What follows belongs to an exercise in optimizing a design on an open flow for small area; a production flow would make more cautious choices. Where RTL was checked, it was by simulation tests only, not by an equivalence proof against the original. Some runs may be left out. An edit can pass the tests and still lose a function that they never use. For run 7, only the layout was checked, not whether the RTL still works. The flow treats the clock pin as an ideal source, which a real chip does not have.

==> run_1/critical_path.png <==
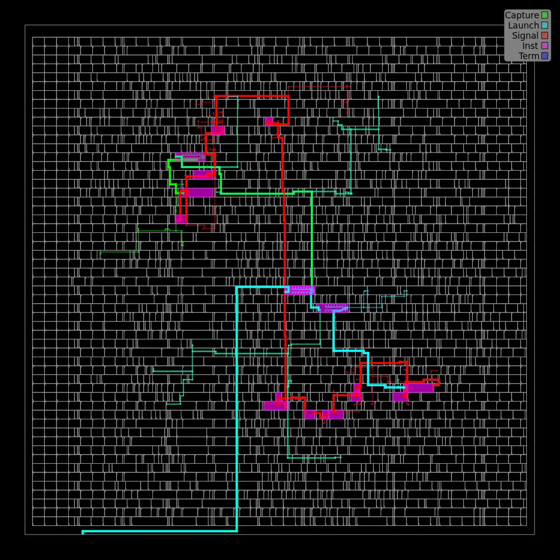
==> run_1/layers.png <==
The bar under the picture is 50 µm long.
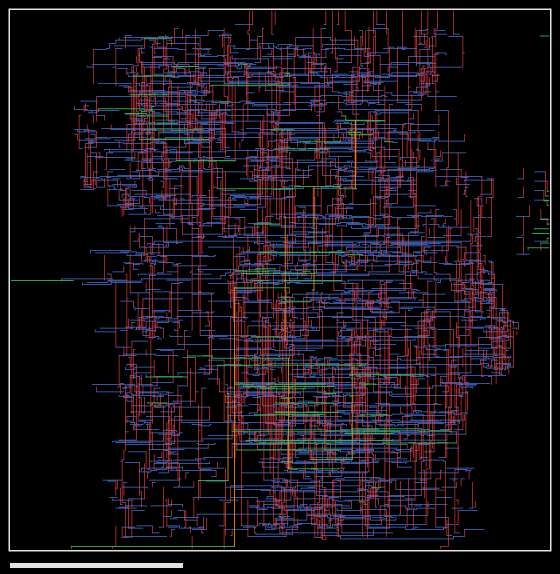
==> run_1/clock_wires.png <==
The bar under the picture is 50 µm long.
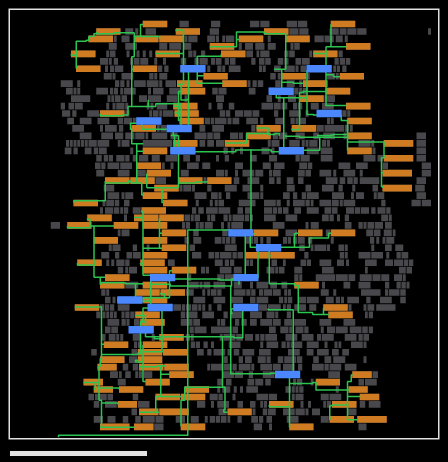
==> run_1/m3.png <==
The bar under the picture is 50 µm long.
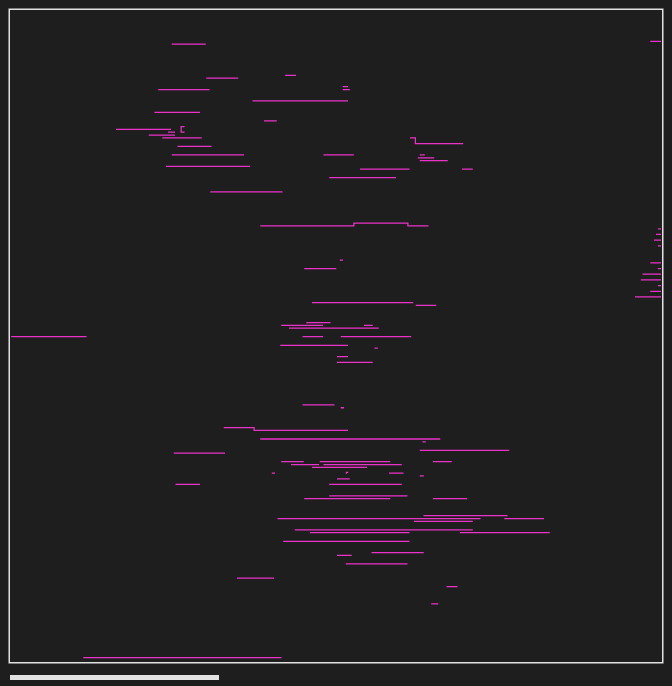
### config.mk
export PLATFORM = sky130hd
export DESIGN_NAME = pong
export DESIGN_NICKNAME = pong
export VERILOG_FILES = /design/flow/design.v
export SDC_FILE = /design/flow/constraint.sdc
export NUM_CORES = 4
export LEC_CHECK = 0
export CAP_MARGIN = 20
export CORE_MARGIN = 2
export CORE_UTILIZATION = 40
export SLEW_MARGIN = 20
### design.v
`timescale 1ns / 1ps
module debouncer(    
    output reg clean,
    input button, clk
    );
 reg [2:0]count_val;
    wire max_val = &count_val;
    always @ (posedge clk)
        begin
            if (button == clean)
                count_val <= 0;
            else 
                count_val <= count_val + 4'd1;
                if (max_val) clean <= button;
        end    
endmodule
`timescale 1ns / 1ps
module vga_controller(
    input clk,   
    input reset,        
    output video_on,    
    output hsync,      
    output vsync,     
    output p_pixel,     
    output [9:0] x,     
    output [9:0] y     
    );
    parameter h_display = 640;              
    parameter h_front = 48;               
    parameter h_back = 16;               
    parameter h_retrace = 96;               
    parameter h_max = h_display + h_front + h_back + h_retrace - 1;  
    parameter v_display = 480;              
    parameter v_front = 10;               
    parameter v_back = 33;               
    parameter v_retrace = 2;                
    parameter v_max = v_display + v_front + v_back + v_retrace - 1;  
	reg  [1:0] r_25MHz;
	wire w_25MHz;
	always @(posedge clk or posedge reset)
		if(reset)
		  r_25MHz <= 0;
		else
		  r_25MHz <= r_25MHz + 1;
	assign w_25MHz = (r_25MHz == 0) ? 1 : 0;  
    reg [9:0] h_count_reg, h_count_next;
    reg [9:0] v_count_reg, v_count_next;
    reg v_sync_reg, h_sync_reg;
    wire v_sync_next, h_sync_next;
    always @(posedge clk or posedge reset)
        if(reset) begin
            v_count_reg <= 0;
            h_count_reg <= 0;
            v_sync_reg  <= 1'b0;
            h_sync_reg  <= 1'b0;
        end
        else begin
            v_count_reg <= v_count_next;
            h_count_reg <= h_count_next;
            v_sync_reg  <= v_sync_next;
            h_sync_reg  <= h_sync_next;
        end
    always @(posedge clk or posedge reset)
        if(reset) begin
            h_count_next <= 0;
            v_count_next <= 0;
        end
        else if(r_25MHz == 2'd3) begin
            if(h_count_next == h_max)                 
                h_count_next <= 0;
            else
                h_count_next <= h_count_next + 1;
            if(h_count_next == h_max)                 
                if((v_count_next == v_max))           
                    v_count_next <= 0;
                else
                    v_count_next <= v_count_next + 1;
        end
    assign h_sync_next = (h_count_reg >= (h_display+h_back) && h_count_reg <= (h_display+h_back+h_retrace-1));
    assign v_sync_next = (v_count_reg >= (v_display+v_back) && v_count_reg <= (v_display+v_back+v_retrace-1));
    assign video_on = (h_count_reg < h_display) && (v_count_reg < v_display);  
    assign hsync  = h_sync_reg;
    assign vsync  = v_sync_reg;
    assign x      = h_count_reg;
    assign y      = v_count_reg;
    assign p_pixel = w_25MHz;
endmodule
`timescale 1ns / 1ps
module pixel(
    input clk,  
    input reset,    
    input up,
    input down,
    input video_on,
    input [9:0] x,
    input [9:0] y,
    output reg [11:0] rgb,
    output reg [15:0] score_keep
    );
    parameter X_MAX = 639;
    parameter Y_MAX = 479;
    wire frame_refresh;
    assign frame_refresh = ((y == 481) && (x == 0)) ? 1 : 0; 
    parameter WALL_LEFT = 77;    
    parameter WALL_RIGHT = 84; 
    parameter PADDLE_LEFT = 620;
    parameter PADDLE_RIGHT = 624;    
    wire [9:0] paddle_top, paddle_bottom;
    parameter PADDLE_HEIGHT = 98;  
    reg [9:0] paddle_pos_reg, paddle_pos_next;
    parameter PADDLE_SPEED = 2;   
    reg [7:0] speed_counter;
    parameter BALL_DIMENSION = 12;  
    wire [9:0] ball_left, ball_right;    
    wire [9:0] ball_top, ball_bottom;
    reg [9:0] ball_pos_y_reg, ball_pos_x_reg;  
    wire [9:0] ball_pos_y_next, ball_pos_x_next;  
    reg signed [9:0] x_velocity_reg, x_velocity_next;  
    reg signed [9:0] y_velocity_reg, y_velocity_next;  
    parameter signed BALL_SPEED_POS = 2;  
    parameter signed BALL_SPEED_NEG = -2;
    wire [3:0] rom_address, ball_column;    
    reg [11:0] rom_data;              
    wire ball_pixel;                    
    always @(posedge clk or posedge reset)
        if(reset) begin
            paddle_pos_reg <= 0;
            ball_pos_x_reg <= 0;
            ball_pos_y_reg <= 0;
            x_velocity_reg <= 10'h002;
            y_velocity_reg <= 10'h002;
            speed_counter <= 0;   
            score_keep <= 16'b0000000000000000;
        end
        else begin
            paddle_pos_reg <= paddle_pos_next;
            ball_pos_x_reg <= ball_pos_x_next;
            ball_pos_y_reg <= ball_pos_y_next;
            x_velocity_reg <= x_velocity_next;
            y_velocity_reg <= y_velocity_next;
        if ((PADDLE_LEFT <= ball_right) && (ball_right <= PADDLE_RIGHT) &&
            (paddle_top <= ball_bottom) && (ball_top <= paddle_bottom) && (x_velocity_reg > 0)) begin
            speed_counter <= speed_counter + 1;
            score_keep <= score_keep + 16'b0000000000000001;
        end
        if (ball_right >= X_MAX) begin
            speed_counter <= 0;  
            score_keep <= 16'b0000000000000000;
        end
    end
    always @*
        case(rom_address)
            4'b0000 : rom_data = 12'b000111111000;  
            4'b0001 : rom_data = 12'b001111111100; 
            4'b0010 : rom_data = 12'b111111111111;
            4'b0011 : rom_data = 12'b111111111111;
            4'b0100 : rom_data = 12'b001111111100; 
            4'b0101 : rom_data = 12'b100011110001;
            4'b0110 : rom_data = 12'b110000000011;
            4'b0111 : rom_data = 12'b111111111111; 
            4'b1000 : rom_data = 12'b111111111111;
            4'b1001 : rom_data = 12'b001111111100;
            4'b1010 : rom_data = 12'b000111111000;
            default : rom_data = 12'b000000000000;
        endcase
    wire wall_active, paddle_active, square_ball_active, ball_active;
    wire [11:0] wall_color, paddle_color, ball_color, background_color;
    assign wall_active = ((WALL_LEFT <= x) && (x <= WALL_RIGHT)) ? 1 : 0;
    assign wall_color = 12'h111;       
    assign paddle_color = 12'h111;        
    assign ball_color = 12'h1FF;       
    assign background_color = 12'hCCC;        
    assign paddle_top = paddle_pos_reg;                              
    assign paddle_bottom = paddle_top + PADDLE_HEIGHT - 1;               
    assign paddle_active = (PADDLE_LEFT <= x) && (x <= PADDLE_RIGHT) &&      
                           (paddle_top <= y) && (y <= paddle_bottom);
    always @* begin
        paddle_pos_next = paddle_pos_reg;      
        if(frame_refresh)
            if(up & (paddle_top > PADDLE_SPEED))
                paddle_pos_next = paddle_pos_reg - PADDLE_SPEED;   
            else if(down & (paddle_bottom < (Y_MAX - PADDLE_SPEED)))
                paddle_pos_next = paddle_pos_reg + PADDLE_SPEED;   
    end
    assign ball_left = ball_pos_x_reg;
    assign ball_top = ball_pos_y_reg;
    assign ball_right = ball_left + BALL_DIMENSION - 1;
    assign ball_bottom = ball_top + BALL_DIMENSION - 1;
    assign square_ball_active = (ball_left <= x) && (x <= ball_right) &&
                                (ball_top <= y) && (y <= ball_bottom);
    assign rom_address = y[3:0] - ball_top[3:0];    
    assign ball_column = x[3:0] - ball_left[3:0];     
    assign ball_pixel = rom_data[ball_column];          
    assign ball_active = square_ball_active & ball_pixel;      
    assign ball_pos_x_next = (frame_refresh) ? ball_pos_x_reg + x_velocity_reg : ball_pos_x_reg;
    assign ball_pos_y_next = (frame_refresh) ? ball_pos_y_reg + y_velocity_reg : ball_pos_y_reg;
    always @* begin
        x_velocity_next = x_velocity_reg;
        y_velocity_next = y_velocity_reg;
        if(ball_top < 1) begin
            y_velocity_next = BALL_SPEED_POS;  
        end else if(ball_bottom > Y_MAX) begin
            y_velocity_next = BALL_SPEED_NEG;  
        end else if(ball_left <= WALL_RIGHT) begin
            x_velocity_next = BALL_SPEED_POS;  
            x_velocity_next = x_velocity_next + speed_counter;
        end else if ((PADDLE_LEFT <= ball_right) && (ball_right <= PADDLE_RIGHT) &&
             (paddle_top <= ball_bottom) && (ball_top <= paddle_bottom)) begin
            if (x_velocity_reg > 0) begin
                x_velocity_next = -(x_velocity_reg + speed_counter);
            end 
            y_velocity_next = y_velocity_reg;
        end
    end
    always @*
        if(~video_on)
            rgb = 12'h000;       
        else
            if(wall_active)
                rgb = wall_color;      
            else if(paddle_active)
                rgb = paddle_color;       
            else if(ball_active)
                rgb = ball_color;      
            else
                rgb = background_color;        
endmodule
`timescale 1ns / 1ps
module pong(
    input clk,       
    input reset,            
    input up,               
    input down,             
    output hsync,           
    output vsync,           
    output [11:0] rgb,
    output [15:0] score
    );
    wire wire_reset, w_up, w_down, w_vid_on, wire_pixel;
    wire [9:0] wire_x, wire_y;
    reg [11:0] reg_rgb;
    wire [11:0] wire_rgb;
    wire [15:0] wire_score;
    vga_controller vga(.clk(clk), .reset(wire_reset), .video_on(w_vid_on), .hsync(hsync), .vsync(vsync), .p_pixel(wire_pixel), .x(wire_x), .y(wire_y));
    pixel pix(.clk(clk), .reset(wire_reset), .up(w_up), .down(w_down), .video_on(w_vid_on), .x(wire_x), .y(wire_y), .rgb(wire_rgb), .score_keep(wire_score));
    debouncer dbright(.clk(clk), .button(reset), .clean(wire_reset));
    debouncer dbup(.clk(clk), .button(up), .clean(w_up));
    debouncer dbdown(.clk(clk), .button(down), .clean(w_down));
    always @(posedge clk)
        if(wire_pixel)
            reg_rgb <= wire_rgb;
    assign rgb = reg_rgb;
    assign score = wire_score;
endmodule
### constraint.sdc
create_clock -name core_clock -period 10.0 [get_ports {clk}]
set_input_delay 2.0000 -clock core_clock [delete_from_list [all_inputs] [get_ports {clk}]]
set_output_delay 2.0000 -clock core_clock [all_outputs]
set_load 0.01 [all_outputs]
### run.sh
#!/bin/bash
# synth_recipe.tcl (not shown) runs the flow's synth.tcl, then flattens the netlist and writes it again
# the make line also repeats each setting of config.mk as NAME=value (left out here)
make -C /OpenROAD-flow-scripts/flow DESIGN_CONFIG=/design/flow/config.mk WORK_HOME=/design/flow/orfs CLKGATE_MAP_FILE= SYNTH_SCRIPT=/design/flow/synth_recipe.tcl finish
==> out/summary.txt, run 1 <==
Outcome -> no timing/DRC/antenna violations
Hold Buf Count CTS -> 0
Final hold vios -> 0
Register area share after synthesis -> 0.3318
CTS Root Cell -> clkbuf_16
Worst Reg-to-Reg Cells -> 12
Most common library cells after synthesis -> ha_1, dfrtp_1, inv_1, nor2_1, nand2_1
Clk buf depth -> 2
Most common cell after layout, fill and taps aside -> ha_1
CP Max Fanout -> 9
Setup violations, final -> 0
Starting DRT DRC Count -> 574
Register clock-pin slew on the reported worst setup and hold paths -> 0.06 ns
Crit path from -> pix.ball_pos_y_reg[1]$_DFFE_PP0P_
Cells after DPL -> 1295
Num rows -> 55
Max reg flops -> 16
Arrival @ worst endpoint -> 4.16 ns
Worst setup endpoint -> pix.x_velocity_reg[8]$_DFFE_PP0P_
Fill cells -> 2123
Headroom to the max-slew limit -> 0.4040
Placement Setup Slack -> 6.243 ns
Total setup buffers inserted after CTS -> 0
Die ar. -> 24360 µm²
Worst slew pin tran -> 0.8939 ns
Top Ports -> 34
Crit Path Category -> register to register
Largest area contributor in the synthesized netlist -> dfrtp_1
Post-synthesis adder-cell area fraction -> 0.1969
#FFs+latches synth -> 123
Grt ovf -> 0
GP Congestion -> 0.8906
TritonCTS clock tree -> yes
Synth Area in Simple Gates -> 0.1811
Mapped Cells -> 1002
Die W -> 156.1 µm
Critical R2R Launch -> pix.ball_pos_y_reg[1]$_DFFE_PP0P_
CP Capture Type -> register
Post-Layout Inst Area -> 10370 µm²
Initial Util -> 0.4086
RSZ-0062 raised after global routing -> false
Syn avg cell area -> 9.232 µm²
Syn Std Cell Area -> 9250 µm²
Multi-input gate area -> 5693 µm²
Worst Path Required -> 10.33 ns
HPWL Detailed -> 16170 µm
Synth area leaders -> dfrtp_1, ha_1, xnor2_1
Drt drc -> 0
Largest net degree at the start of global routing -> 71
H-tree Lvls -> 4
EDFF count, synth -> 7
Reg2Reg Setup Slack -> 6.17 ns
Top reg by flops -> pix.score_keep
CTS buffer count -> 17
Most frequent cells in the layout -> ha_1, dfrtp_1, inv_1
Initial antenna violation count -> 0
Fin nets -> 1175
Global-route wire length before repair -> 35910 µm
Upper clock frequency limit -> 0.2612 GHz
Ys async rst share -> 0.8699
Vias per cell -> 5.476
DP Area -> 9806 µm²
Hold Worst Slack -> 0.3938 ns
Most frequent cell after synthesis -> ha_1
Routed Antenna Nets -> 0
Seq. cell area -> 3069 µm²
Largest family of logic cells by synthesized area -> adder cells
Critical path startpoint category -> register
Multiplexer share of the synthesized area -> 0.01501
Layout area overhead -> 12.13%
Yosys top cell area share -> 0.2868
Max cap viols -> 0
Port Buf Inserts -> 32
Final period utilization -> 0.3829
Min-Delay Path Class -> register to asynchronous set/reset pin
DRT Pass-1 Iters -> 5
Syn. warnings -> 4
Core Area -> 22640 µm²
Number of global-route vias before repair -> 6845
Worst reg2reg path endpoint -> pix.x_velocity_reg[8]$_DFFE_PP0P_
Vert. Die Dim -> 156.1 µm
Layout cells sized above 1 -> 0.05278
Clock sink count -> 123
Number of antenna diodes -> 0
XOR/XNOR Fraction of Synth Area -> 0.08427
Slew Limit Fails -> 0
Top FF cell, synth -> dfrtp_1
Resized cells post-CTS -> 0
Syn Nets -> 1148
Synth Area in Compound Gates -> 0.1370
Netlist cell types -> 76
Notes on critical_path.png above:
fin crit period: 3.829 ns
Post-Layout Cell Count: 1327
aggregate negative setup slack: 0 ns
fin worst setup slack: 6.171 ns
final core occ: 0.4581

Notes on layers.png above:
Green marks M3, wire length 980 µm. Blue marks M1, wire length 11000 µm. Orange marks M4, wire length 243 µm. Red marks M2, wire length 9260 µm.
routed via count: 7266
final WL: 21520 µm
WL per Instance: 16.22 µm
total track usage: 0.1864

Notes on clock_wires.png above:
Orange marks flip-flops, count 123. Green marks clock wires, length 1860 µm. Blue marks clock-net drivers, count 17.
There are 18 routed clock nets.
worst-skew pair later-pin latency: 0.42 ns
final clock skew: 0.01217 ns

Notes on m3.png above:
The layer holds 4.6% of the routed length. The layer carries 980 µm of wire. 74 nets have wire on it. The longest straight run is 48.3 µm.
met3 Usage GRT: 0.03278

run 1: worst max-delay path, cell delays in order (launching register included):
cell and delay [ns]:
dfrtp_1 0.49, ha_1 0.32, o21ai_0 0.21, xor2_1 0.29
ha_1 0.30, a21oi_1 0.16, o22a_1 0.16, nand3_1 0.11
nor4_4 0.42, nand2_2 0.24, or4_4 0.64, o21ai_4 0.17
mux2i_1 0.24
run 1: layout make-up:
type,instances,area share
multi-input combinational,761,0.5489
sequential,123,0.2959
clock buffer,23,0.04608
tap,285,0.03438
inverter,91,0.03317
timing repair buffer,35,0.03305
clock inverter,9,0.008565
run 1: per-layer routing:
layer	wire, µm	track usage	vias to the layer above
met4	243	0.04849	0
met5	0	0	-
met2	9262	0.2762	165
li1	-	-	3610
met1	11040	0.2793	3475
met3	979	0.03278	16
==> run_1/blocks.png <==
Other sequential cells in the stronger grey, the rest of the logic in the fainter grey.
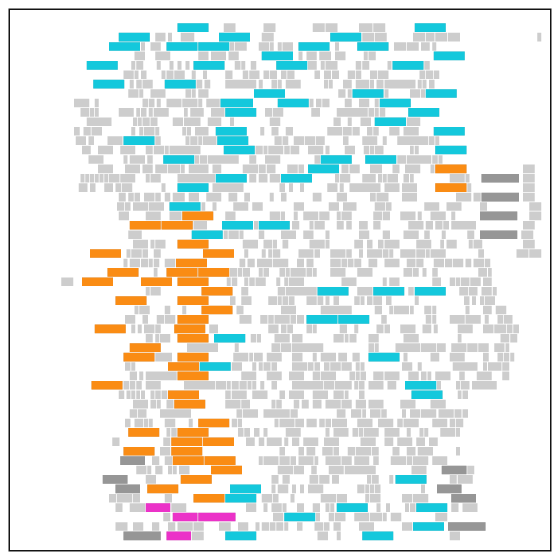

## Run 2: files that changed since run 1, shown whole
==> design.v <==
`timescale 1ns / 1ps
module debouncer(
    output reg clean,
    input button, clk
    );
    reg [2:0] count_val;
    always @(posedge clk) begin
        if (button == clean)
            count_val <= 3'd0;
        else
            count_val <= count_val + 3'd1;
        if (&count_val)
            clean <= button;
    end
endmodule
`timescale 1ns / 1ps
module vga_controller(
    input clk,
    input reset,
    output video_on,
    output reg hsync,
    output reg vsync,
    output p_pixel,
    output reg [9:0] x,
    output reg [9:0] y
    );
    reg [1:0] phase;
    reg started;
    assign p_pixel = (phase == 2'd0);
    wire advance = p_pixel & started;
    wire h_end = (x == 10'd799);
    wire v_end = (y == 10'd524);
    always @(posedge clk or posedge reset)
        if (reset) begin
            phase   <= 2'd0;
            started <= 1'b0;
            x       <= 10'd0;
            y       <= 10'd0;
            hsync   <= 1'b0;
            vsync   <= 1'b0;
        end
        else begin
            phase <= phase + 2'd1;
            if (p_pixel)
                started <= 1'b1;
            if (advance) begin
                x <= h_end ? 10'd0 : x + 10'd1;
                if (h_end)
                    y <= v_end ? 10'd0 : y + 10'd1;
            end
            hsync <= (x >= 10'd656) && (x <= 10'd751);
            vsync <= (y >= 10'd513) && (y <= 10'd514);
        end
    assign video_on = (x < 10'd640) && (y < 10'd480);
endmodule
`timescale 1ns / 1ps
module pixel(
    input clk,
    input reset,
    input up,
    input down,
    input video_on,
    input [9:0] x,
    input [9:0] y,
    output [1:0] col,
    output reg [15:0] score_keep
    );
    reg [9:0] bx;         
    reg [8:0] by;         
    reg       vneg;       
    reg [9:0] vx;         
    reg [7:0] pad;        
    wire [7:0] speed = score_keep[7:0];
    wire frame_refresh = (y == 10'd481) && (x == 10'd0);
    wire top_hit = (by[7:0] == 8'd0);
    wire bot_hit = by[7] & by[6] & by[5] & ~by[4] & by[3] & (by[2] | (by[1] & by[0]));
    wire left_hit = (bx <= 10'd84);
    wire right_hit = (bx >= 10'd628) && (bx <= 10'd1012);
    wire [9:0] dpy = {1'b0, by} + 10'd5 - {2'b00, pad};
    wire pad_x = (bx >= 10'd609) && (bx <= 10'd613);
    wire pad_hit = pad_x && (dpy <= 10'd53) && ~vx[9];
    always @(posedge clk or posedge reset)
        if (reset) begin
            bx <= 10'd0;
            by <= 9'd0;
            vneg <= 1'b0;
            vx <= 10'd2;
            pad <= 8'd0;
            score_keep <= 16'd0;
        end
        else begin
            if (frame_refresh) begin
                bx <= bx + vx;
                by <= vneg ? by - 9'd1 : by + 9'd1;
                if (up & (pad[7:1] != 7'd0))
                    pad <= pad - 8'd1;
                else if (down & ~(pad[7] & pad[5] & pad[4] & pad[3] & pad[2] & pad[1]))
                    pad <= pad + 8'd1;
            end
            if (top_hit)
                vneg <= 1'b0;
            else if (bot_hit)
                vneg <= 1'b1;
            else if (left_hit)
                vx <= 10'd2 + {2'b00, speed};
            else if (pad_hit)
                vx <= -(vx + {2'b00, speed});
            if (right_hit)
                score_keep <= 16'd0;
            else if (pad_hit)
                score_keep <= score_keep + 16'd1;
        end
    wire wall_active = (x >= 10'd77) && (x <= 10'd84);
    wire [8:0] py = y[9:1] - {1'b0, pad};
    wire [9:0] ppy = {1'b0, y[9:1]} - {2'b00, pad};
    wire paddle_active = (x >= 10'd620) && (x <= 10'd624) && (ppy <= 10'd48);
    wire [10:0] dx = {1'b0, x} - {1'b0, bx};
    wire [9:0] dy = {1'b0, y[9:1]} - {1'b0, by};
    wire [3:0] row = {dy[2:0], y[0]};
    wire [3:0] column = dx[3:0];
    reg [11:0] rom_data;
    always @*
        case (row)
            4'b0000 : rom_data = 12'b000111111000;
            4'b0001 : rom_data = 12'b001111111100;
            4'b0010 : rom_data = 12'b111111111111;
            4'b0011 : rom_data = 12'b111111111111;
            4'b0100 : rom_data = 12'b001111111100;
            4'b0101 : rom_data = 12'b100011110001;
            4'b0110 : rom_data = 12'b110000000011;
            4'b0111 : rom_data = 12'b111111111111;
            4'b1000 : rom_data = 12'b111111111111;
            4'b1001 : rom_data = 12'b001111111100;
            4'b1010 : rom_data = 12'b000111111000;
            default : rom_data = 12'b000000000000;
        endcase
    wire ball_active = (dx <= 11'd11) && (dy <= 10'd5) && rom_data[column];
    wire dark = wall_active | paddle_active;
    assign col[0] = video_on & (dark | ball_active);
    assign col[1] = video_on & ~dark;
endmodule
`timescale 1ns / 1ps
module pong(
    input clk,
    input reset,
    input up,
    input down,
    output hsync,
    output vsync,
    output [11:0] rgb,
    output [15:0] score
    );
    wire wire_reset, w_up, w_down, w_vid_on, wire_pixel;
    wire [9:0] wire_x, wire_y;
    wire [1:0] wire_col;
    reg  [1:0] reg_col;
    vga_controller vga(.clk(clk), .reset(wire_reset), .video_on(w_vid_on), .hsync(hsync), .vsync(vsync), .p_pixel(wire_pixel), .x(wire_x), .y(wire_y));
    pixel pix(.clk(clk), .reset(wire_reset), .up(w_up), .down(w_down), .video_on(w_vid_on), .x(wire_x), .y(wire_y), .col(wire_col), .score_keep(score));
    debouncer dbright(.clk(clk), .button(reset), .clean(wire_reset));
    debouncer dbup(.clk(clk), .button(up), .clean(w_up));
    debouncer dbdown(.clk(clk), .button(down), .clean(w_down));
    always @(posedge clk)
        if (wire_pixel)
            reg_col <= wire_col;
    wire c111 = reg_col[0];
    wire c1ff = reg_col[0] & reg_col[1];
    wire cccc = reg_col[1];
    wire cc00 = reg_col[1] & ~reg_col[0];
    assign rgb = {cc00, cc00, 1'b0, c111, cccc, cccc, c1ff, c111, cccc, cccc, c1ff, c111};
endmodule
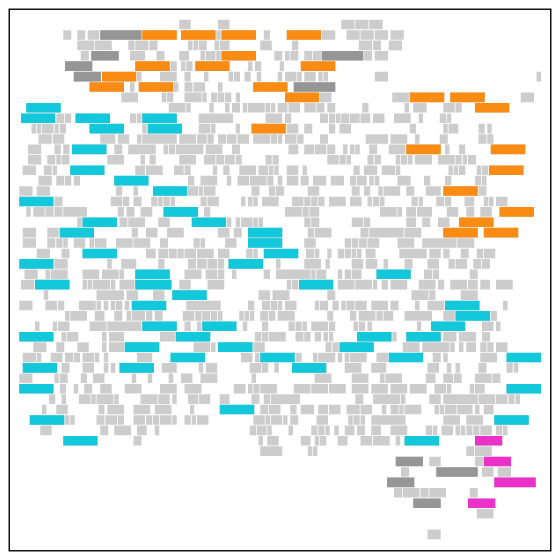
(run_2/blocks.png)
Other sequential cells in the stronger grey, the rest of the logic in the fainter grey.
Cyan marks pix, flops 54. Orange marks vga, flops 25. Magenta marks dbdown, flops 4, where lower right.
Another 10 sequential cells are not coloured.
final core occ: 0.4483
Post-Layout Cell Count: 1115

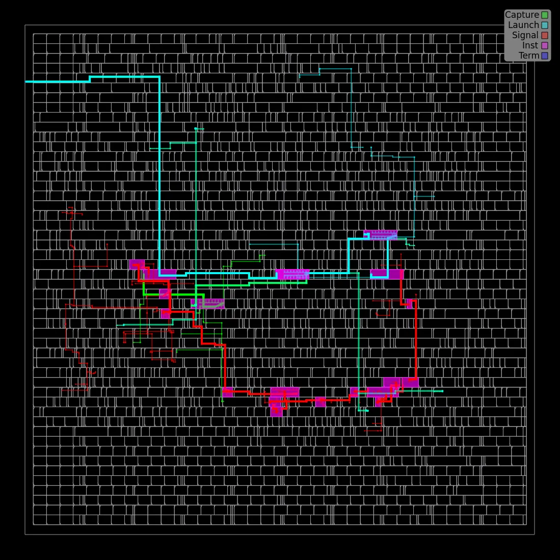
(run_2/critical_path.png)
fin worst setup slack: 6.402 ns
fin crit period: 3.598 ns

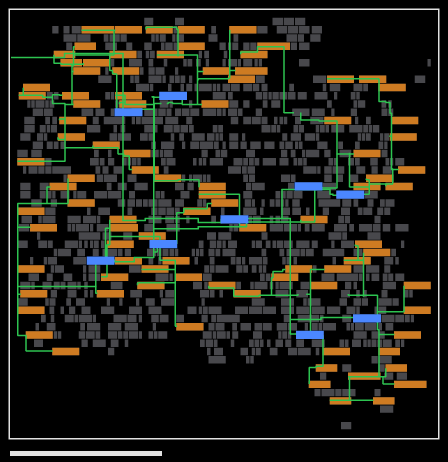
(run_2/clock_wires.png)
The bar under the picture is 50 µm long.
Blue marks clock-net drivers, count 9. Green marks clock wires, length 1470 µm. Orange marks flip-flops, count 93.
Position of the flops: widely spread.
final clock skew: 0.01400 ns
worst-skew pair later-pin latency: 0.36 ns

==> run 2 against run 1 <==
Effect of this change: utilization shrank 0.99 points; cell area decreased by 20%; routed wire length is 22% lower.
==> out/summary.txt, run 2 <==
Number of global-route vias before repair -> 5842
Headroom to the max-slew limit -> 0.4870
Arrival @ worst endpoint -> 3.90 ns
Most common cell after layout, fill and taps aside -> ha_1
GRT Max-Usage Layer -> met2
#MultiIn Comb -> 657
Seq/total area -> 0.2772
WL per Instance -> 15.03 µm
Top FF cell, synth -> dfrtp_1
Outcome -> no timing/DRC/antenna violations
Synth Area in Compound Gates -> 0.1581
Max reg flops -> 16
Crit Path Category -> register to register
Syn. warnings -> 4
Synth area leaders -> dfrtp_1, ha_1, xnor2_1
Starting DRT DRC Count -> 288
Clock network share of area -> 0.03590
Vert. Die Dim -> 141.2 µm
Aggregate negative setup slack -> 0 ns
Total track usage -> 0.1778
CTS buffer count -> 9
HPWL Detailed -> 12520 µm
Most common library cells after synthesis -> ha_1, inv_1, dfrtp_1, nand2_1, nor2_1
Hold Buf Count CTS -> 0
Syn avg cell area -> 8.802 µm²
Fin nets -> 987
Syn Nets -> 966
Top Ports -> 34
Layout cells sized above 1 -> 0.05335
Highest Signal Layer -> met4
Largest net degree at the start of global routing -> 80
Met1 Track Usage GR -> 0.2414
Yosys top cell area share -> 0.2594
Inverters -> 79
Biggest Area Class -> multi-input combinational cells
CTS Root Cell -> clkbuf_16
Core Area -> 18580 µm²
Routed via count -> 5904
Most frequent cell after synthesis -> ha_1
Worst Path Required -> 10.30 ns
Register clock-pin slew on the reported worst setup and hold paths -> 0.08 ns
Die W -> 141.2 µm
Multiplexer share of the synthesized area -> 0.01097
Post-Layout Inst Area -> 8329 µm²
Well Taps -> 234
Resized cells post-CTS -> 0
WL met2 -> 7649 µm
GP Congestion -> 0.8217
Post-synthesis adder-cell area fraction -> 0.1849
Total setup buffers inserted after CTS -> 0
Synth Area in Simple Gates -> 0.1860
Netlist cell types -> 63
Crit-path cells -> inv_1 > ha_1 > inv_1 > ha_1 > inv_1 > fa_1 > nor2b_1 > o31ai_1 > o2bb2ai_1 > xnor2_1 > nor4_4 > buf_4 > nand2_2 > o21ai_2 > o221a_2
EDFF count, synth -> 5
Upper clock frequency limit -> 0.2779 GHz
Nonclk buf count -> 36
Worst slew pin tran -> 0.7696 ns
H-tree Lvls -> 3
Final WL -> 16750 µm
Routed Antenna Nets -> 0
Max cap viols -> 0
XOR/XNOR Fraction of Synth Area -> 0.09426
Ys async rst share -> 0.8495
Number of antenna diodes -> 0
CP Capture Type -> register
Buffering overhead -> 0.04251
CLK BUF -> 9
Min-Delay Path Class -> register to register
Cells after DPL -> 1099
Clock sink count -> 93
Critical path buffers and inverters -> 4
Met3 Usage GRT -> 0.03023
Syn Std Cell Area -> 7526 µm²
Global-route wire length before repair -> 28820 µm
Port Buf Inserts -> 32
Seq. cell area -> 2308 µm²
#FFs+latches synth -> 93
RSZ-0062 raised after global routing -> false
Mapped Cells -> 855
Critical path startpoint category -> register
Fill cells -> 1804
CP top delay family -> adder cells
Slew Limit Fails -> 0
TritonCTS clock tree -> yes
Layout area overhead -> 10.67%
Largest area contributor in the synthesized netlist -> dfrtp_1
Grt ovf -> 0
DRT Pass-1 Iters -> 5
Crit-path most repeated cell -> inv_1
CP Max Fanout -> 17
Most frequent cells in the layout -> ha_1, inv_1, dfrtp_1
Clk buf depth -> 2
Setup violations, final -> 0
Drt drc -> 0
Final hold vios -> 0
Count of flip-flops and latches -> 93
Register area share after synthesis -> 0.3067
Num rows -> 50
Initial Util -> 0.4051
Fraction of area in multi-input gates -> 0.5735
Top reg by flops -> pix.score_keep
DP Area -> 8026 µm²
Length of routed met3 wiring -> 547 µm
-- run 2: changes by cell type after synthesis, moves of 12 or more --
cell and change:
nand4_1 -12, nor2_1 -18, inv_1 -12, nand3_1 -13, dfrtp_1 -28, ha_1 -36, xnor2_1 -12
-- run 2: path summary, 6_finish.rpt --
check	end	start	slack (ns)	cells after the start
min in group asynchronous	vga.started$_DFFE_PP0N_	dbright.clean$_DFFE_PP_	0.54	2
hold / removal	vga.phase[0]$_DFF_PP0_	vga.phase[0]$_DFF_PP0_	0.41	1
setup / recovery	pix.vx[0]$_DFFE_PP0P_	pix.by[1]$_DFFE_PP0P_	6.40	15
max in group asynchronous	vga.y[0]$_DFFE_PP0P_	dbright.clean$_DFFE_PP_	8.89	2
setup reg to reg	pix.vx[0]$_DFFE_PP0P_	pix.by[1]$_DFFE_PP0P_	6.40	15
hold reg to reg	vga.phase[0]$_DFF_PP0_	vga.phase[0]$_DFF_PP0_	0.41	1
==> run_2/layers.png <==
The bar under the picture is 50 µm long.
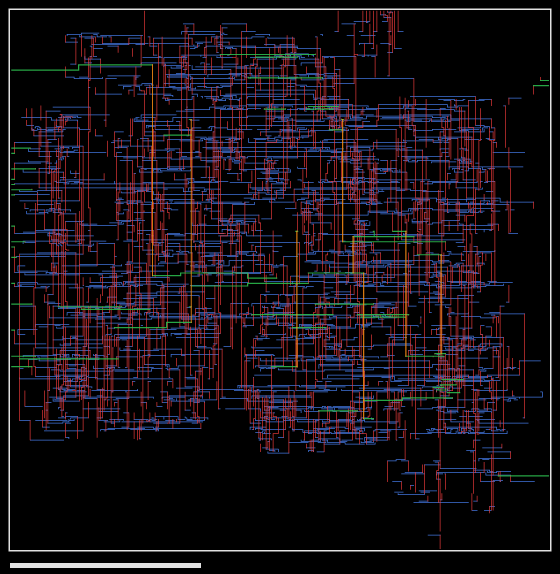

## Run 3: files that changed since run 2, shown whole
==> design.v <==
`timescale 1ns / 1ps
module debouncer(
    output reg clean,
    output clean_next,
    input button, clk
    );
    reg [2:0] count_val;
    wire differ = button ^ clean;
    assign clean_next = (&count_val) ? button : clean;
    always @(posedge clk) begin
        count_val[0] <= differ & ~count_val[0];
        count_val[1] <= differ & (count_val[1] ^ count_val[0]);
        count_val[2] <= differ & (count_val[2] ^ (count_val[1] & count_val[0]));
        clean <= clean_next;
    end
endmodule
`timescale 1ns / 1ps
module vga_controller(
    input clk,
    input reset,
    output video_on,
    output reg hsync,
    output reg vsync,
    output p_pixel,
    output reg [9:0] x,
    output reg [9:0] y
    );
    function [9:0] inc10;
        input [9:0] a;
        input ci;
        integer i;
        reg c;
        begin
            c = ci;
            for (i = 0; i < 10; i = i + 1) begin
                inc10[i] = a[i] ^ c;
                c = a[i] & c;
            end
        end
    endfunction
    reg [1:0] phase;
    reg started;
    assign p_pixel = (phase == 2'd0);
    wire advance = p_pixel & started;
    wire h_end = (x == 10'd799);
    wire v_end = (y == 10'd524);
    wire h_wrap = advance & h_end;
    always @(posedge clk)
        if (reset) begin
            phase   <= 2'd0;
            started <= 1'b0;
            x       <= 10'd0;
            y       <= 10'd0;
            hsync   <= 1'b0;
            vsync   <= 1'b0;
        end
        else begin
            phase <= {phase[1] ^ phase[0], ~phase[0]};
            if (p_pixel)
                started <= 1'b1;
            x <= inc10(x, advance) & {10{~h_wrap}};
            y <= inc10(y, h_wrap) & {10{~(h_wrap & v_end)}};
            hsync <= (x >= 10'd656) && (x <= 10'd751);
            vsync <= (y >= 10'd513) && (y <= 10'd514);
        end
    assign video_on = (x < 10'd640) && (y < 10'd480);
endmodule
`timescale 1ns / 1ps
module pixel(
    input clk,
    input reset,
    input up,
    input down,
    input video_on,
    input [9:0] x,
    input [9:0] y,
    output [1:0] col,
    output reg [15:0] score_keep
    );
    function [10:0] add10;
        input [9:0] a;
        input [9:0] b;
        input ci;
        integer i;
        reg c;
        begin
            c = ci;
            for (i = 0; i < 10; i = i + 1) begin
                add10[i] = a[i] ^ b[i] ^ c;
                c = (a[i] & b[i]) | (c & (a[i] ^ b[i]));
            end
            add10[10] = c;
        end
    endfunction
    function [15:0] inc16;
        input [15:0] a;
        input ci;
        integer i;
        reg c;
        begin
            c = ci;
            for (i = 0; i < 16; i = i + 1) begin
                inc16[i] = a[i] ^ c;
                c = a[i] & c;
            end
        end
    endfunction
    reg [9:0] bx;         
    reg [8:0] by;         
    reg       vneg;       
    reg [9:0] vx;         
    reg [7:0] pad;        
    wire [7:0] speed = score_keep[7:0];
    wire frame_refresh = (y == 10'd481) && (x == 10'd0);
    wire vx_neg = vx[9] | (vx[8] & vx[7]);
    wire top_hit = (by[7:0] == 8'd0);
    wire bot_hit = by[7] & by[6] & by[5] & ~by[4] & by[3] & (by[2] | (by[1] & by[0]));
    wire left_hit = (bx <= 10'd84);
    wire right_hit = (bx >= 10'd628) && (bx <= 10'd1012);
    wire [10:0] dpy = add10({1'b0, by}, ~{2'b00, pad}, 1'b1);
    wire pad_rows = (dpy[9:0] >= 10'h3fb) || (dpy[9:0] <= 10'd48);
    wire pad_x = (bx >= 10'd609) && (bx <= 10'd613);
    wire pad_hit = pad_x && pad_rows && ~vx_neg;
    wire [8:0] ny = ~y[9:1];
    wire pad_up = up & (pad[7:1] != 7'd0);
    wire pad_down = down & ~(pad[7] & pad[5] & pad[4] & pad[3] & pad[2] & pad[1]);
    wire [10:0] sx = add10(bx, frame_refresh ? vx : ~x, frame_refresh & vx_neg);
    wire [10:0] sy = add10({1'b0, by}, {1'b0, frame_refresh ? {{8{vneg}}, 1'b1} : ny}, 1'b0);
    wire [10:0] sp = add10({2'b00, pad}, {1'b0, frame_refresh ? {{8{pad_up}}, pad_up | pad_down} : ny}, 1'b0);
    wire [10:0] sv = add10(left_hit ? 10'd2 : vx, {2'b00, speed}, 1'b0);
    wire vx_load = ~top_hit & ~bot_hit & (left_hit | pad_hit);
    always @(posedge clk)
        if (reset) begin
            bx <= 10'd0;
            by <= 9'd0;
            vneg <= 1'b0;
            vx <= 10'd2;
            pad <= 8'd0;
            score_keep <= 16'd0;
        end
        else begin
            if (frame_refresh) begin
                bx <= sx[9:0];
                by <= sy[8:0];
                pad <= sp[7:0];
            end
            if (top_hit)
                vneg <= 1'b0;
            else if (bot_hit)
                vneg <= 1'b1;
            if (vx_load)
                vx <= sv[9:0] ^ {10{~left_hit}};
            score_keep <= inc16(score_keep, pad_hit) & {16{~right_hit}};
        end
    wire wall_active = (x >= 10'd77) && (x <= 10'd84);
    wire paddle_active = (x >= 10'd620) && (x <= 10'd624) && ~sp[9] && (sp[8:0] >= 9'd463);
    wire ball_x = ~sx[10] && (sx[9:0] >= 10'd1012);
    wire ball_y = ~sy[9] && (sy[8:0] >= 9'd506);
    wire [3:0] row = {~sy[2:0], y[0]};
    wire [3:0] column = ~sx[3:0];
    reg [11:0] rom_data;
    always @*
        case (row)
            4'b0000 : rom_data = 12'b000111111000;
            4'b0001 : rom_data = 12'b001111111100;
            4'b0010 : rom_data = 12'b111111111111;
            4'b0011 : rom_data = 12'b111111111111;
            4'b0100 : rom_data = 12'b001111111100;
            4'b0101 : rom_data = 12'b100011110001;
            4'b0110 : rom_data = 12'b110000000011;
            4'b0111 : rom_data = 12'b111111111111;
            4'b1000 : rom_data = 12'b111111111111;
            4'b1001 : rom_data = 12'b001111111100;
            4'b1010 : rom_data = 12'b000111111000;
            default : rom_data = 12'b000000000000;
        endcase
    wire ball_active = ball_x && ball_y && rom_data[column];
    wire dark = wall_active | paddle_active;
    assign col[0] = video_on & (dark | ball_active);
    assign col[1] = video_on & ~dark;
endmodule
`timescale 1ns / 1ps
module pong(
    input clk,
    input reset,
    input up,
    input down,
    output hsync,
    output vsync,
    output [11:0] rgb,
    output [15:0] score
    );
    wire rst_now, rst_next;
    wire wire_reset, w_up, w_down, w_vid_on, wire_pixel;
    wire [9:0] wire_x, wire_y;
    wire [1:0] wire_col;
    reg  [1:0] reg_col;
    vga_controller vga(.clk(clk), .reset(wire_reset), .video_on(w_vid_on), .hsync(hsync), .vsync(vsync), .p_pixel(wire_pixel), .x(wire_x), .y(wire_y));
    pixel pix(.clk(clk), .reset(wire_reset), .up(w_up), .down(w_down), .video_on(w_vid_on), .x(wire_x), .y(wire_y), .col(wire_col), .score_keep(score));
    debouncer dbright(.clk(clk), .button(reset), .clean(rst_now), .clean_next(rst_next));
    assign wire_reset = rst_now | rst_next;
    debouncer dbup(.clk(clk), .button(up), .clean(w_up), .clean_next());
    debouncer dbdown(.clk(clk), .button(down), .clean(w_down), .clean_next());
    always @(posedge clk)
        if (wire_pixel)
            reg_col <= wire_col;
    wire c111 = reg_col[0];
    wire c1ff = reg_col[0] & reg_col[1];
    wire cccc = reg_col[1];
    wire cc00 = reg_col[1] & ~reg_col[0];
    assign rgb = {cc00, cc00, 1'b0, c111, cccc, cccc, c1ff, c111, cccc, cccc, c1ff, c111};
endmodule
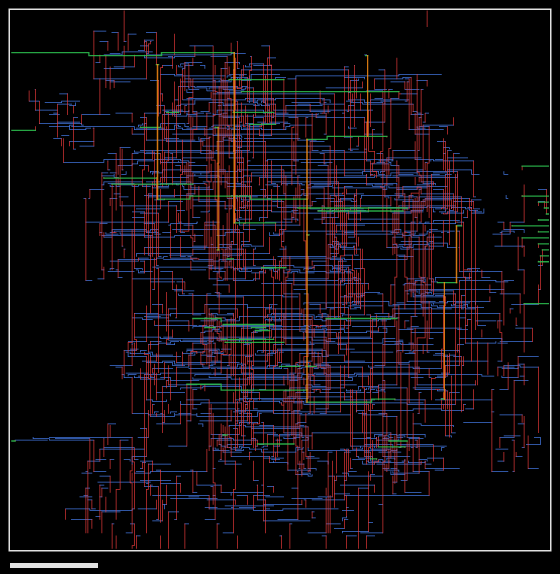
(run_3/layers.png)
The bar under the picture is 20 µm long.
Blue marks M1, wire length 6070 µm. Orange marks M4, wire length 215 µm. Red marks M2, wire length 5730 µm. Green marks M3, wire length 475 µm.
routed via count: 4254
WL per Instance: 15.53 µm
total track usage: 0.1794
final WL: 12490 µm

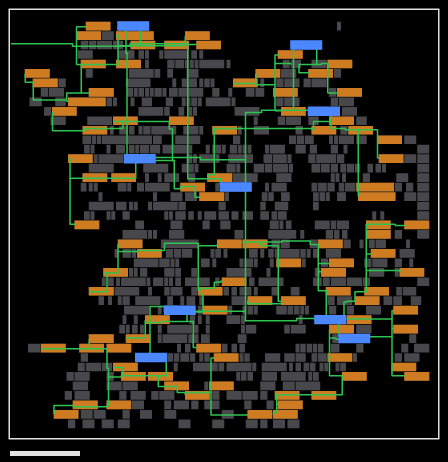
(run_3/clock_wires.png)
The bar under the picture is 20 µm long.
Orange marks flip-flops, count 93. Green marks clock wires, length 1260 µm. Blue marks clock-net drivers, count 9.
There are 10 routed clock nets.
worst-skew pair later-pin latency: 0.35 ns
final clock skew: 0.009320 ns

==> run 3 against run 2 <==
Effect of this change: still clean on timing, DRC and antenna; critical path depth grew 19; clock skew is 0.0047 ns lower; routed wire length is 25% lower.
==> out/summary.txt, run 3 <==
Outcome -> no timing/DRC/antenna violations
Number of antenna diodes -> 0
Syn avg cell area -> 9.293 µm²
HPWL Detailed -> 9237 µm
Synth Area in Compound Gates -> 0.1342
Layout area overhead -> 12.07%
Core Area -> 13830 µm²
Clk buf depth -> 2
CP peak stage delay -> 0.70 ns
Netlist cell types -> 53
Fin nets -> 714
Crit-path most repeated cell -> ha_1
Critical path buffers and inverters -> 5
Top FF cell, synth -> dfxtp_1
Aggregate negative setup slack -> 0 ns
Seq. cell area -> 1902 µm²
Most common cell after layout, fill and taps aside -> dfxtp_1
Largest family of logic cells by synthesized area -> adder cells
Fin crit period -> 7.086 ns
Arrival @ worst endpoint -> 7.38 ns
Worst slew pin tran -> 0.9426 ns
Syn. warnings -> 4
CP Max Fanout -> 12
Synth area leaders -> dfxtp_1, fa_1, ha_1
CP top delay family -> adder cells
Slew Limit Fails -> 0
Drt drc -> 0
Headroom to the max-slew limit -> 0.3716
Number of global-route vias before repair -> 4142
Crit Path Category -> register to register
Global-route wire length before repair -> 20780 µm
Critical path startpoint category -> register
Multiplexer share of the synthesized area -> 0.01194
Worst Path Required -> 10.29 ns
XOR/XNOR Fraction of Synth Area -> 0.01083
Length of routed met3 wiring -> 474 µm
Vias per cell -> 5.291
Layout cells sized above 1 -> 0.05609
Most frequent cells in the layout -> dfxtp_1, nand2_1, inv_1
Fin worst setup slack -> 2.914 ns
Multi-input gate area -> 3363 µm²
DP Area -> 6043 µm²
Ys async rst share -> 0
Cells after DPL -> 789
Resized cells post-CTS -> 0
Max reg flops -> 16
CTS Root Cell -> clkbuf_16
GR Util met2 -> 0.2762
Min-Delay Path Class -> register to register
Met3 Usage GRT -> 0.03459
TritonCTS clock tree -> yes
DRT Pass-1 Iters -> 4
Final period utilization -> 0.7086
Upper clock frequency limit -> 0.1411 GHz
Hold Worst Slack -> 0.4177 ns
Hold Buf Count CTS -> 0
Initial antenna violation count -> 0
Register clock-pin slew on the reported worst setup and hold paths -> 0.07 ns
Slowest CP cell -> a211oi_2
Initial Util -> 0.4093
GRT Max-Usage Layer -> met2
Syn Std Cell Area -> 5659 µm²
H-tree Lvls -> 3
Register area share after synthesis -> 0.3361
Post-Layout Inst Area -> 6342 µm²
Largest net degree at the start of global routing -> 45
Grt ovf -> 0
Max cap viols -> 0
Largest area contributor in the synthesized netlist -> dfxtp_1
Syn Nets -> 703
Synth Area in Simple Gates -> 0.1848
Final hold vios -> 0
Clock sink count -> 93
Highest Signal Layer -> met4
CP Capture Type -> register
Yosys top cell area share -> 0.3148
Placement Setup Slack -> 2.939 ns
Num rows -> 43
Setup violations, final -> 0
Met1 Track Usage GR -> 0.2515
Post-Route M1 WL -> 6071 µm
Top reg by flops -> pix.score_keep
Die W -> 122.9 µm
Total setup buffers inserted after CTS -> 0
CTS buffer count -> 9
EDFF count, synth -> 4
Post-synthesis adder-cell area fraction -> 0.2507
Mapped Cells -> 609
#FFs+latches synth -> 93
Vert. Die Dim -> 122.9 µm
Port Buf Inserts -> 32
GP Congestion -> 0.8769
RSZ-0062 raised after global routing -> false
Fill cells -> 1270
WL met2 -> 5728 µm
Top Ports -> 34
Starting DRT DRC Count -> 311
Routed Antenna Nets -> 0
Most frequent cell after synthesis -> dfxtp_1
Most common library cells after synthesis -> dfxtp_1, nand2_1, inv_1, ha_1, a21oi_1
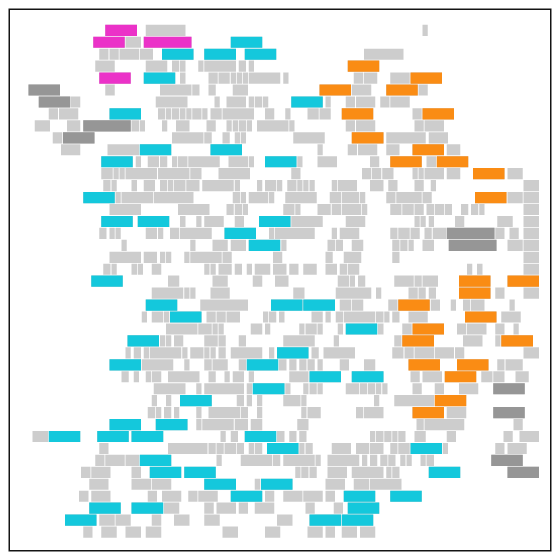
(run_3/blocks.png)
Other sequential cells in the stronger grey, the rest of the logic in the fainter grey.
Orange marks vga, flops 25. Cyan marks pix, flops 54. Magenta marks dbdown, flops 4, where upper left.
Another 10 sequential cells are not coloured.
final core occ: 0.4587
Die ar.: 15120 µm²
Post-Layout Cell Count: 804

-- run 3: changes by cell type in the layout (fill, tap and decap cells not counted), moves of 32 or more --
cell / delta
and2_1: +35
ha_1: -49
xnor2_1: -46
dfrtp_1: -78
dfxtp_1: +80
fa_1: +32
-- run 3: final timing paths --
path	from	endpoint	slack, ns	depth (start not counted)
max	pix.by[0]$_SDFFE_PP0P_	pix.score_keep[15]$_SDFF_PP0_	2.91	34
min	dbup.count_val[0]$_DFF_P_	dbup.count_val[0]$_DFF_P_	0.42	1
max reg2reg	pix.by[0]$_SDFFE_PP0P_	pix.score_keep[15]$_SDFF_PP0_	2.91	34
min reg2reg	dbup.count_val[0]$_DFF_P_	dbup.count_val[0]$_DFF_P_	0.42	1
-- run 3: area by class of cell --
type                    count  area share
inverters                  54     0.03196
repair buffers             36     0.05524
clock inverters             5    0.009469
clock buffers              10     0.03768
flip-flops and latches     93      0.2999
well taps                 180     0.03551
multi-input cells         426      0.5303
==> run_3/m3.png <==
The bar under the picture is 20 µm long.
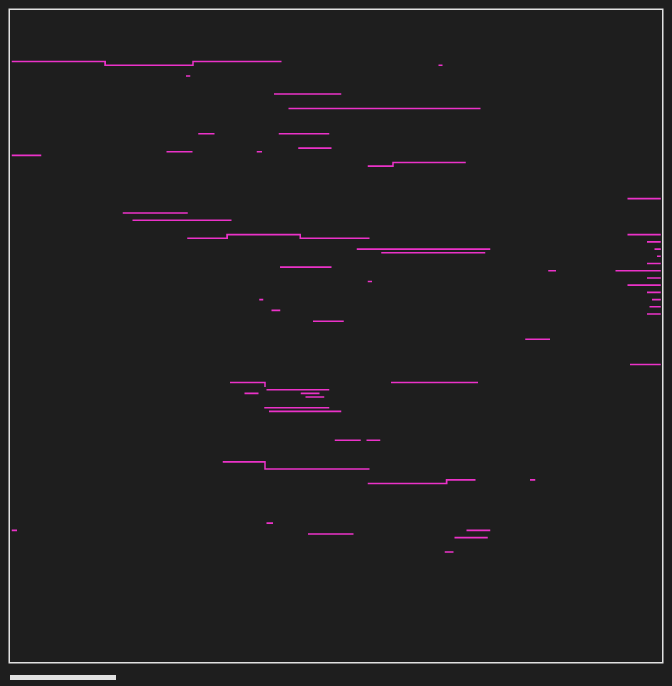

==> run 4, diff against run 3 <==
==> flow/run.sh (new file) <==
#!/bin/bash
# Standard synthesis unchanged, then the standard ORFS layout with:
#  - port buffers of the smallest buffer cell (buf_1) instead of the default choice
#  - a clock tree built from clkbuf_8 cells, without dummy load cells
set -euo pipefail
bash standard.sh synth > synth.log 2>&1
bash standard.sh \
  BUFFER_PORTS_ARGS="-buffer_cell sky130_fd_sc_hd__buf_1" \
  CTS_ARGS="-sink_clustering_enable -repair_clock_nets -dont_use_dummy_load -buf_list sky130_fd_sc_hd__clkbuf_8" \
  finish > layout.log 2>&1
==> standard.sh (new file) <==
#!/bin/bash
# synth_recipe.tcl (not shown) runs the flow's synth.tcl, then flattens the netlist and writes it again
# the make line also repeats each setting of config.mk as NAME=value (left out here)
make -C /OpenROAD-flow-scripts/flow DESIGN_CONFIG=/design/flow/config.mk WORK_HOME=/design/flow/orfs CLKGATE_MAP_FILE= SYNTH_SCRIPT=/design/flow/synth_recipe.tcl "${@:-finish}"
--- a/config.mk
+++ b/config.mk
@@ -8,4 +8,4 @@
 export CAP_MARGIN = 20
 export CORE_MARGIN = 2
-export CORE_UTILIZATION = 40
+export CORE_UTILIZATION = 65
 export SLEW_MARGIN = 20
removed: run.sh
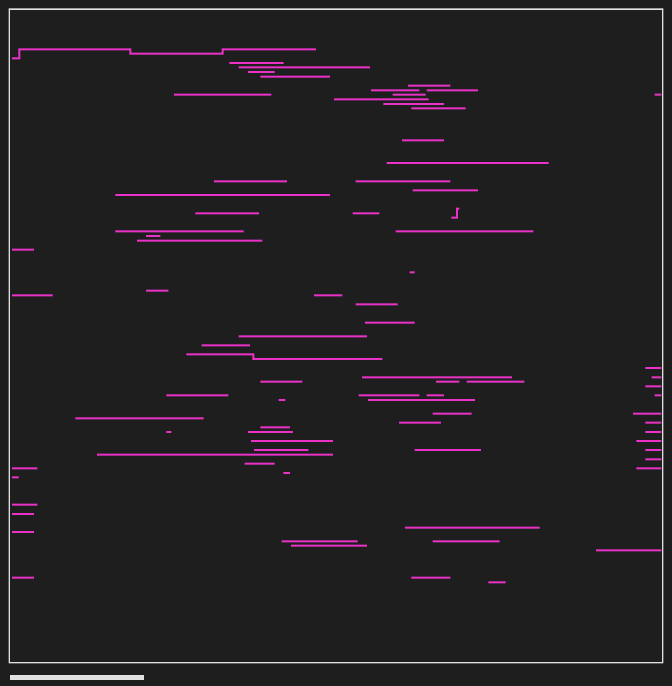
(run_4/m3.png)
The bar under the picture is 20 µm long.
The layer holds 6.2% of the routed length. The longest straight run is 35.0 µm. The layer carries 710 µm of wire.
final WL: 11460 µm
routed via count: 4257
met3 Usage GRT: 0.04245

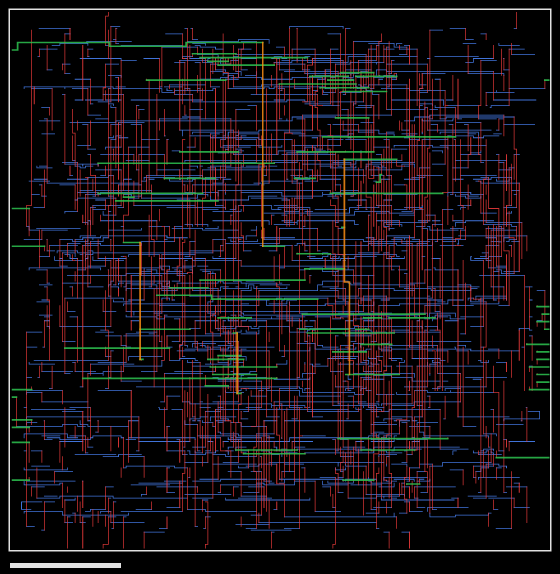
(run_4/layers.png)
The bar under the picture is 20 µm long.
Red marks M2, wire length 5400 µm. Green marks M3, wire length 710 µm. Orange marks M4, wire length 108 µm. Blue marks M1, wire length 5240 µm.
WL per Instance: 15.79 µm
total track usage: 0.2615

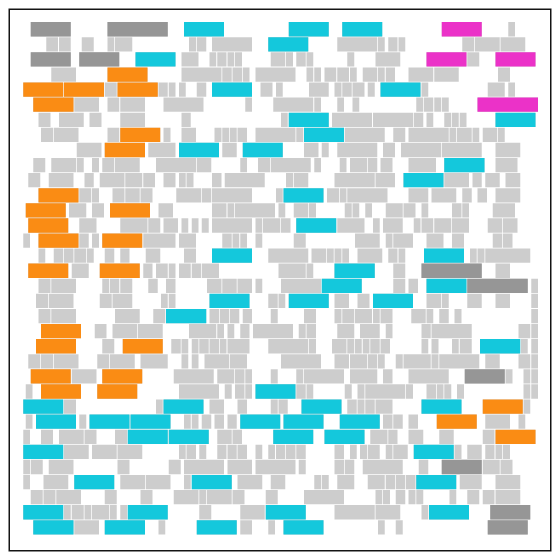
(run_4/blocks.png)
Other sequential cells in the stronger grey, the rest of the logic in the fainter grey.
Orange marks vga, flops 25. Cyan marks pix, flops 54, where widely spread. Magenta marks dbdown, flops 4, where upper right.
Another 10 sequential cells are not coloured.
Die ar.: 9469 µm²
final core occ: 0.6839

==> run 4 against run 3 <==
Effect of this change: clock-buffer cell count fell by 1; via count barely moved; sequential share of layout area rose by 2.4 points; maximum frequency rose by 1.9%; final cell count fell by 9.7%.
==> out/summary.txt, run 4 <==
Outcome -> no timing/DRC/antenna violations
CP Capture Type -> register
Most frequent cells in the layout -> dfxtp_1, nand2_1, inv_1
HPWL Detailed -> 8553 µm
Seq/total area -> 0.3236
Critical path startpoint category -> register
Upper clock frequency limit -> 0.1438 GHz
Min-Delay Path Class -> register to register
Port Buf Inserts -> 32
Yosys top cell area share -> 0.3148
TritonCTS clock tree -> yes
Multi-input gate area -> 3363 µm²
Layout cells sized above 1 -> 0.04693
Largest area contributor in the synthesized netlist -> dfxtp_1
Largest net degree at the start of global routing -> 45
Biggest Area Class -> multi-input combinational cells
Count of flip-flops and latches -> 93
Number of global-route vias before repair -> 4192
Netlist cell types -> 53
Total setup buffers inserted after CTS -> 0
Routed Antenna Nets -> 0
Arrival @ worst endpoint -> 7.22 ns
Final hold vios -> 0
Initial Util -> 0.6586
DRT Pass-1 Iters -> 5
Register clock-pin slew on the reported worst setup and hold paths -> 0.09 ns
CLK BUF -> 9
Worst slew pin tran -> 0.9466 ns
Fraction of area in multi-input gates -> 0.5723
Headroom to the max-slew limit -> 0.3689
Ys async rst share -> 0
Largest family of logic cells by synthesized area -> adder cells
Global-route wire length before repair -> 19930 µm
Aggregate negative setup slack -> 0 ns
Placement Setup Slack -> 3.034 ns
Inverters -> 54
#FFs+latches synth -> 93
Well Taps -> 108
Worst-skew pair later-pin latency -> 0.36 ns
EDFF count, synth -> 4
XOR/XNOR Fraction of Synth Area -> 0.01083
Critical path buffers and inverters -> 5
Resized cells post-CTS -> 0
Clock network share of area -> 0.02108
Starting DRT DRC Count -> 215
Core Area -> 8593 µm²
Syn. warnings -> 4
Crit Path Category -> register to register
H-tree Lvls -> 3
Hold Buf Count CTS -> 0
#MultiIn Comb -> 426
Synth area leaders -> dfxtp_1, fa_1, ha_1
Worst Path Required -> 10.26 ns
Slew Limit Fails -> 0
Grt ovf -> 0
Synth Area in Compound Gates -> 0.1342
CP Max Fanout -> 12
CP peak stage delay -> 0.69 ns
Multiplexer share of the synthesized area -> 0.01194
Synth Area in Simple Gates -> 0.1848
Nonclk buf count -> 36
Post-synthesis adder-cell area fraction -> 0.2507
Final period utilization -> 0.6955
Crit-path most repeated cell -> ha_1
Vert. Die Dim -> 97.31 µm
Layout area overhead -> 3.847%
CP top delay family -> adder cells
Clk buf depth -> 2
DP Area -> 5753 µm²
Drt drc -> 0
Most frequent cell after synthesis -> dfxtp_1
Die W -> 97.31 µm
Most common cell after layout, fill and taps aside -> dfxtp_1
Top reg by flops -> pix.score_keep
Setup violations, final -> 0
Clock sink count -> 93
Seq. cell area -> 1902 µm²
Fin crit period -> 6.955 ns
Initial antenna violation count -> 0
Syn Nets -> 703
Syn Std Cell Area -> 5659 µm²
Number of antenna diodes -> 0
Fin worst setup slack -> 3.045 ns
Slowest CP cell -> a211oi_2
Num rows -> 34
[run 4: cell counts after synthesis]
Identical to the previous run, type by type.
[run 4: path summary, 6_finish.rpt]
check             cells past startpoint                    start  slack [ns]                            end
setup / recovery                     34   pix.by[0]$_SDFFE_PP0P_        3.05  pix.score_keep[15]$_SDFF_PP0_
hold / removal                        1  vga.phase[0]$_SDFF_PP0_        0.42        vga.phase[0]$_SDFF_PP0_
setup reg to reg                     34   pix.by[0]$_SDFFE_PP0P_        3.05  pix.score_keep[15]$_SDFF_PP0_
hold reg to reg                       1  vga.phase[0]$_SDFF_PP0_        0.42        vga.phase[0]$_SDFF_PP0_
[run 4: metal layers]
layer / wire [µm] / global-route usage
met2: 5404 / 0.4145
met5: 0 / 0
met3: 709 / 0.04245
met4: 108 / 0.06838
met1: 5240 / 0.3782
[run 4: through the flow]
step	instances
after CTS	726
after floorplan	609
after global routing	726
after global placement	717
after detailed placement	717
final	726
==> run_4/critical_path.png <==
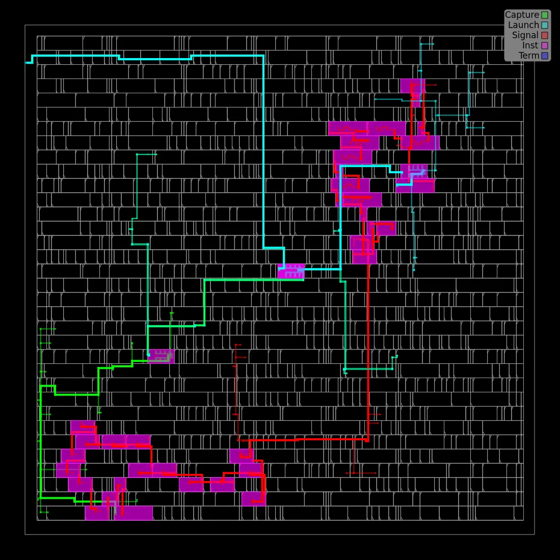

==> run 5, diff against run 4 <==
--- a/config.mk
+++ b/config.mk
@@ -8,4 +8,4 @@
 export CAP_MARGIN = 20
 export CORE_MARGIN = 2
-export CORE_UTILIZATION = 65
+export CORE_UTILIZATION = 40
 export SLEW_MARGIN = 20
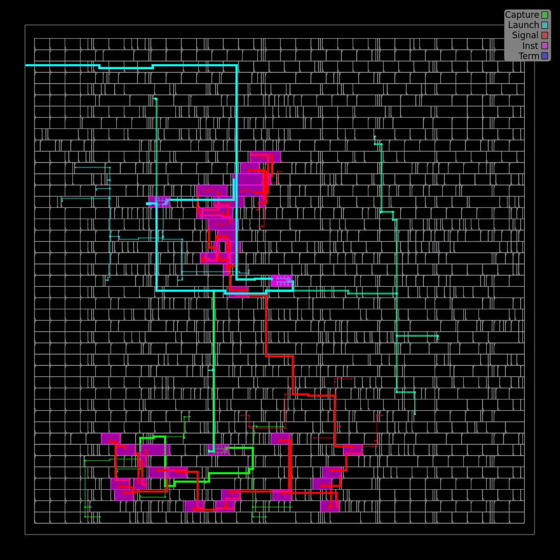
(run_5/critical_path.png)
fin worst setup slack: 2.869 ns
Post-Layout Cell Count: 798
fin crit period: 7.131 ns
final core occ: 0.4315

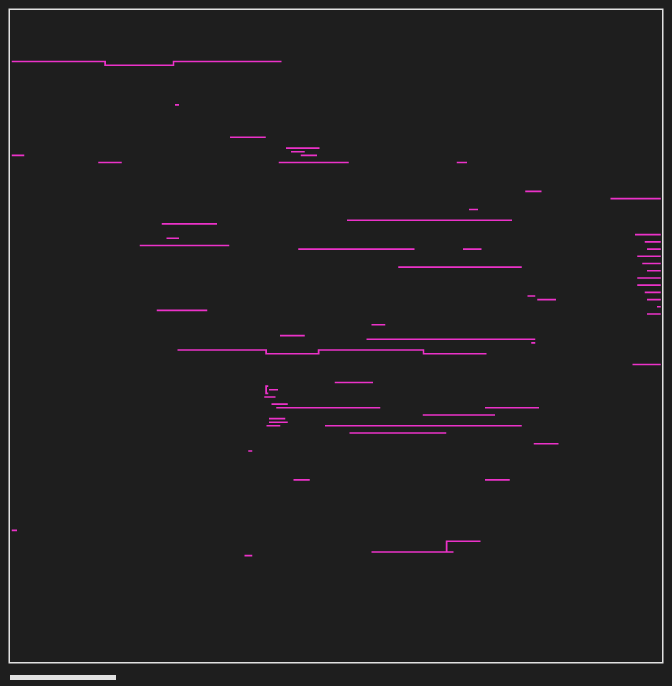
(run_5/m3.png)
The bar under the picture is 20 µm long.
The layer carries 520 µm of wire. 46 nets have wire on it. The wires run mostly horizontal. The longest straight run is 36.8 µm.
met3 Usage GRT: 0.02860
routed via count: 4251

==> run 5 against run 4 <==
Effect of this change: flip-flop and latch count unchanged; via count decreased by 0.14%; maximum frequency decreased by 2.5%; critical endpoint unchanged; highest routed layer unchanged.
==> out/summary.txt, run 5 <==
Largest net degree at the start of global routing -> 46
Worst Path Required -> 10.29 ns
Final period utilization -> 0.7131
Max reg flops -> 16
Top Ports -> 34
Fill cells -> 1329
Final WL -> 12230 µm
Most common library cells after synthesis -> dfxtp_1, nand2_1, inv_1, ha_1, a21oi_1
Hold_sp -> vga.phase[0]$_SDFF_PP0_
Number of global-route vias before repair -> 4058
Register area share after synthesis -> 0.3361
Clk buf depth -> 2
Top reg by flops -> pix.score_keep
Multi-input gate area -> 3363 µm²
TritonCTS clock tree -> yes
Synth Area in Compound Gates -> 0.1342
Synth area leaders -> dfxtp_1, fa_1, ha_1
CP Max Fanout -> 12
Vert. Die Dim -> 122.9 µm
Netlist cell types -> 53
Grt ovf -> 0
Num rows -> 43
Max cap viols -> 0
Seq. cell area -> 1902 µm²
CP Capture Type -> register
#FFs+latches synth -> 93
Drt drc -> 0
Routed Antenna Nets -> 0
Ys async rst share -> 0
Reg2Reg Setup Slack -> 2.87 ns
Hold Buf Count CTS -> 0
Arrival @ worst endpoint -> 7.43 ns
Syn. warnings -> 4
Largest family of logic cells by synthesized area -> adder cells
Port Buf Inserts -> 32
Resized cells post-CTS -> 0
DP Area -> 5843 µm²
Fin nets -> 714
Global-route wire length before repair -> 20510 µm
Starting DRT DRC Count -> 423
Cells after DPL -> 789
Register clock-pin slew on the reported worst setup and hold paths -> 0.10 ns
Aggregate negative setup slack -> 0 ns
CTS buffer count -> 9
CP peak stage delay -> 0.70 ns
Crit path from -> pix.by[0]$_SDFFE_PP0P_
Top FF cell, synth -> dfxtp_1
Min-Delay Endpoint -> vga.phase[0]$_SDFF_PP0_
Crit-path most repeated cell -> ha_1
Initial Util -> 0.4093
Number of antenna diodes -> 0
Die ar. -> 15120 µm²
Worst Reg-to-Reg Cells -> 34
Syn Nets -> 703
Layout cells sized above 1 -> 0.04693
Yosys top cell area share -> 0.3148
Slew Limit Fails -> 0
Synth Area in Simple Gates -> 0.1848
Worst slew pin tran -> 0.9244 ns
Die W -> 122.9 µm
Most frequent cells in the layout -> dfxtp_1, nand2_1, inv_1
GP Congestion -> 0.8601
Syn avg cell area -> 9.293 µm²
Min-Delay Path Class -> register to register
Outcome -> no timing/DRC/antenna violations
Total track usage -> 0.1776
Crit Path Category -> register to register
Core Area -> 13830 µm²
Depth of the worst hold-timing path -> 1
Slowest CP cell -> a211oi_2
Multiplexer share of the synthesized area -> 0.01194
Clock sink count -> 93
Mapped Cells -> 609
Headroom to the max-slew limit -> 0.3837
Layout area overhead -> 5.439%
Placement Setup Slack -> 2.895 ns
Vias per cell -> 5.327
Post-Layout Inst Area -> 5967 µm²
Post-synthesis adder-cell area fraction -> 0.2507
Hold Worst Slack -> 0.4145 ns
Setup violations, final -> 0
Syn Std Cell Area -> 5659 µm²
DRT Pass-1 Iters -> 5
WL per Instance -> 15.33 µm
H-tree Lvls -> 3
Largest area contributor in the synthesized netlist -> dfxtp_1
Upper clock frequency limit -> 0.1402 GHz
Most frequent cell after synthesis -> dfxtp_1
Critical path startpoint category -> register
Worst reg2reg path endpoint -> pix.score_keep[15]$_SDFF_PP0_
RSZ-0062 raised after global routing -> false
Critical R2R Launch -> pix.by[0]$_SDFFE_PP0P_
XOR/XNOR Fraction of Synth Area -> 0.01083
Initial antenna violation count -> 0
Most common cell after layout, fill and taps aside -> dfxtp_1
HPWL Detailed -> 9027 µm
Total setup buffers inserted after CTS -> 0
Worst setup endpoint -> pix.score_keep[15]$_SDFF_PP0_
Final hold vios -> 0
EDFF count, synth -> 4
CTS Root Cell -> clkbuf_8
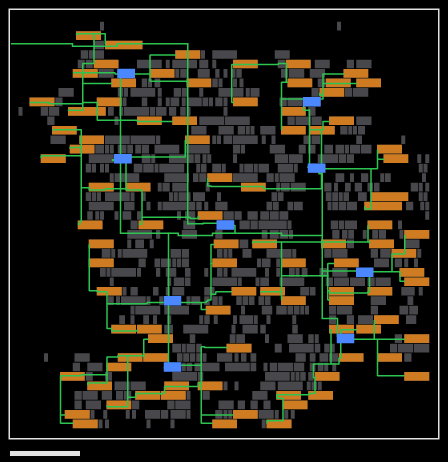
(run_5/clock_wires.png)
The bar under the picture is 20 µm long.
Orange marks flip-flops, count 93. Blue marks clock-net drivers, count 9. Green marks clock wires, length 1310 µm.
Position of the flops: widely spread. There are 10 routed clock nets.
worst-skew pair later-pin latency: 0.39 ns
final clock skew: 0.03036 ns

[run 5: cell counts after synthesis]
Identical to the previous run, type by type.
[run 5: worst max-delay path: cells and delay by family (launching register included)]
family / cells / cell delay, ns
AO/OA/AOI/OAI: 2 / 1.04
XOR/XNOR: 1 / 0.06
adder cells (fa/ha/maj): 24 / 5.08
buffers and inverters: 5 / 0.33
flip-flops: 1 / 0.35
AND/OR/NAND/NOR: 2 / 0.20
[run 5: cell type report]
type	instances	area share
flip-flops and latches	93	0.3187
clock buffers	9	0.02076
repair buffers	36	0.02516
inverters	54	0.03397
multi-input cells	426	0.5636
well taps	180	0.03774
[run 5: per-layer routing]
layer / global-route usage / wire length, µm
met3: 0.02860 / 519
met1: 0.2557 / 6014
met2: 0.2652 / 5471
met5: 0 / 0
met4: 0.07184 / 224
==> run_5/blocks.png <==
Other sequential cells in the stronger grey, the rest of the logic in the fainter grey.
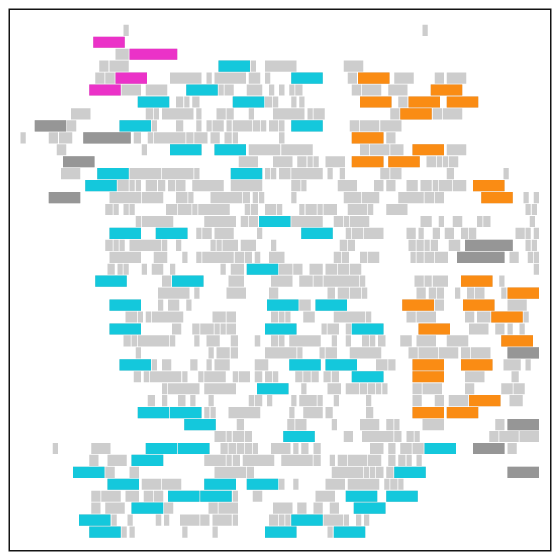

==> run 6, diff against run 5 <==
--- a/flow/run.sh
+++ b/flow/run.sh
@@ -3,4 +3,5 @@
 #  - port buffers of the smallest buffer cell (buf_1) instead of the default choice
 #  - a clock tree built from clkbuf_8 cells, without dummy load cells
+#  - non-critical cells downsized after global routing (RECOVER_POWER)
 set -euo pipefail
 bash standard.sh synth > synth.log 2>&1
@@ -8,3 +9,4 @@
   BUFFER_PORTS_ARGS="-buffer_cell sky130_fd_sc_hd__buf_1" \
   CTS_ARGS="-sink_clustering_enable -repair_clock_nets -dont_use_dummy_load -buf_list sky130_fd_sc_hd__clkbuf_8" \
+  RECOVER_POWER=100 \
   finish > layout.log 2>&1
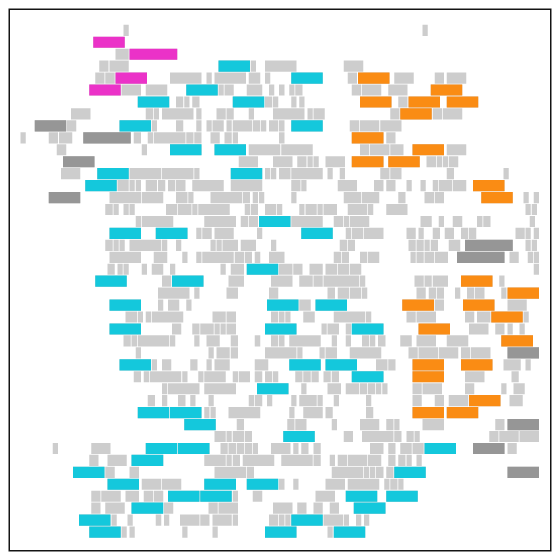
(run_6/blocks.png)
Other sequential cells in the stronger grey, the rest of the logic in the fainter grey.
Cyan marks pix, flops 54. Orange marks vga, flops 25. Magenta marks dbdown, flops 4, where upper left.
Another 10 sequential cells are not coloured.
final core occ: 0.4293
Die ar.: 15120 µm²

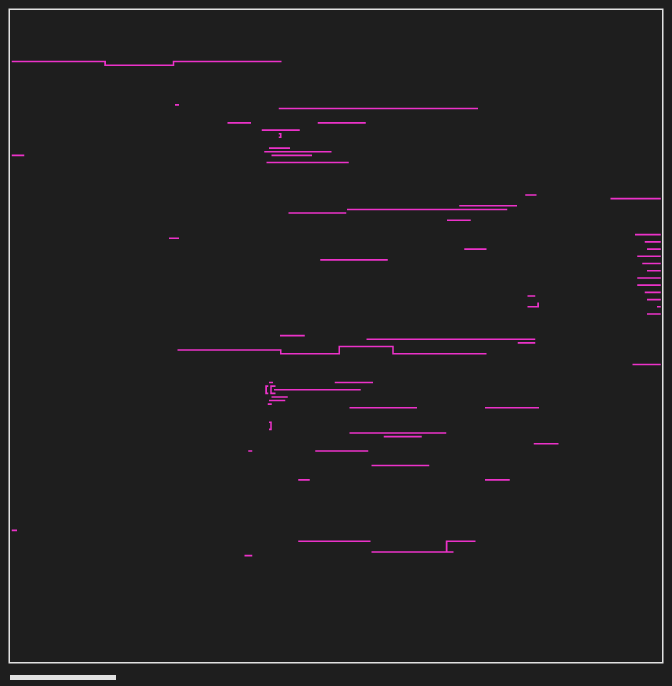
(run_6/m3.png)
The bar under the picture is 20 µm long.
43 nets have wire on it. The layer carries 530 µm of wire. The wires run mostly horizontal. The layer holds 4.3% of the routed length.
final WL: 12250 µm

==> run 6 against run 5 <==
Effect of this change: the layout now fails its checks (max-capacitance violations, max-slew violations); cell area fell by 0.52%; setup slack worse by 0.52 ns; clock-buffer cell count is the same; synthesized area did not move; non-clock buffer count did not move.
==> out/summary.txt, run 6 <==
Most common cell after layout, fill and taps aside -> dfxtp_1
DRT Pass-1 Iters -> 5
Syn. warnings -> 4
Max reg flops -> 16
Outcome -> finished with violations
Vias per cell -> 5.327
Fin worst setup slack -> 2.345 ns
Hold Buf Count CTS -> 0
Post-Layout Inst Area -> 5936 µm²
Worst reg2reg path endpoint -> reg_col[0]$_DFFE_PN_
Max cap viols -> 2
Port Buf Inserts -> 32
#FFs+latches synth -> 93
Cells after DPL -> 789
Crit path from -> vga.x[5]$_SDFF_PP0_
XOR/XNOR Fraction of Synth Area -> 0.01083
Drt drc -> 0
Top Ports -> 34
EDFF count, synth -> 4
Placement Setup Slack -> 2.895 ns
Post-synthesis adder-cell area fraction -> 0.2507
Post-Layout Cell Count -> 798
Syn avg cell area -> 9.293 µm²
Initial Util -> 0.4093
Most frequent cell after synthesis -> dfxtp_1
Top FF cell, synth -> dfxtp_1
Netlist cell types -> 53
Worst setup endpoint -> reg_col[0]$_DFFE_PN_
Min-Delay Path Class -> register to register
Top reg by flops -> pix.score_keep
Final period utilization -> 0.7655
Worst Reg-to-Reg Cells -> 23
RSZ-0062 raised after global routing -> false
Total setup buffers inserted after CTS -> 0
Syn Nets -> 703
Yosys top cell area share -> 0.3148
TritonCTS clock tree -> yes
Reg2Reg Setup Slack -> 2.35 ns
Setup violations, final -> 0
Failed Checks -> max-capacitance violations, max-slew violations
Final hold vios -> 0
Most common library cells after synthesis -> dfxtp_1, nand2_1, inv_1, ha_1, a21oi_1
Clock sink count -> 93
Worst-skew pair later-pin latency -> 0.39 ns
Syn Std Cell Area -> 5659 µm²
Num rows -> 43
Hold Worst Slack -> 0.4142 ns
Initial antenna violation count -> 0
Starting DRT DRC Count -> 408
Arrival @ worst endpoint -> 7.86 ns
Largest net degree at the start of global routing -> 46
Clk buf depth -> 2
Worst Path Required -> 10.21 ns
GP Congestion -> 0.8601
Register area share after synthesis -> 0.3361
Grt ovf -> 0
Aggregate negative setup slack -> 0 ns
Slew Limit Fails -> 91
Vert. Die Dim -> 122.9 µm
Core Area -> 13830 µm²
Global-route wire length before repair -> 20510 µm
Largest family of logic cells by synthesized area -> adder cells
Depth of the worst hold-timing path -> 1
Synth area leaders -> dfxtp_1, fa_1, ha_1
Headroom to the max-slew limit -> -0.5011
HPWL Detailed -> 9027 µm
Layout cells sized above 1 -> 0.03722
Fill cells -> 1336
CP Capture Type -> register
CTS buffer count -> 9
CTS Root Cell -> clkbuf_8
Resized cells post-CTS -> 0
Total track usage -> 0.1776
CP Max Fanout -> 44
Ys async rst share -> 0
Crit Path Category -> register to register
Routed Antenna Nets -> 0
Number of antenna diodes -> 0
Critical path startpoint category -> register
Register clock-pin slew on the reported worst setup and hold paths -> 0.09 ns
H-tree Lvls -> 3
Synth Area in Compound Gates -> 0.1342
WL per Instance -> 15.35 µm
Hold_sp -> vga.phase[0]$_SDFF_PP0_
Layout area overhead -> 4.886%
Largest area contributor in the synthesized netlist -> dfxtp_1
Worst slew pin tran -> 2.252 ns
Die W -> 122.9 µm
Synth Area in Simple Gates -> 0.1848
DP Area -> 5843 µm²
Fin crit period -> 7.655 ns
Routed via count -> 4251
Min-Delay Endpoint -> vga.phase[0]$_SDFF_PP0_
Critical R2R Launch -> vga.x[5]$_SDFF_PP0_
Upper clock frequency limit -> 0.1306 GHz
Multiplexer share of the synthesized area -> 0.01194
Number of global-route vias before repair -> 4058
Most frequent cells in the layout -> dfxtp_1, nand2_1, inv_1
Fin nets -> 714
Mapped Cells -> 609
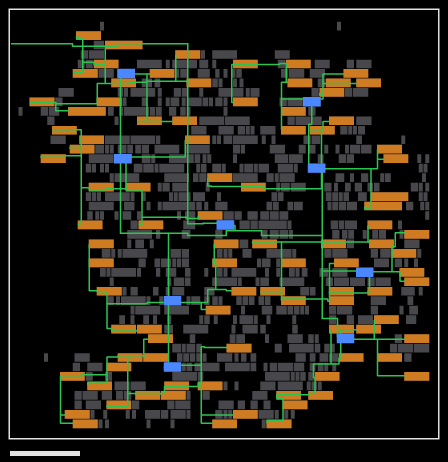
(run_6/clock_wires.png)
The bar under the picture is 20 µm long.
Orange marks flip-flops, count 93. Blue marks clock-net drivers, count 9. Green marks clock wires, length 1290 µm.
There are 10 routed clock nets. Position of the flops: widely spread.
final clock skew: 0.02895 ns

[run 6: cell counts after synthesis]
Identical to the previous run, type by type.
[run 6: layer usage]
layer  part of all wire  global-route usage  up-vias
met3              0.043             0.02860       18
met5                  0                   0        -
li1                   -                   -     2078
met2               0.45              0.2652      100
met1               0.49              0.2557     2055
met4              0.017             0.07184        0
[run 6: area by class of cell]
type                            instances  area, µm²  area share
Inverter                               54      202.7     0.03415
Clock buffer                            9      123.9     0.02087
Tap cell                              180      225.2     0.03794
Multi-Input combinational cell        426       3343      0.5632
Sequential cell                        93       1902      0.3204
Timing Repair Buffer                   36      138.9     0.02340
[run 6: worst max-delay path: stages, from the launching register on]
cell       delay, ns
dfxtp_1         0.44
nor4_1          0.39
nand2_1         0.13
nor3_1          0.16
clkbuf_1        1.38
a21oi_1         0.28
fa_1            0.48
inv_1           0.08
fa_1            0.17
inv_1           0.05
fa_1            0.38
inv_1           0.08
fa_1            0.17
inv_1           0.05
fa_1            0.41
fa_1            0.42
fa_1            0.43
fa_1            0.40
inv_1           0.08
fa_1            0.20
fa_1            0.44
nor4_1          0.40
o2111ai_1       0.25
a21oi_1         0.22
==> run_6/critical_path.png <==
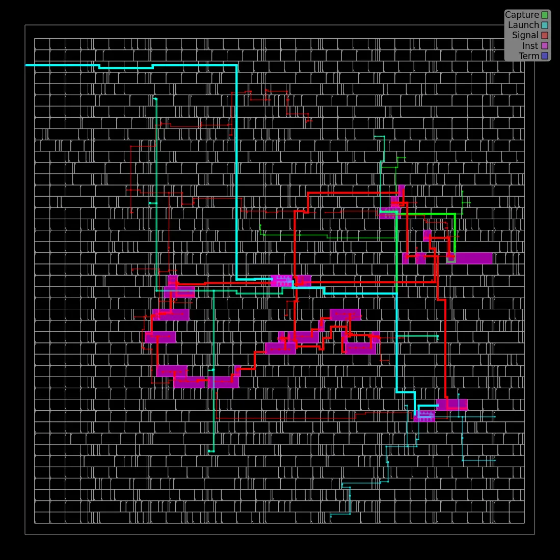

==> run 7, diff against run 6 <==
--- a/design.v
+++ b/design.v
@@ -110,5 +110,5 @@
     reg       vneg;       
     reg [9:0] vx;         
-    reg [7:0] pad;        
+    reg [7:0] npad;       
     wire [7:0] speed = score_keep[7:0];
     wire frame_refresh = (y == 10'd481) && (x == 10'd0);
@@ -118,14 +118,14 @@
     wire left_hit = (bx <= 10'd84);
     wire right_hit = (bx >= 10'd628) && (bx <= 10'd1012);
-    wire [10:0] dpy = add10({1'b0, by}, ~{2'b00, pad}, 1'b1);
+    wire [10:0] dpy = add10({1'b0, by}, {2'b11, npad}, 1'b1);
     wire pad_rows = (dpy[9:0] >= 10'h3fb) || (dpy[9:0] <= 10'd48);
     wire pad_x = (bx >= 10'd609) && (bx <= 10'd613);
     wire pad_hit = pad_x && pad_rows && ~vx_neg;
     wire [8:0] ny = ~y[9:1];
-    wire pad_up = up & (pad[7:1] != 7'd0);
-    wire pad_down = down & ~(pad[7] & pad[5] & pad[4] & pad[3] & pad[2] & pad[1]);
+    wire pad_up = up & (npad[7:1] != 7'h7f);
+    wire pad_down = down & (npad[7] | npad[5] | npad[4] | npad[3] | npad[2] | npad[1]);
     wire [10:0] sx = add10(bx, frame_refresh ? vx : ~x, frame_refresh & vx_neg);
     wire [10:0] sy = add10({1'b0, by}, {1'b0, frame_refresh ? {{8{vneg}}, 1'b1} : ny}, 1'b0);
-    wire [10:0] sp = add10({2'b00, pad}, {1'b0, frame_refresh ? {{8{pad_up}}, pad_up | pad_down} : ny}, 1'b0);
+    wire [10:0] sp = add10({2'b01, npad}, {1'b0, frame_refresh ? {{8{pad_down & ~pad_up}}, pad_up | pad_down} : y[9:1]}, ~frame_refresh);
     wire [10:0] sv = add10(left_hit ? 10'd2 : vx, {2'b00, speed}, 1'b0);
     wire vx_load = ~top_hit & ~bot_hit & (left_hit | pad_hit);
@@ -136,5 +136,5 @@
             vneg <= 1'b0;
             vx <= 10'd2;
-            pad <= 8'd0;
+            npad <= 8'hff;
             score_keep <= 16'd0;
         end
@@ -143,5 +143,5 @@
                 bx <= sx[9:0];
                 by <= sy[8:0];
-                pad <= sp[7:0];
+                npad <= sp[7:0];
             end
             if (top_hit)
@@ -154,5 +154,5 @@
         end
     wire wall_active = (x >= 10'd77) && (x <= 10'd84);
-    wire paddle_active = (x >= 10'd620) && (x <= 10'd624) && ~sp[9] && (sp[8:0] >= 9'd463);
+    wire paddle_active = (x >= 10'd620) && (x <= 10'd624) && sp[9] && (sp[8:0] <= 9'd48);
     wire ball_x = ~sx[10] && (sx[9:0] >= 10'd1012);
     wire ball_y = ~sy[9] && (sy[8:0] >= 9'd506);
==> flow/run.sh (replaced) <==
#!/bin/bash
# Standard synthesis unchanged, then the standard ORFS layout with:
#  - port buffers of the smallest buffer cell (buf_1) instead of the default choice
#  - a clock tree built from clkbuf_8 cells, without dummy load cells
set -euo pipefail
bash standard.sh synth > synth.log 2>&1
bash standard.sh \
  BUFFER_PORTS_ARGS="-buffer_cell sky130_fd_sc_hd__buf_1" \
  CTS_ARGS="-sink_clustering_enable -repair_clock_nets -dont_use_dummy_load -buf_list sky130_fd_sc_hd__clkbuf_8" \
  finish > layout.log 2>&1
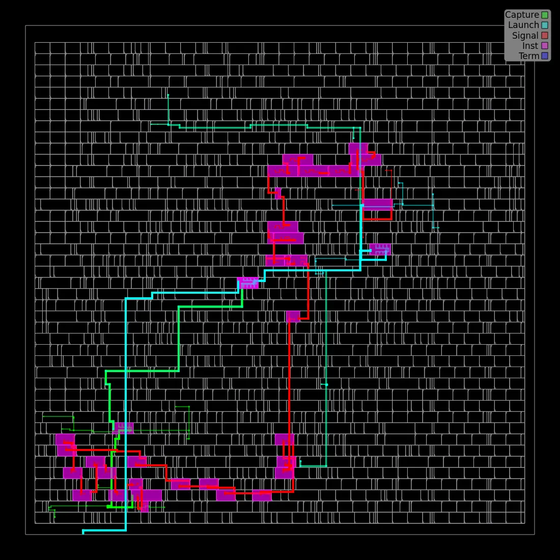
(run_7/critical_path.png)
Post-Layout Cell Count: 802
fin crit period: 7.271 ns

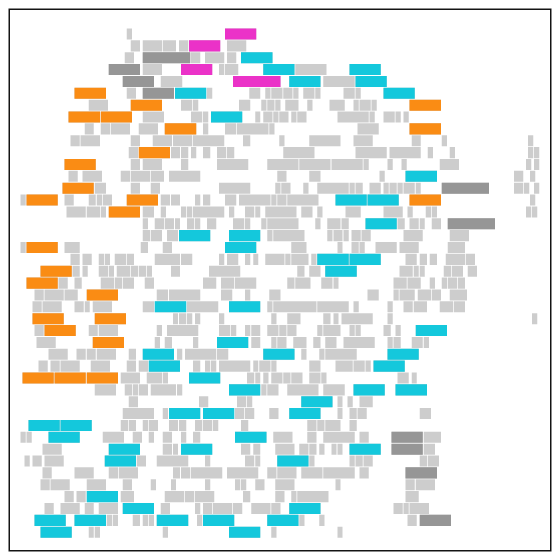
(run_7/blocks.png)
Other sequential cells in the stronger grey, the rest of the logic in the fainter grey.
Cyan marks pix, flops 54. Magenta marks dbdown, flops 4, where top centre. Orange marks vga, flops 25.
final core occ: 0.4366
Die ar.: 15330 µm²

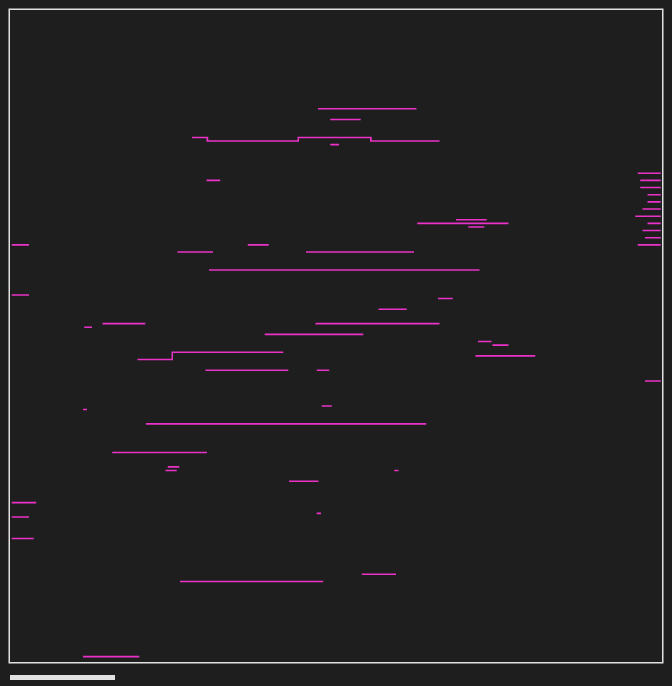
(run_7/m3.png)
The bar under the picture is 20 µm long.
The layer holds 4.0% of the routed length. The wires run mostly horizontal. The longest straight run is 52.9 µm. 40 nets have wire on it.
met3 Usage GRT: 0.02610
routed via count: 4256
final WL: 12240 µm

==> run 7 against run 6 <==
Effect of this change: the run now finishes clean; synthesized cell count fell by 0.16%; via count rose by 0.12%; utilization up 0.73 points; register-to-register slack better by 0.38 ns; first-iteration DRC count down 46%; maximum frequency rose by 5.3%; synthesized area rose by 1.5%; routed wire length is essentially flat; critical path depth rose by 9; die area rose by 1.4%; clock-buffer cell count stayed put; largest cell class unchanged.
==> out/summary.txt, run 7 <==
Worst Reg-to-Reg Cells -> 32
Yosys top cell area share -> 0.3102
Netlist cell types -> 61
Top Ports -> 34
DP Area -> 5959 µm²
Crit path from -> pix.by[0]$_SDFFE_PP0P_
Number of antenna diodes -> 0
HPWL Detailed -> 9241 µm
Fin worst setup slack -> 2.729 ns
Min-Delay Endpoint -> vga.phase[0]$_SDFF_PP0_
Drt drc -> 0
Crit-path most repeated cell -> ha_1
Synth area leaders -> dfxtp_1, fa_1, ha_1
Length of routed met3 wiring -> 484 µm
Placement Setup Slack -> 2.601 ns
Worst path depth -> 32
Syn Nets -> 702
CP Max Fanout -> 5
Total setup buffers inserted after CTS -> 0
Worst setup endpoint -> pix.score_keep[15]$_SDFF_PP0_
Arrival @ worst endpoint -> 7.51 ns
Vert. Die Dim -> 123.8 µm
Mapped Cells -> 608
Syn avg cell area -> 9.446 µm²
Syn Std Cell Area -> 5743 µm²
Hold Worst Slack -> 0.4239 ns
WL met2 -> 5501 µm
Most common library cells after synthesis -> dfxtp_1, and2_1, inv_1, nor2_1, ha_1
RSZ-0062 raised after global routing -> false
Most frequent cell after synthesis -> dfxtp_1
H-tree Lvls -> 3
Worst Path Required -> 10.24 ns
Post-Route M1 WL -> 6024 µm
Crit Path Category -> register to register
Final period utilization -> 0.7271
CP Capture Type -> register
Worst reg2reg path endpoint -> pix.score_keep[15]$_SDFF_PP0_
Hold Buf Count CTS -> 0
Most common cell after layout, fill and taps aside -> dfxtp_1
Global-route wire length before repair -> 20510 µm
Max reg flops -> 16
WL per Instance -> 15.26 µm
Port Buf Inserts -> 32
Aggregate negative setup slack -> 0 ns
Hold_sp -> vga.phase[0]$_SDFF_PP0_
Number of global-route vias before repair -> 4153
Worst-skew pair later-pin latency -> 0.38 ns
Top reg by flops -> pix.score_keep
DRT Pass-1 Iters -> 4
#FFs+latches synth -> 93
Syn. warnings -> 4
Final clock skew -> 0.03078 ns
Slew Limit Fails -> 0
Routed Antenna Nets -> 0
Outcome -> no timing/DRC/antenna violations
Critical R2R Launch -> pix.by[0]$_SDFFE_PP0P_
Most frequent cells in the layout -> dfxtp_1, and2_1, inv_1, nor2_1, ha_1
Max cap viols -> 0
Initial Util -> 0.4121
Layout area overhead -> 5.926%
Top FF cell, synth -> dfxtp_1
Reg2Reg Setup Slack -> 2.73 ns
Ys async rst share -> 0
Register clock-pin slew on the reported worst setup and hold paths -> 0.08 ns
Depth of the worst hold-timing path -> 1
Layout cells sized above 1 -> 0.04823
Resized cells post-CTS -> 0
Critical path buffers and inverters -> 3
Post-Layout Inst Area -> 6083 µm²
Largest net degree at the start of global routing -> 41
Slowest CP cell -> a2111oi_0
CP top delay family -> adder cells
Cells after DPL -> 793
GP Congestion -> 0.8730
Clk buf depth -> 2
Largest area contributor in the synthesized netlist -> dfxtp_1
Die W -> 123.8 µm
Vias per cell -> 5.307
Num rows -> 43
CP peak stage delay -> 0.64 ns
Upper clock frequency limit -> 0.1375 GHz
Grt ovf -> 0
Register area share after synthesis -> 0.3312
CTS Root Cell -> clkbuf_8
Core Area -> 13930 µm²
Final hold vios -> 0
TritonCTS clock tree -> yes
Initial antenna violation count -> 0
Clock sink count -> 93
Total track usage -> 0.1744
Headroom to the max-slew limit -> 0.4728
Critical path startpoint category -> register
Worst slew pin tran -> 0.7908 ns
Highest Signal Layer -> met4
CTS buffer count -> 9
Setup violations, final -> 0
Fin nets -> 718
Min-Delay Path Class -> register to register
Starting DRT DRC Count -> 222
EDFF count, synth -> 4
run 7: cell types whose count changed in the layout (fill, tap and decap cells not counted), sizes merged, moves of 6 or more:
cell	previous run	this run
or3	2	8
nand2	56	38
o21bai	1	7
a21oi	50	19
nand2b	1	8
nor2	38	51
a31oi	2	10
and2	45	52
run 7: routing by layer:
layer | vias to the layer above | GRT usage
met4 | 0 | 0.07741
met3 | 17 | 0.02610
li1 | 2098 | -
met2 | 75 | 0.2668
met1 | 2066 | 0.2439
met5 | - | 0
run 7: layout make-up:
type                    count  area (µm²)
inverters                  51       191.4
flip-flops and latches     93        1902
fillers                  1363        7851
repair buffers             37       157.7
multi-input cells         432        3483
clock buffers               9       123.9
well taps                 180       225.2
run 7: cell families (layout without fill, tap and decap cells):
| group | after synthesis | in the layout | synth area share |
|---|---|---|---|
| compound gates | 110 | 110 | 0.1294 |
| xor+xnor | 7 | 7 | 0.01068 |
| fa+ha+maj | 90 | 90 | 0.2484 |
| buf+inv | 83 | 97 | 0.06340 |
| flops | 93 | 93 | 0.3312 |
| mux | 5 | 5 | 0.009586 |
| other cells | 1 | 1 | 0.0006530 |
| simple gates | 219 | 219 | 0.2068 |
==> run_7/layers.png <==
The bar under the picture is 20 µm long.
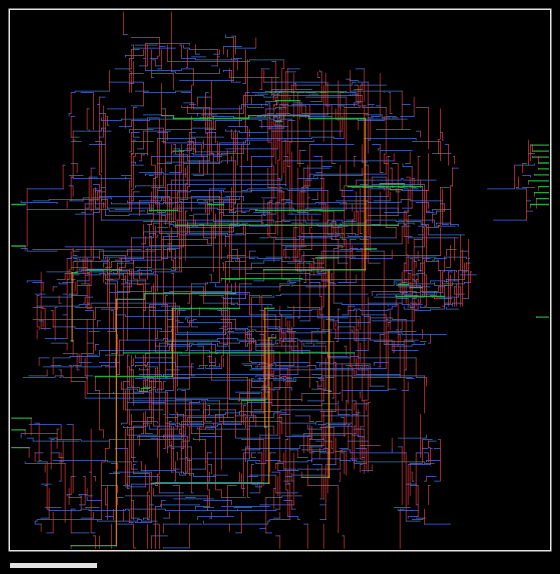

==> run 8, diff against run 7 <==
--- a/design.v
+++ b/design.v
@@ -107,25 +107,26 @@
     endfunction
     reg [9:0] bx;         
-    reg [8:0] by;         
+    reg [7:0] by;         
     reg       vneg;       
     reg [9:0] vx;         
-    reg [7:0] npad;       
+    reg [7:0] pad;        
     wire [7:0] speed = score_keep[7:0];
     wire frame_refresh = (y == 10'd481) && (x == 10'd0);
     wire vx_neg = vx[9] | (vx[8] & vx[7]);
-    wire top_hit = (by[7:0] == 8'd0);
-    wire bot_hit = by[7] & by[6] & by[5] & ~by[4] & by[3] & (by[2] | (by[1] & by[0]));
+    wire top_hit = (by == 8'd1);
+    wire bot_hit = by[7] & by[6] & by[5] & by[3] & by[2];
+    wire by_wrapped = (by == 8'd0);
     wire left_hit = (bx <= 10'd84);
     wire right_hit = (bx >= 10'd628) && (bx <= 10'd1012);
-    wire [10:0] dpy = add10({1'b0, by}, {2'b11, npad}, 1'b1);
-    wire pad_rows = (dpy[9:0] >= 10'h3fb) || (dpy[9:0] <= 10'd48);
+    wire [10:0] dpy = add10({2'b00, by}, ~{2'b00, pad}, 1'b1);
+    wire pad_rows = ((dpy[9:0] >= 10'h3fc) || (dpy[9:0] <= 10'd49)) && ~by_wrapped;
     wire pad_x = (bx >= 10'd609) && (bx <= 10'd613);
     wire pad_hit = pad_x && pad_rows && ~vx_neg;
     wire [8:0] ny = ~y[9:1];
-    wire pad_up = up & (npad[7:1] != 7'h7f);
-    wire pad_down = down & (npad[7] | npad[5] | npad[4] | npad[3] | npad[2] | npad[1]);
+    wire pad_up = up & (pad[7:1] != 7'd0);
+    wire pad_down = down & ~(pad[7] & pad[5] & pad[4] & pad[3] & pad[2] & pad[1]);
     wire [10:0] sx = add10(bx, frame_refresh ? vx : ~x, frame_refresh & vx_neg);
-    wire [10:0] sy = add10({1'b0, by}, {1'b0, frame_refresh ? {{8{vneg}}, 1'b1} : ny}, 1'b0);
-    wire [10:0] sp = add10({2'b01, npad}, {1'b0, frame_refresh ? {{8{pad_down & ~pad_up}}, pad_up | pad_down} : y[9:1]}, ~frame_refresh);
+    wire [10:0] sy = add10({2'b00, by}, {1'b0, frame_refresh ? {{8{vneg}}, 1'b1} : ny}, 1'b0);
+    wire [10:0] sp = add10({2'b00, pad}, {1'b0, frame_refresh ? {{8{pad_up}}, pad_up | pad_down} : ny}, 1'b0);
     wire [10:0] sv = add10(left_hit ? 10'd2 : vx, {2'b00, speed}, 1'b0);
     wire vx_load = ~top_hit & ~bot_hit & (left_hit | pad_hit);
@@ -133,8 +134,8 @@
         if (reset) begin
             bx <= 10'd0;
-            by <= 9'd0;
+            by <= 8'd1;
             vneg <= 1'b0;
             vx <= 10'd2;
-            npad <= 8'hff;
+            pad <= 8'd0;
             score_keep <= 16'd0;
         end
@@ -142,6 +143,6 @@
             if (frame_refresh) begin
                 bx <= sx[9:0];
-                by <= sy[8:0];
-                npad <= sp[7:0];
+                by <= sy[7:0];
+                pad <= sp[7:0];
             end
             if (top_hit)
@@ -154,7 +155,7 @@
         end
     wire wall_active = (x >= 10'd77) && (x <= 10'd84);
-    wire paddle_active = (x >= 10'd620) && (x <= 10'd624) && sp[9] && (sp[8:0] <= 9'd48);
+    wire paddle_active = (x >= 10'd620) && (x <= 10'd624) && ~sp[9] && (sp[8:0] >= 9'd463);
     wire ball_x = ~sx[10] && (sx[9:0] >= 10'd1012);
-    wire ball_y = ~sy[9] && (sy[8:0] >= 9'd506);
+    wire ball_y = (sy[9:0] >= 10'd507) && (sy[9:0] <= 10'd512) && ~by_wrapped;
     wire [3:0] row = {~sy[2:0], y[0]};
     wire [3:0] column = ~sx[3:0];
@@ -162,15 +163,15 @@
     always @*
         case (row)
-            4'b0000 : rom_data = 12'b000111111000;
-            4'b0001 : rom_data = 12'b001111111100;
-            4'b0010 : rom_data = 12'b111111111111;
-            4'b0011 : rom_data = 12'b111111111111;
-            4'b0100 : rom_data = 12'b001111111100;
-            4'b0101 : rom_data = 12'b100011110001;
-            4'b0110 : rom_data = 12'b110000000011;
-            4'b0111 : rom_data = 12'b111111111111;
-            4'b1000 : rom_data = 12'b111111111111;
-            4'b1001 : rom_data = 12'b001111111100;
-            4'b1010 : rom_data = 12'b000111111000;
+            4'b0000 : rom_data = 12'b111111111111;   
+            4'b0001 : rom_data = 12'b111111111111;   
+            4'b0010 : rom_data = 12'b001111111100;   
+            4'b0011 : rom_data = 12'b100011110001;   
+            4'b0100 : rom_data = 12'b110000000011;   
+            4'b0101 : rom_data = 12'b111111111111;   
+            4'b0110 : rom_data = 12'b111111111111;   
+            4'b0111 : rom_data = 12'b001111111100;   
+            4'b1000 : rom_data = 12'b000111111000;   
+            4'b1110 : rom_data = 12'b000111111000;   
+            4'b1111 : rom_data = 12'b001111111100;   
             default : rom_data = 12'b000000000000;
         endcase
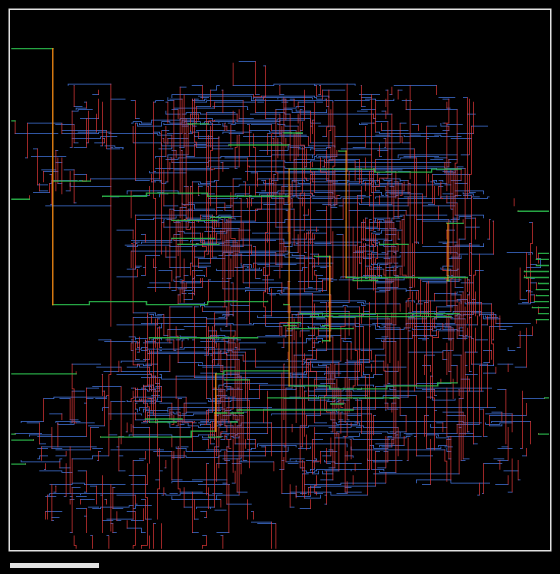
(run_8/layers.png)
The bar under the picture is 20 µm long.
Orange marks M4, wire length 180 µm. Green marks M3, wire length 619 µm. Blue marks M1, wire length 5860 µm. Red marks M2, wire length 5630 µm.
WL per Instance: 15.69 µm
routed via count: 4182
final WL: 12290 µm
total track usage: 0.1787

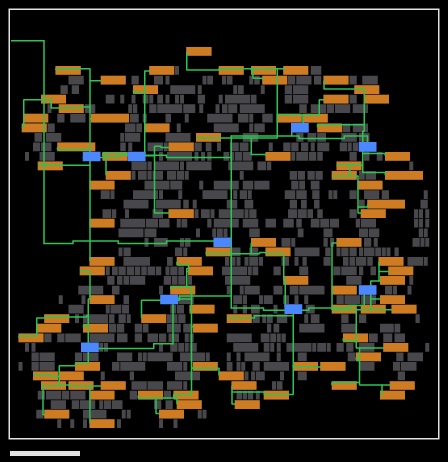
(run_8/clock_wires.png)
The bar under the picture is 20 µm long.
Orange marks flip-flops, count 92. Green marks clock wires, length 1250 µm. Blue marks clock-net drivers, count 9.
Position of the flops: widely spread. There are 10 routed clock nets.
final clock skew: 0.02394 ns

==> run 8 against run 7 <==
Effect of this change: synthesized area decreased by 3.1%; utilization decreased by 0.84 points; setup slack improved by 0.11 ns; worst hold slack got worse by 0.011 ns; maximum frequency increased by 1.6%; critical path depth unchanged; sequential share of layout area increased by 0.77 points; via count decreased by 1.7%; register-to-register slack improved by 0.11 ns.
==> out/summary.txt, run 8 <==
Count of flip-flops and latches -> 92
CP Capture Type -> register
Min-Delay Path Class -> register to register
Buffering overhead -> 0.02428
Port Buf Inserts -> 32
Critical path buffers and inverters -> 4
CTS buffer count -> 9
Clock network share of area -> 0.02109
Syn Std Cell Area -> 5565 µm²
Yosys top cell area share -> 0.3165
Initial antenna violation count -> 0
Num rows -> 43
Initial Util -> 0.4057
Worst slew pin tran -> 0.9883 ns
Routed Antenna Nets -> 0
Setup violations, final -> 0
Most frequent cells in the layout -> dfxtp_1, nand2_1, ha_1
Register area share after synthesis -> 0.3381
Resized cells post-CTS -> 0
Crit-path most repeated cell -> ha_1
Worst-skew pair later-pin latency -> 0.38 ns
Synth area leaders -> dfxtp_1, fa_1, ha_1
GP Congestion -> 0.8949
Synth Area in Simple Gates -> 0.2210
Slowest CP cell -> fa_1
Seq/total area -> 0.3203
Clk buf depth -> 2
Fin crit period -> 7.160 ns
Global-route wire length before repair -> 20490 µm
Headroom to the max-slew limit -> 0.3411
TritonCTS clock tree -> yes
Reg2Reg Setup Slack -> 2.84 ns
Syn. warnings -> 4
Worst Path Required -> 10.28 ns
Register clock-pin slew on the reported worst setup and hold paths -> 0.09 ns
DRT Pass-1 Iters -> 5
Number of antenna diodes -> 0
Largest area contributor in the synthesized netlist -> dfxtp_1
Largest family of logic cells by synthesized area -> adder cells
Biggest Area Class -> multi-input combinational cells
Core Area -> 13720 µm²
#MultiIn Comb -> 422
Most common library cells after synthesis -> dfxtp_1, ha_1, nand2_1, and2_1
Nonclk buf count -> 35
Critical path startpoint category -> register
Die ar. -> 14870 µm²
Mapped Cells -> 595
Largest net degree at the start of global routing -> 42
Ys async rst share -> 0
Inverters -> 45
Clock sink count -> 92
Number of global-route vias before repair -> 4113
EDFF count, synth -> 4
Outcome -> no timing/DRC/antenna violations
Total setup buffers inserted after CTS -> 0
CLK BUF -> 9
CP top delay family -> adder cells
H-tree Lvls -> 3
Multi-input gate area -> 3332 µm²
Syn Nets -> 685
Well Taps -> 180
Starting DRT DRC Count -> 433
Crit Path Category -> register to register
XOR/XNOR Fraction of Synth Area -> 0.01102
Netlist cell types -> 59
Max reg flops -> 16
Upper clock frequency limit -> 0.1397 GHz
Fin nets -> 695
Die W -> 122.0 µm
Most common cell after layout, fill and taps aside -> dfxtp_1
Vias per cell -> 5.341
Multiplexer share of the synthesized area -> 0.002023
Seq. cell area -> 1882 µm²
Most frequent cell after synthesis -> dfxtp_1
Max cap viols -> 0
Fraction of area in multi-input gates -> 0.5672
Top FF cell, synth -> dfxtp_1
Grt ovf -> 0
HPWL Detailed -> 8952 µm
Drt drc -> 0
Syn avg cell area -> 9.354 µm²
Final hold vios -> 0
Arrival @ worst endpoint -> 7.44 ns
CP Max Fanout -> 13
Aggregate negative setup slack -> 0 ns
Top reg by flops -> pix.score_keep
Hold Buf Count CTS -> 0
Synth Area in Compound Gates -> 0.1185
Layout cells sized above 1 -> 0.04312
RSZ-0062 raised after global routing -> false
Slew Limit Fails -> 0
Post-synthesis adder-cell area fraction -> 0.2446
Final period utilization -> 0.7160
Vert. Die Dim -> 122.0 µm
Top Ports -> 34
CP peak stage delay -> 0.43 ns
#FFs+latches synth -> 92
Layout area overhead -> 5.553%
CTS Root Cell -> clkbuf_8
Fill cells -> 1341
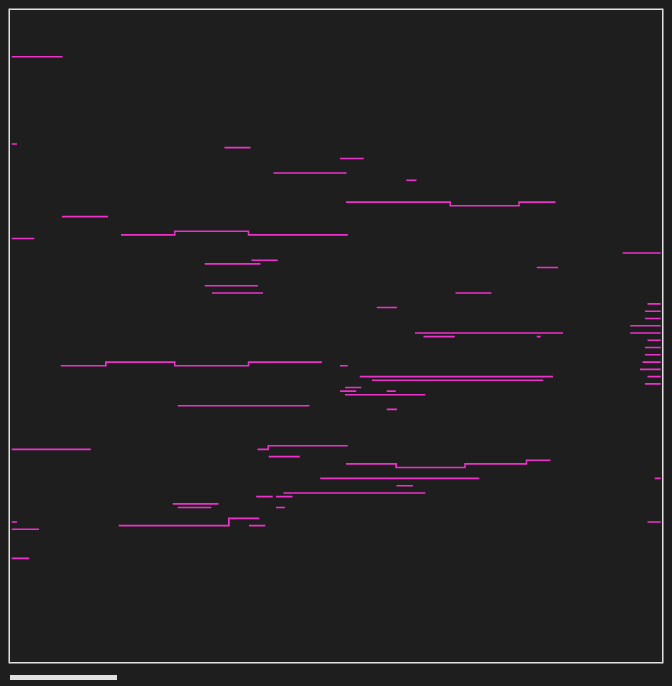
(run_8/m3.png)
The bar under the picture is 20 µm long.
The wires run mostly horizontal. The layer carries 619 µm of wire. The longest straight run is 35.9 µm. 51 nets have wire on it.
met3 Usage GRT: 0.04822

[run 8: path summary, 6_finish.rpt]
kind	start	to	depth (start not counted)
setup reg to reg	pix.by[0]$_SDFFE_PP1P_	pix.score_keep[15]$_SDFF_PP0_	32
hold / removal	vga.phase[0]$_SDFF_PP0_	vga.phase[0]$_SDFF_PP0_	1
hold reg to reg	vga.phase[0]$_SDFF_PP0_	vga.phase[0]$_SDFF_PP0_	1
setup / recovery	pix.by[0]$_SDFFE_PP1P_	pix.score_keep[15]$_SDFF_PP0_	32
[run 8: routing by layer]
layer / GRT usage / part of all wire / vias up
met1: 0.2420 / 0.48 / 2014
met5: 0 / 0 / -
met3: 0.04822 / 0.050 / 15
met4: 0.05388 / 0.015 / 0
met2: 0.2797 / 0.46 / 96
li1: - / - / 2057
[run 8: through the flow]
step           hold WS [ns]  worst slack [ns]  cell area, µm²    util  cells
2_1_floorplan        0.3925             3.596            5565       -    595
3_3_place_gp         0.4024             2.980            5751  0.4192    774
3_5_place_dp         0.4064             2.863            5751  0.4192    774
4_1_cts              0.4201             2.845            5874  0.4282    783
5_1_grt              0.4445             2.418            5874  0.4282    783
6_report             0.4128             2.840            5874  0.4282    783
==> run_8/critical_path.png <==
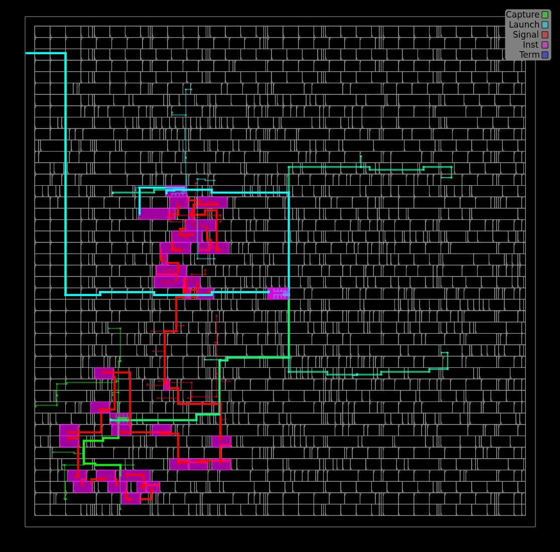

==> run 9, diff against run 8 <==
==> flow/run.sh (replaced) <==
#!/bin/bash
# Standard synthesis unchanged, then the standard ORFS layout with:
#  - port buffers of the smallest buffer cell (buf_1) instead of the default choice
#  - a clock tree built from clkbuf_8 cells, without dummy load cells, whose
#    root buffer is then replaced by a clkbuf_4
set -euo pipefail
HERE=$(pwd)
bash standard.sh synth > synth.log 2>&1
bash standard.sh \
  BUFFER_PORTS_ARGS="-buffer_cell sky130_fd_sc_hd__buf_1" \
  CTS_ARGS="-sink_clustering_enable -repair_clock_nets -dont_use_dummy_load -buf_list sky130_fd_sc_hd__clkbuf_8" \
  POST_CTS_TCL="$HERE/flow/small_root.tcl" \
  finish > layout.log 2>&1
==> flow/small_root.tcl (new file) <==
# After CTS: the root clock buffer only drives the leaf buffers' inputs, so
# use a clkbuf_4 there instead of the clkbuf_8 the tree was built from.
set root [get_cells clkbuf_0_clk]
replace_cell $root sky130_fd_sc_hd__clkbuf_4
detailed_placement
check_placement -verbose
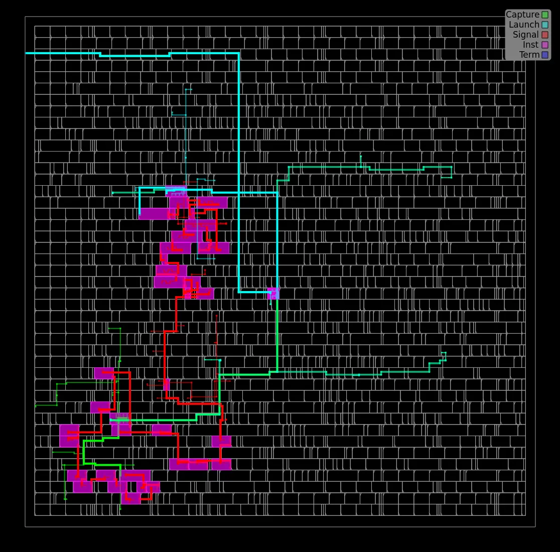
(run_9/critical_path.png)
fin worst setup slack: 2.843 ns
final core occ: 0.4279
Post-Layout Cell Count: 784
fin crit period: 7.157 ns

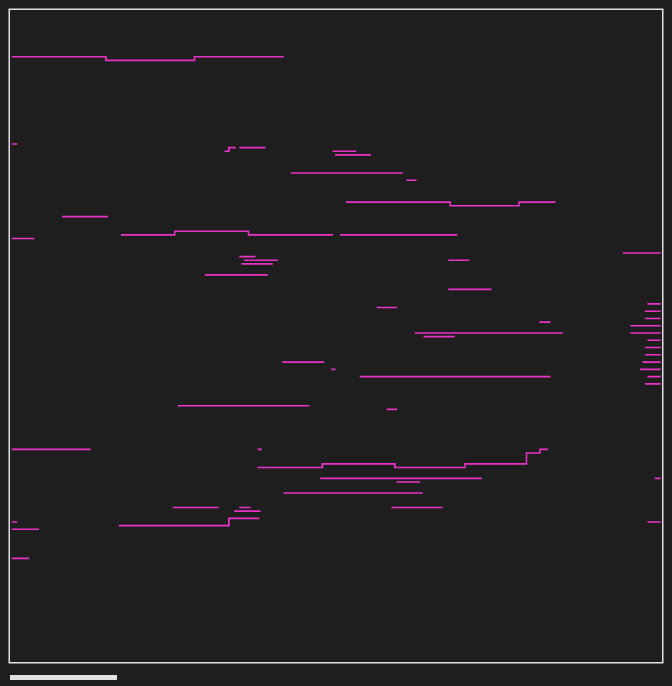
(run_9/m3.png)
The bar under the picture is 20 µm long.
The wires run mostly horizontal. 49 nets have wire on it. The longest straight run is 35.4 µm. The layer carries 592 µm of wire. The layer holds 4.8% of the routed length.
final WL: 12320 µm
routed via count: 4166

==> run 9 against run 8 <==
Effect of this change: first-iteration DRC count down 8.5%; still clean on timing, DRC and antenna; die area did not move; largest cell class unchanged; final cell count up 0.13%; synthesized cell count is the same; worst hold slack barely moved; register-to-register slack about the same; routed wire length is 0.27% higher; highest routed layer unchanged.
==> out/summary.txt, run 9 <==
Placement Setup Slack -> 2.863 ns
Global-route wire length before repair -> 20490 µm
Fill cells -> 1341
Worst-skew pair later-pin latency -> 0.47 ns
Starting DRT DRC Count -> 396
Seq. cell area -> 1882 µm²
Largest net degree at the start of global routing -> 42
Post-synthesis adder-cell area fraction -> 0.2446
Initial antenna violation count -> 1
RSZ-0062 raised after global routing -> false
Vert. Die Dim -> 122.0 µm
Layout area overhead -> 5.486%
EDFF count, synth -> 4
Most common cell after layout, fill and taps aside -> dfxtp_1
Multiplexer share of the synthesized area -> 0.002023
Core Area -> 13720 µm²
Port Buf Inserts -> 32
XOR/XNOR Fraction of Synth Area -> 0.01102
DP Area -> 5751 µm²
Most frequent cells in the layout -> dfxtp_1, nand2_1, ha_1
CP top delay family -> adder cells
#FFs+latches synth -> 92
Critical path startpoint category -> register
Ys async rst share -> 0
Drt drc -> 0
Upper clock frequency limit -> 0.1397 GHz
Num rows -> 43
Largest area contributor in the synthesized netlist -> dfxtp_1
Fin nets -> 695
Synth Area in Simple Gates -> 0.2210
Worst slew pin tran -> 0.9841 ns
Synth area leaders -> dfxtp_1, fa_1, ha_1
Grt ovf -> 0
Most frequent cell after synthesis -> dfxtp_1
Vias per cell -> 5.314
CP Max Fanout -> 13
Headroom to the max-slew limit -> 0.3439
Arrival @ worst endpoint -> 7.53 ns
Syn avg cell area -> 9.354 µm²
CP peak stage delay -> 0.43 ns
Mapped Cells -> 595
Crit path from -> pix.by[0]$_SDFFE_PP1P_
Yosys top cell area share -> 0.3165
Syn Nets -> 685
Final period utilization -> 0.7157
Max cap viols -> 0
Largest family of logic cells by synthesized area -> adder cells
Syn Std Cell Area -> 5565 µm²
Synth Area in Compound Gates -> 0.1185
DRT Pass-1 Iters -> 4
Netlist cell types -> 59
Min-Delay Path Class -> register to register
Cells after DPL -> 774
Multi-input gate area -> 3332 µm²
Clock sink count -> 92
Outcome -> no timing/DRC/antenna violations
Die W -> 122.0 µm
Crit Path Category -> register to register
Slew Limit Fails -> 0
Most common library cells after synthesis -> dfxtp_1, ha_1, nand2_1, and2_1
Hold Worst Slack -> 0.4129 ns
Final clock skew -> 0.02328 ns
Register area share after synthesis -> 0.3381
Number of global-route vias before repair -> 4113
Initial Util -> 0.4057
Slowest CP cell -> fa_1
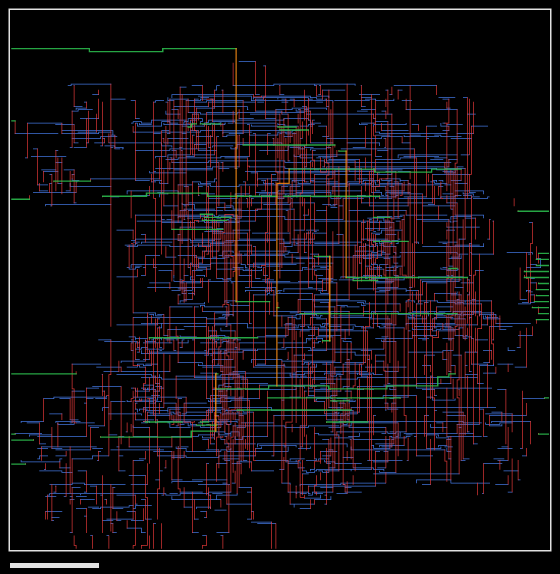
(run_9/layers.png)
The bar under the picture is 20 µm long.
Green marks M3, wire length 592 µm. Red marks M2, wire length 5680 µm. Orange marks M4, wire length 169 µm. Blue marks M1, wire length 5880 µm.
WL per Instance: 15.72 µm

==> run 9: cell types whose count changed in the layout (fill, tap and decap cells not counted), sizes merged <==
cell   change
diode      +1
==> run 9: layout make-up <==
class,instances,share of cell area
sequential,92,0.3205
antenna,1,0.0004263
clock buffer,9,0.02003
tap,180,0.03836
multi-input combinational,422,0.5676
inverter,45,0.02877
timing repair buffer,35,0.02430
==> run 9: path summary, 6_finish.rpt <==
check                                  endpoint  slack, ns  cells after the start
hold reg to reg         vga.phase[0]$_SDFF_PP0_       0.41                      1
setup reg to reg  pix.score_keep[15]$_SDFF_PP0_       2.84                     32
hold / removal          vga.phase[0]$_SDFF_PP0_       0.41                      1
setup / recovery  pix.score_keep[15]$_SDFF_PP0_       2.84                     32
==> run 9: layer usage <==
metal | wire [µm] | vias up | track usage
met2 | 5681 | 84 | 0.2797
met4 | 169 | 0 | 0.05388
met5 | 0 | - | 0
met3 | 592 | 13 | 0.04822
li1 | - | 2061 | -
met1 | 5879 | 2008 | 0.2420

==> notes/layouts.md <==
Pictures saved along the way, in no particular order.

Routed clock nets over the placement.
The bar under the picture is 20 µm long.
(a)
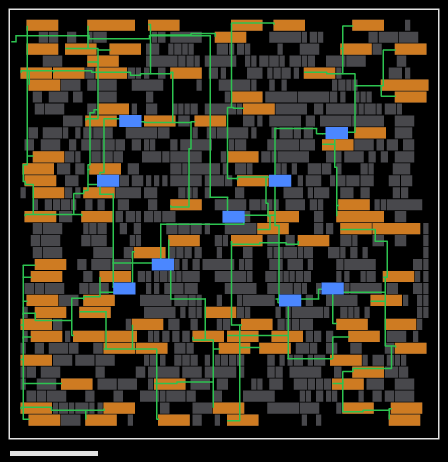
(b)
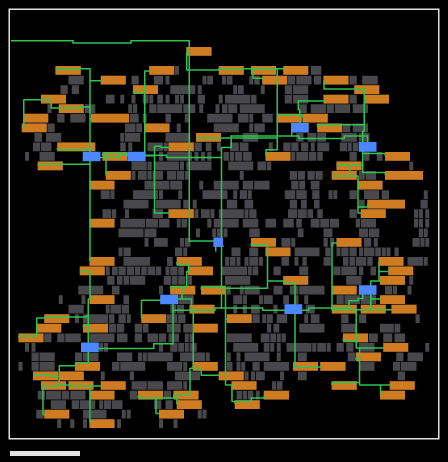
(c)
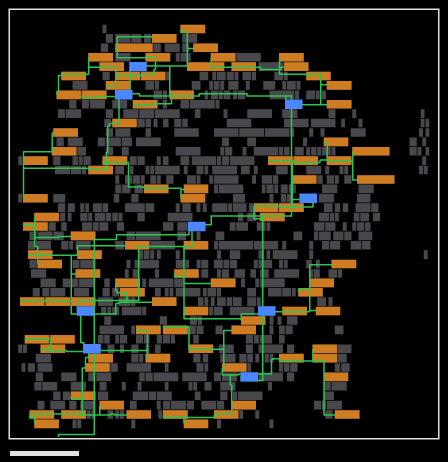
(a) -> run 4
(c) -> run 7
(b) -> run 9

==> re-timing with driven ports <==
The results above use ideal ports. As a check the final layouts listed here were re-extracted and re-timed, cells and wires unchanged.
Step 1 (the two cells are an assumption about what drives the block):
set clk [get_ports {clk}]
set_driving_cell -lib_cell sky130_fd_sc_hd__clkbuf_16 $clk
set_driving_cell -lib_cell sky130_fd_sc_hd__buf_2 [delete_from_list [all_inputs] $clk]
Step 2 moves the port delays by t, midway between the first and last clock arrival at a register: inputs arrive t later, outputs are due t later. That takes back most of the time a late clock gives input paths.
Slacks: ideal ports / drivers / drivers and shift; pairs: ideal ports / drivers.
| run | t, ns | slack for setup (ns) | hold WS [ns] | worst setup path after step 2 | worst slew at a driven data input, ns |
|---|---|---|---|---|---|
| run 1 | 0.458 | 6.171 / 6.171 / 6.171 | 0.394 / 0.394 / 0.394 | register to register | 0.03 |
| run 2 | 0.401 | 6.402 / 6.402 / 6.402 | 0.407 / 0.407 / 0.407 | register to register | 0.03 |
| run 3 | 0.388 | 2.914 / 2.914 / 2.914 | 0.418 / 0.418 / 0.418 | register to register | 0.03 |
| run 4 | 0.380 | 3.045 / 3.045 / 3.045 | 0.422 / 0.422 / 0.422 | register to register | 0.03 |
| run 5 | 0.409 | 2.869 / 2.869 / 2.869 | 0.415 / 0.415 / 0.415 | register to register | 0.03 |
| run 6 | 0.409 | 2.345 / 2.345 / 2.345 | 0.414 / 0.414 / 0.414 | register to register | 0.03 |
| run 7 | 0.397 | 2.729 / 2.729 / 2.729 | 0.424 / 0.424 / 0.424 | register to register | 0.04 |
| run 8 | 0.403 | 2.840 / 2.840 / 2.840 | 0.413 / 0.413 / 0.413 | register to register | 0.03 |
| run 9 | 0.497 | 2.843 / 2.843 / 2.843 | 0.413 / 0.413 / 0.413 | register to register | 0.03 |
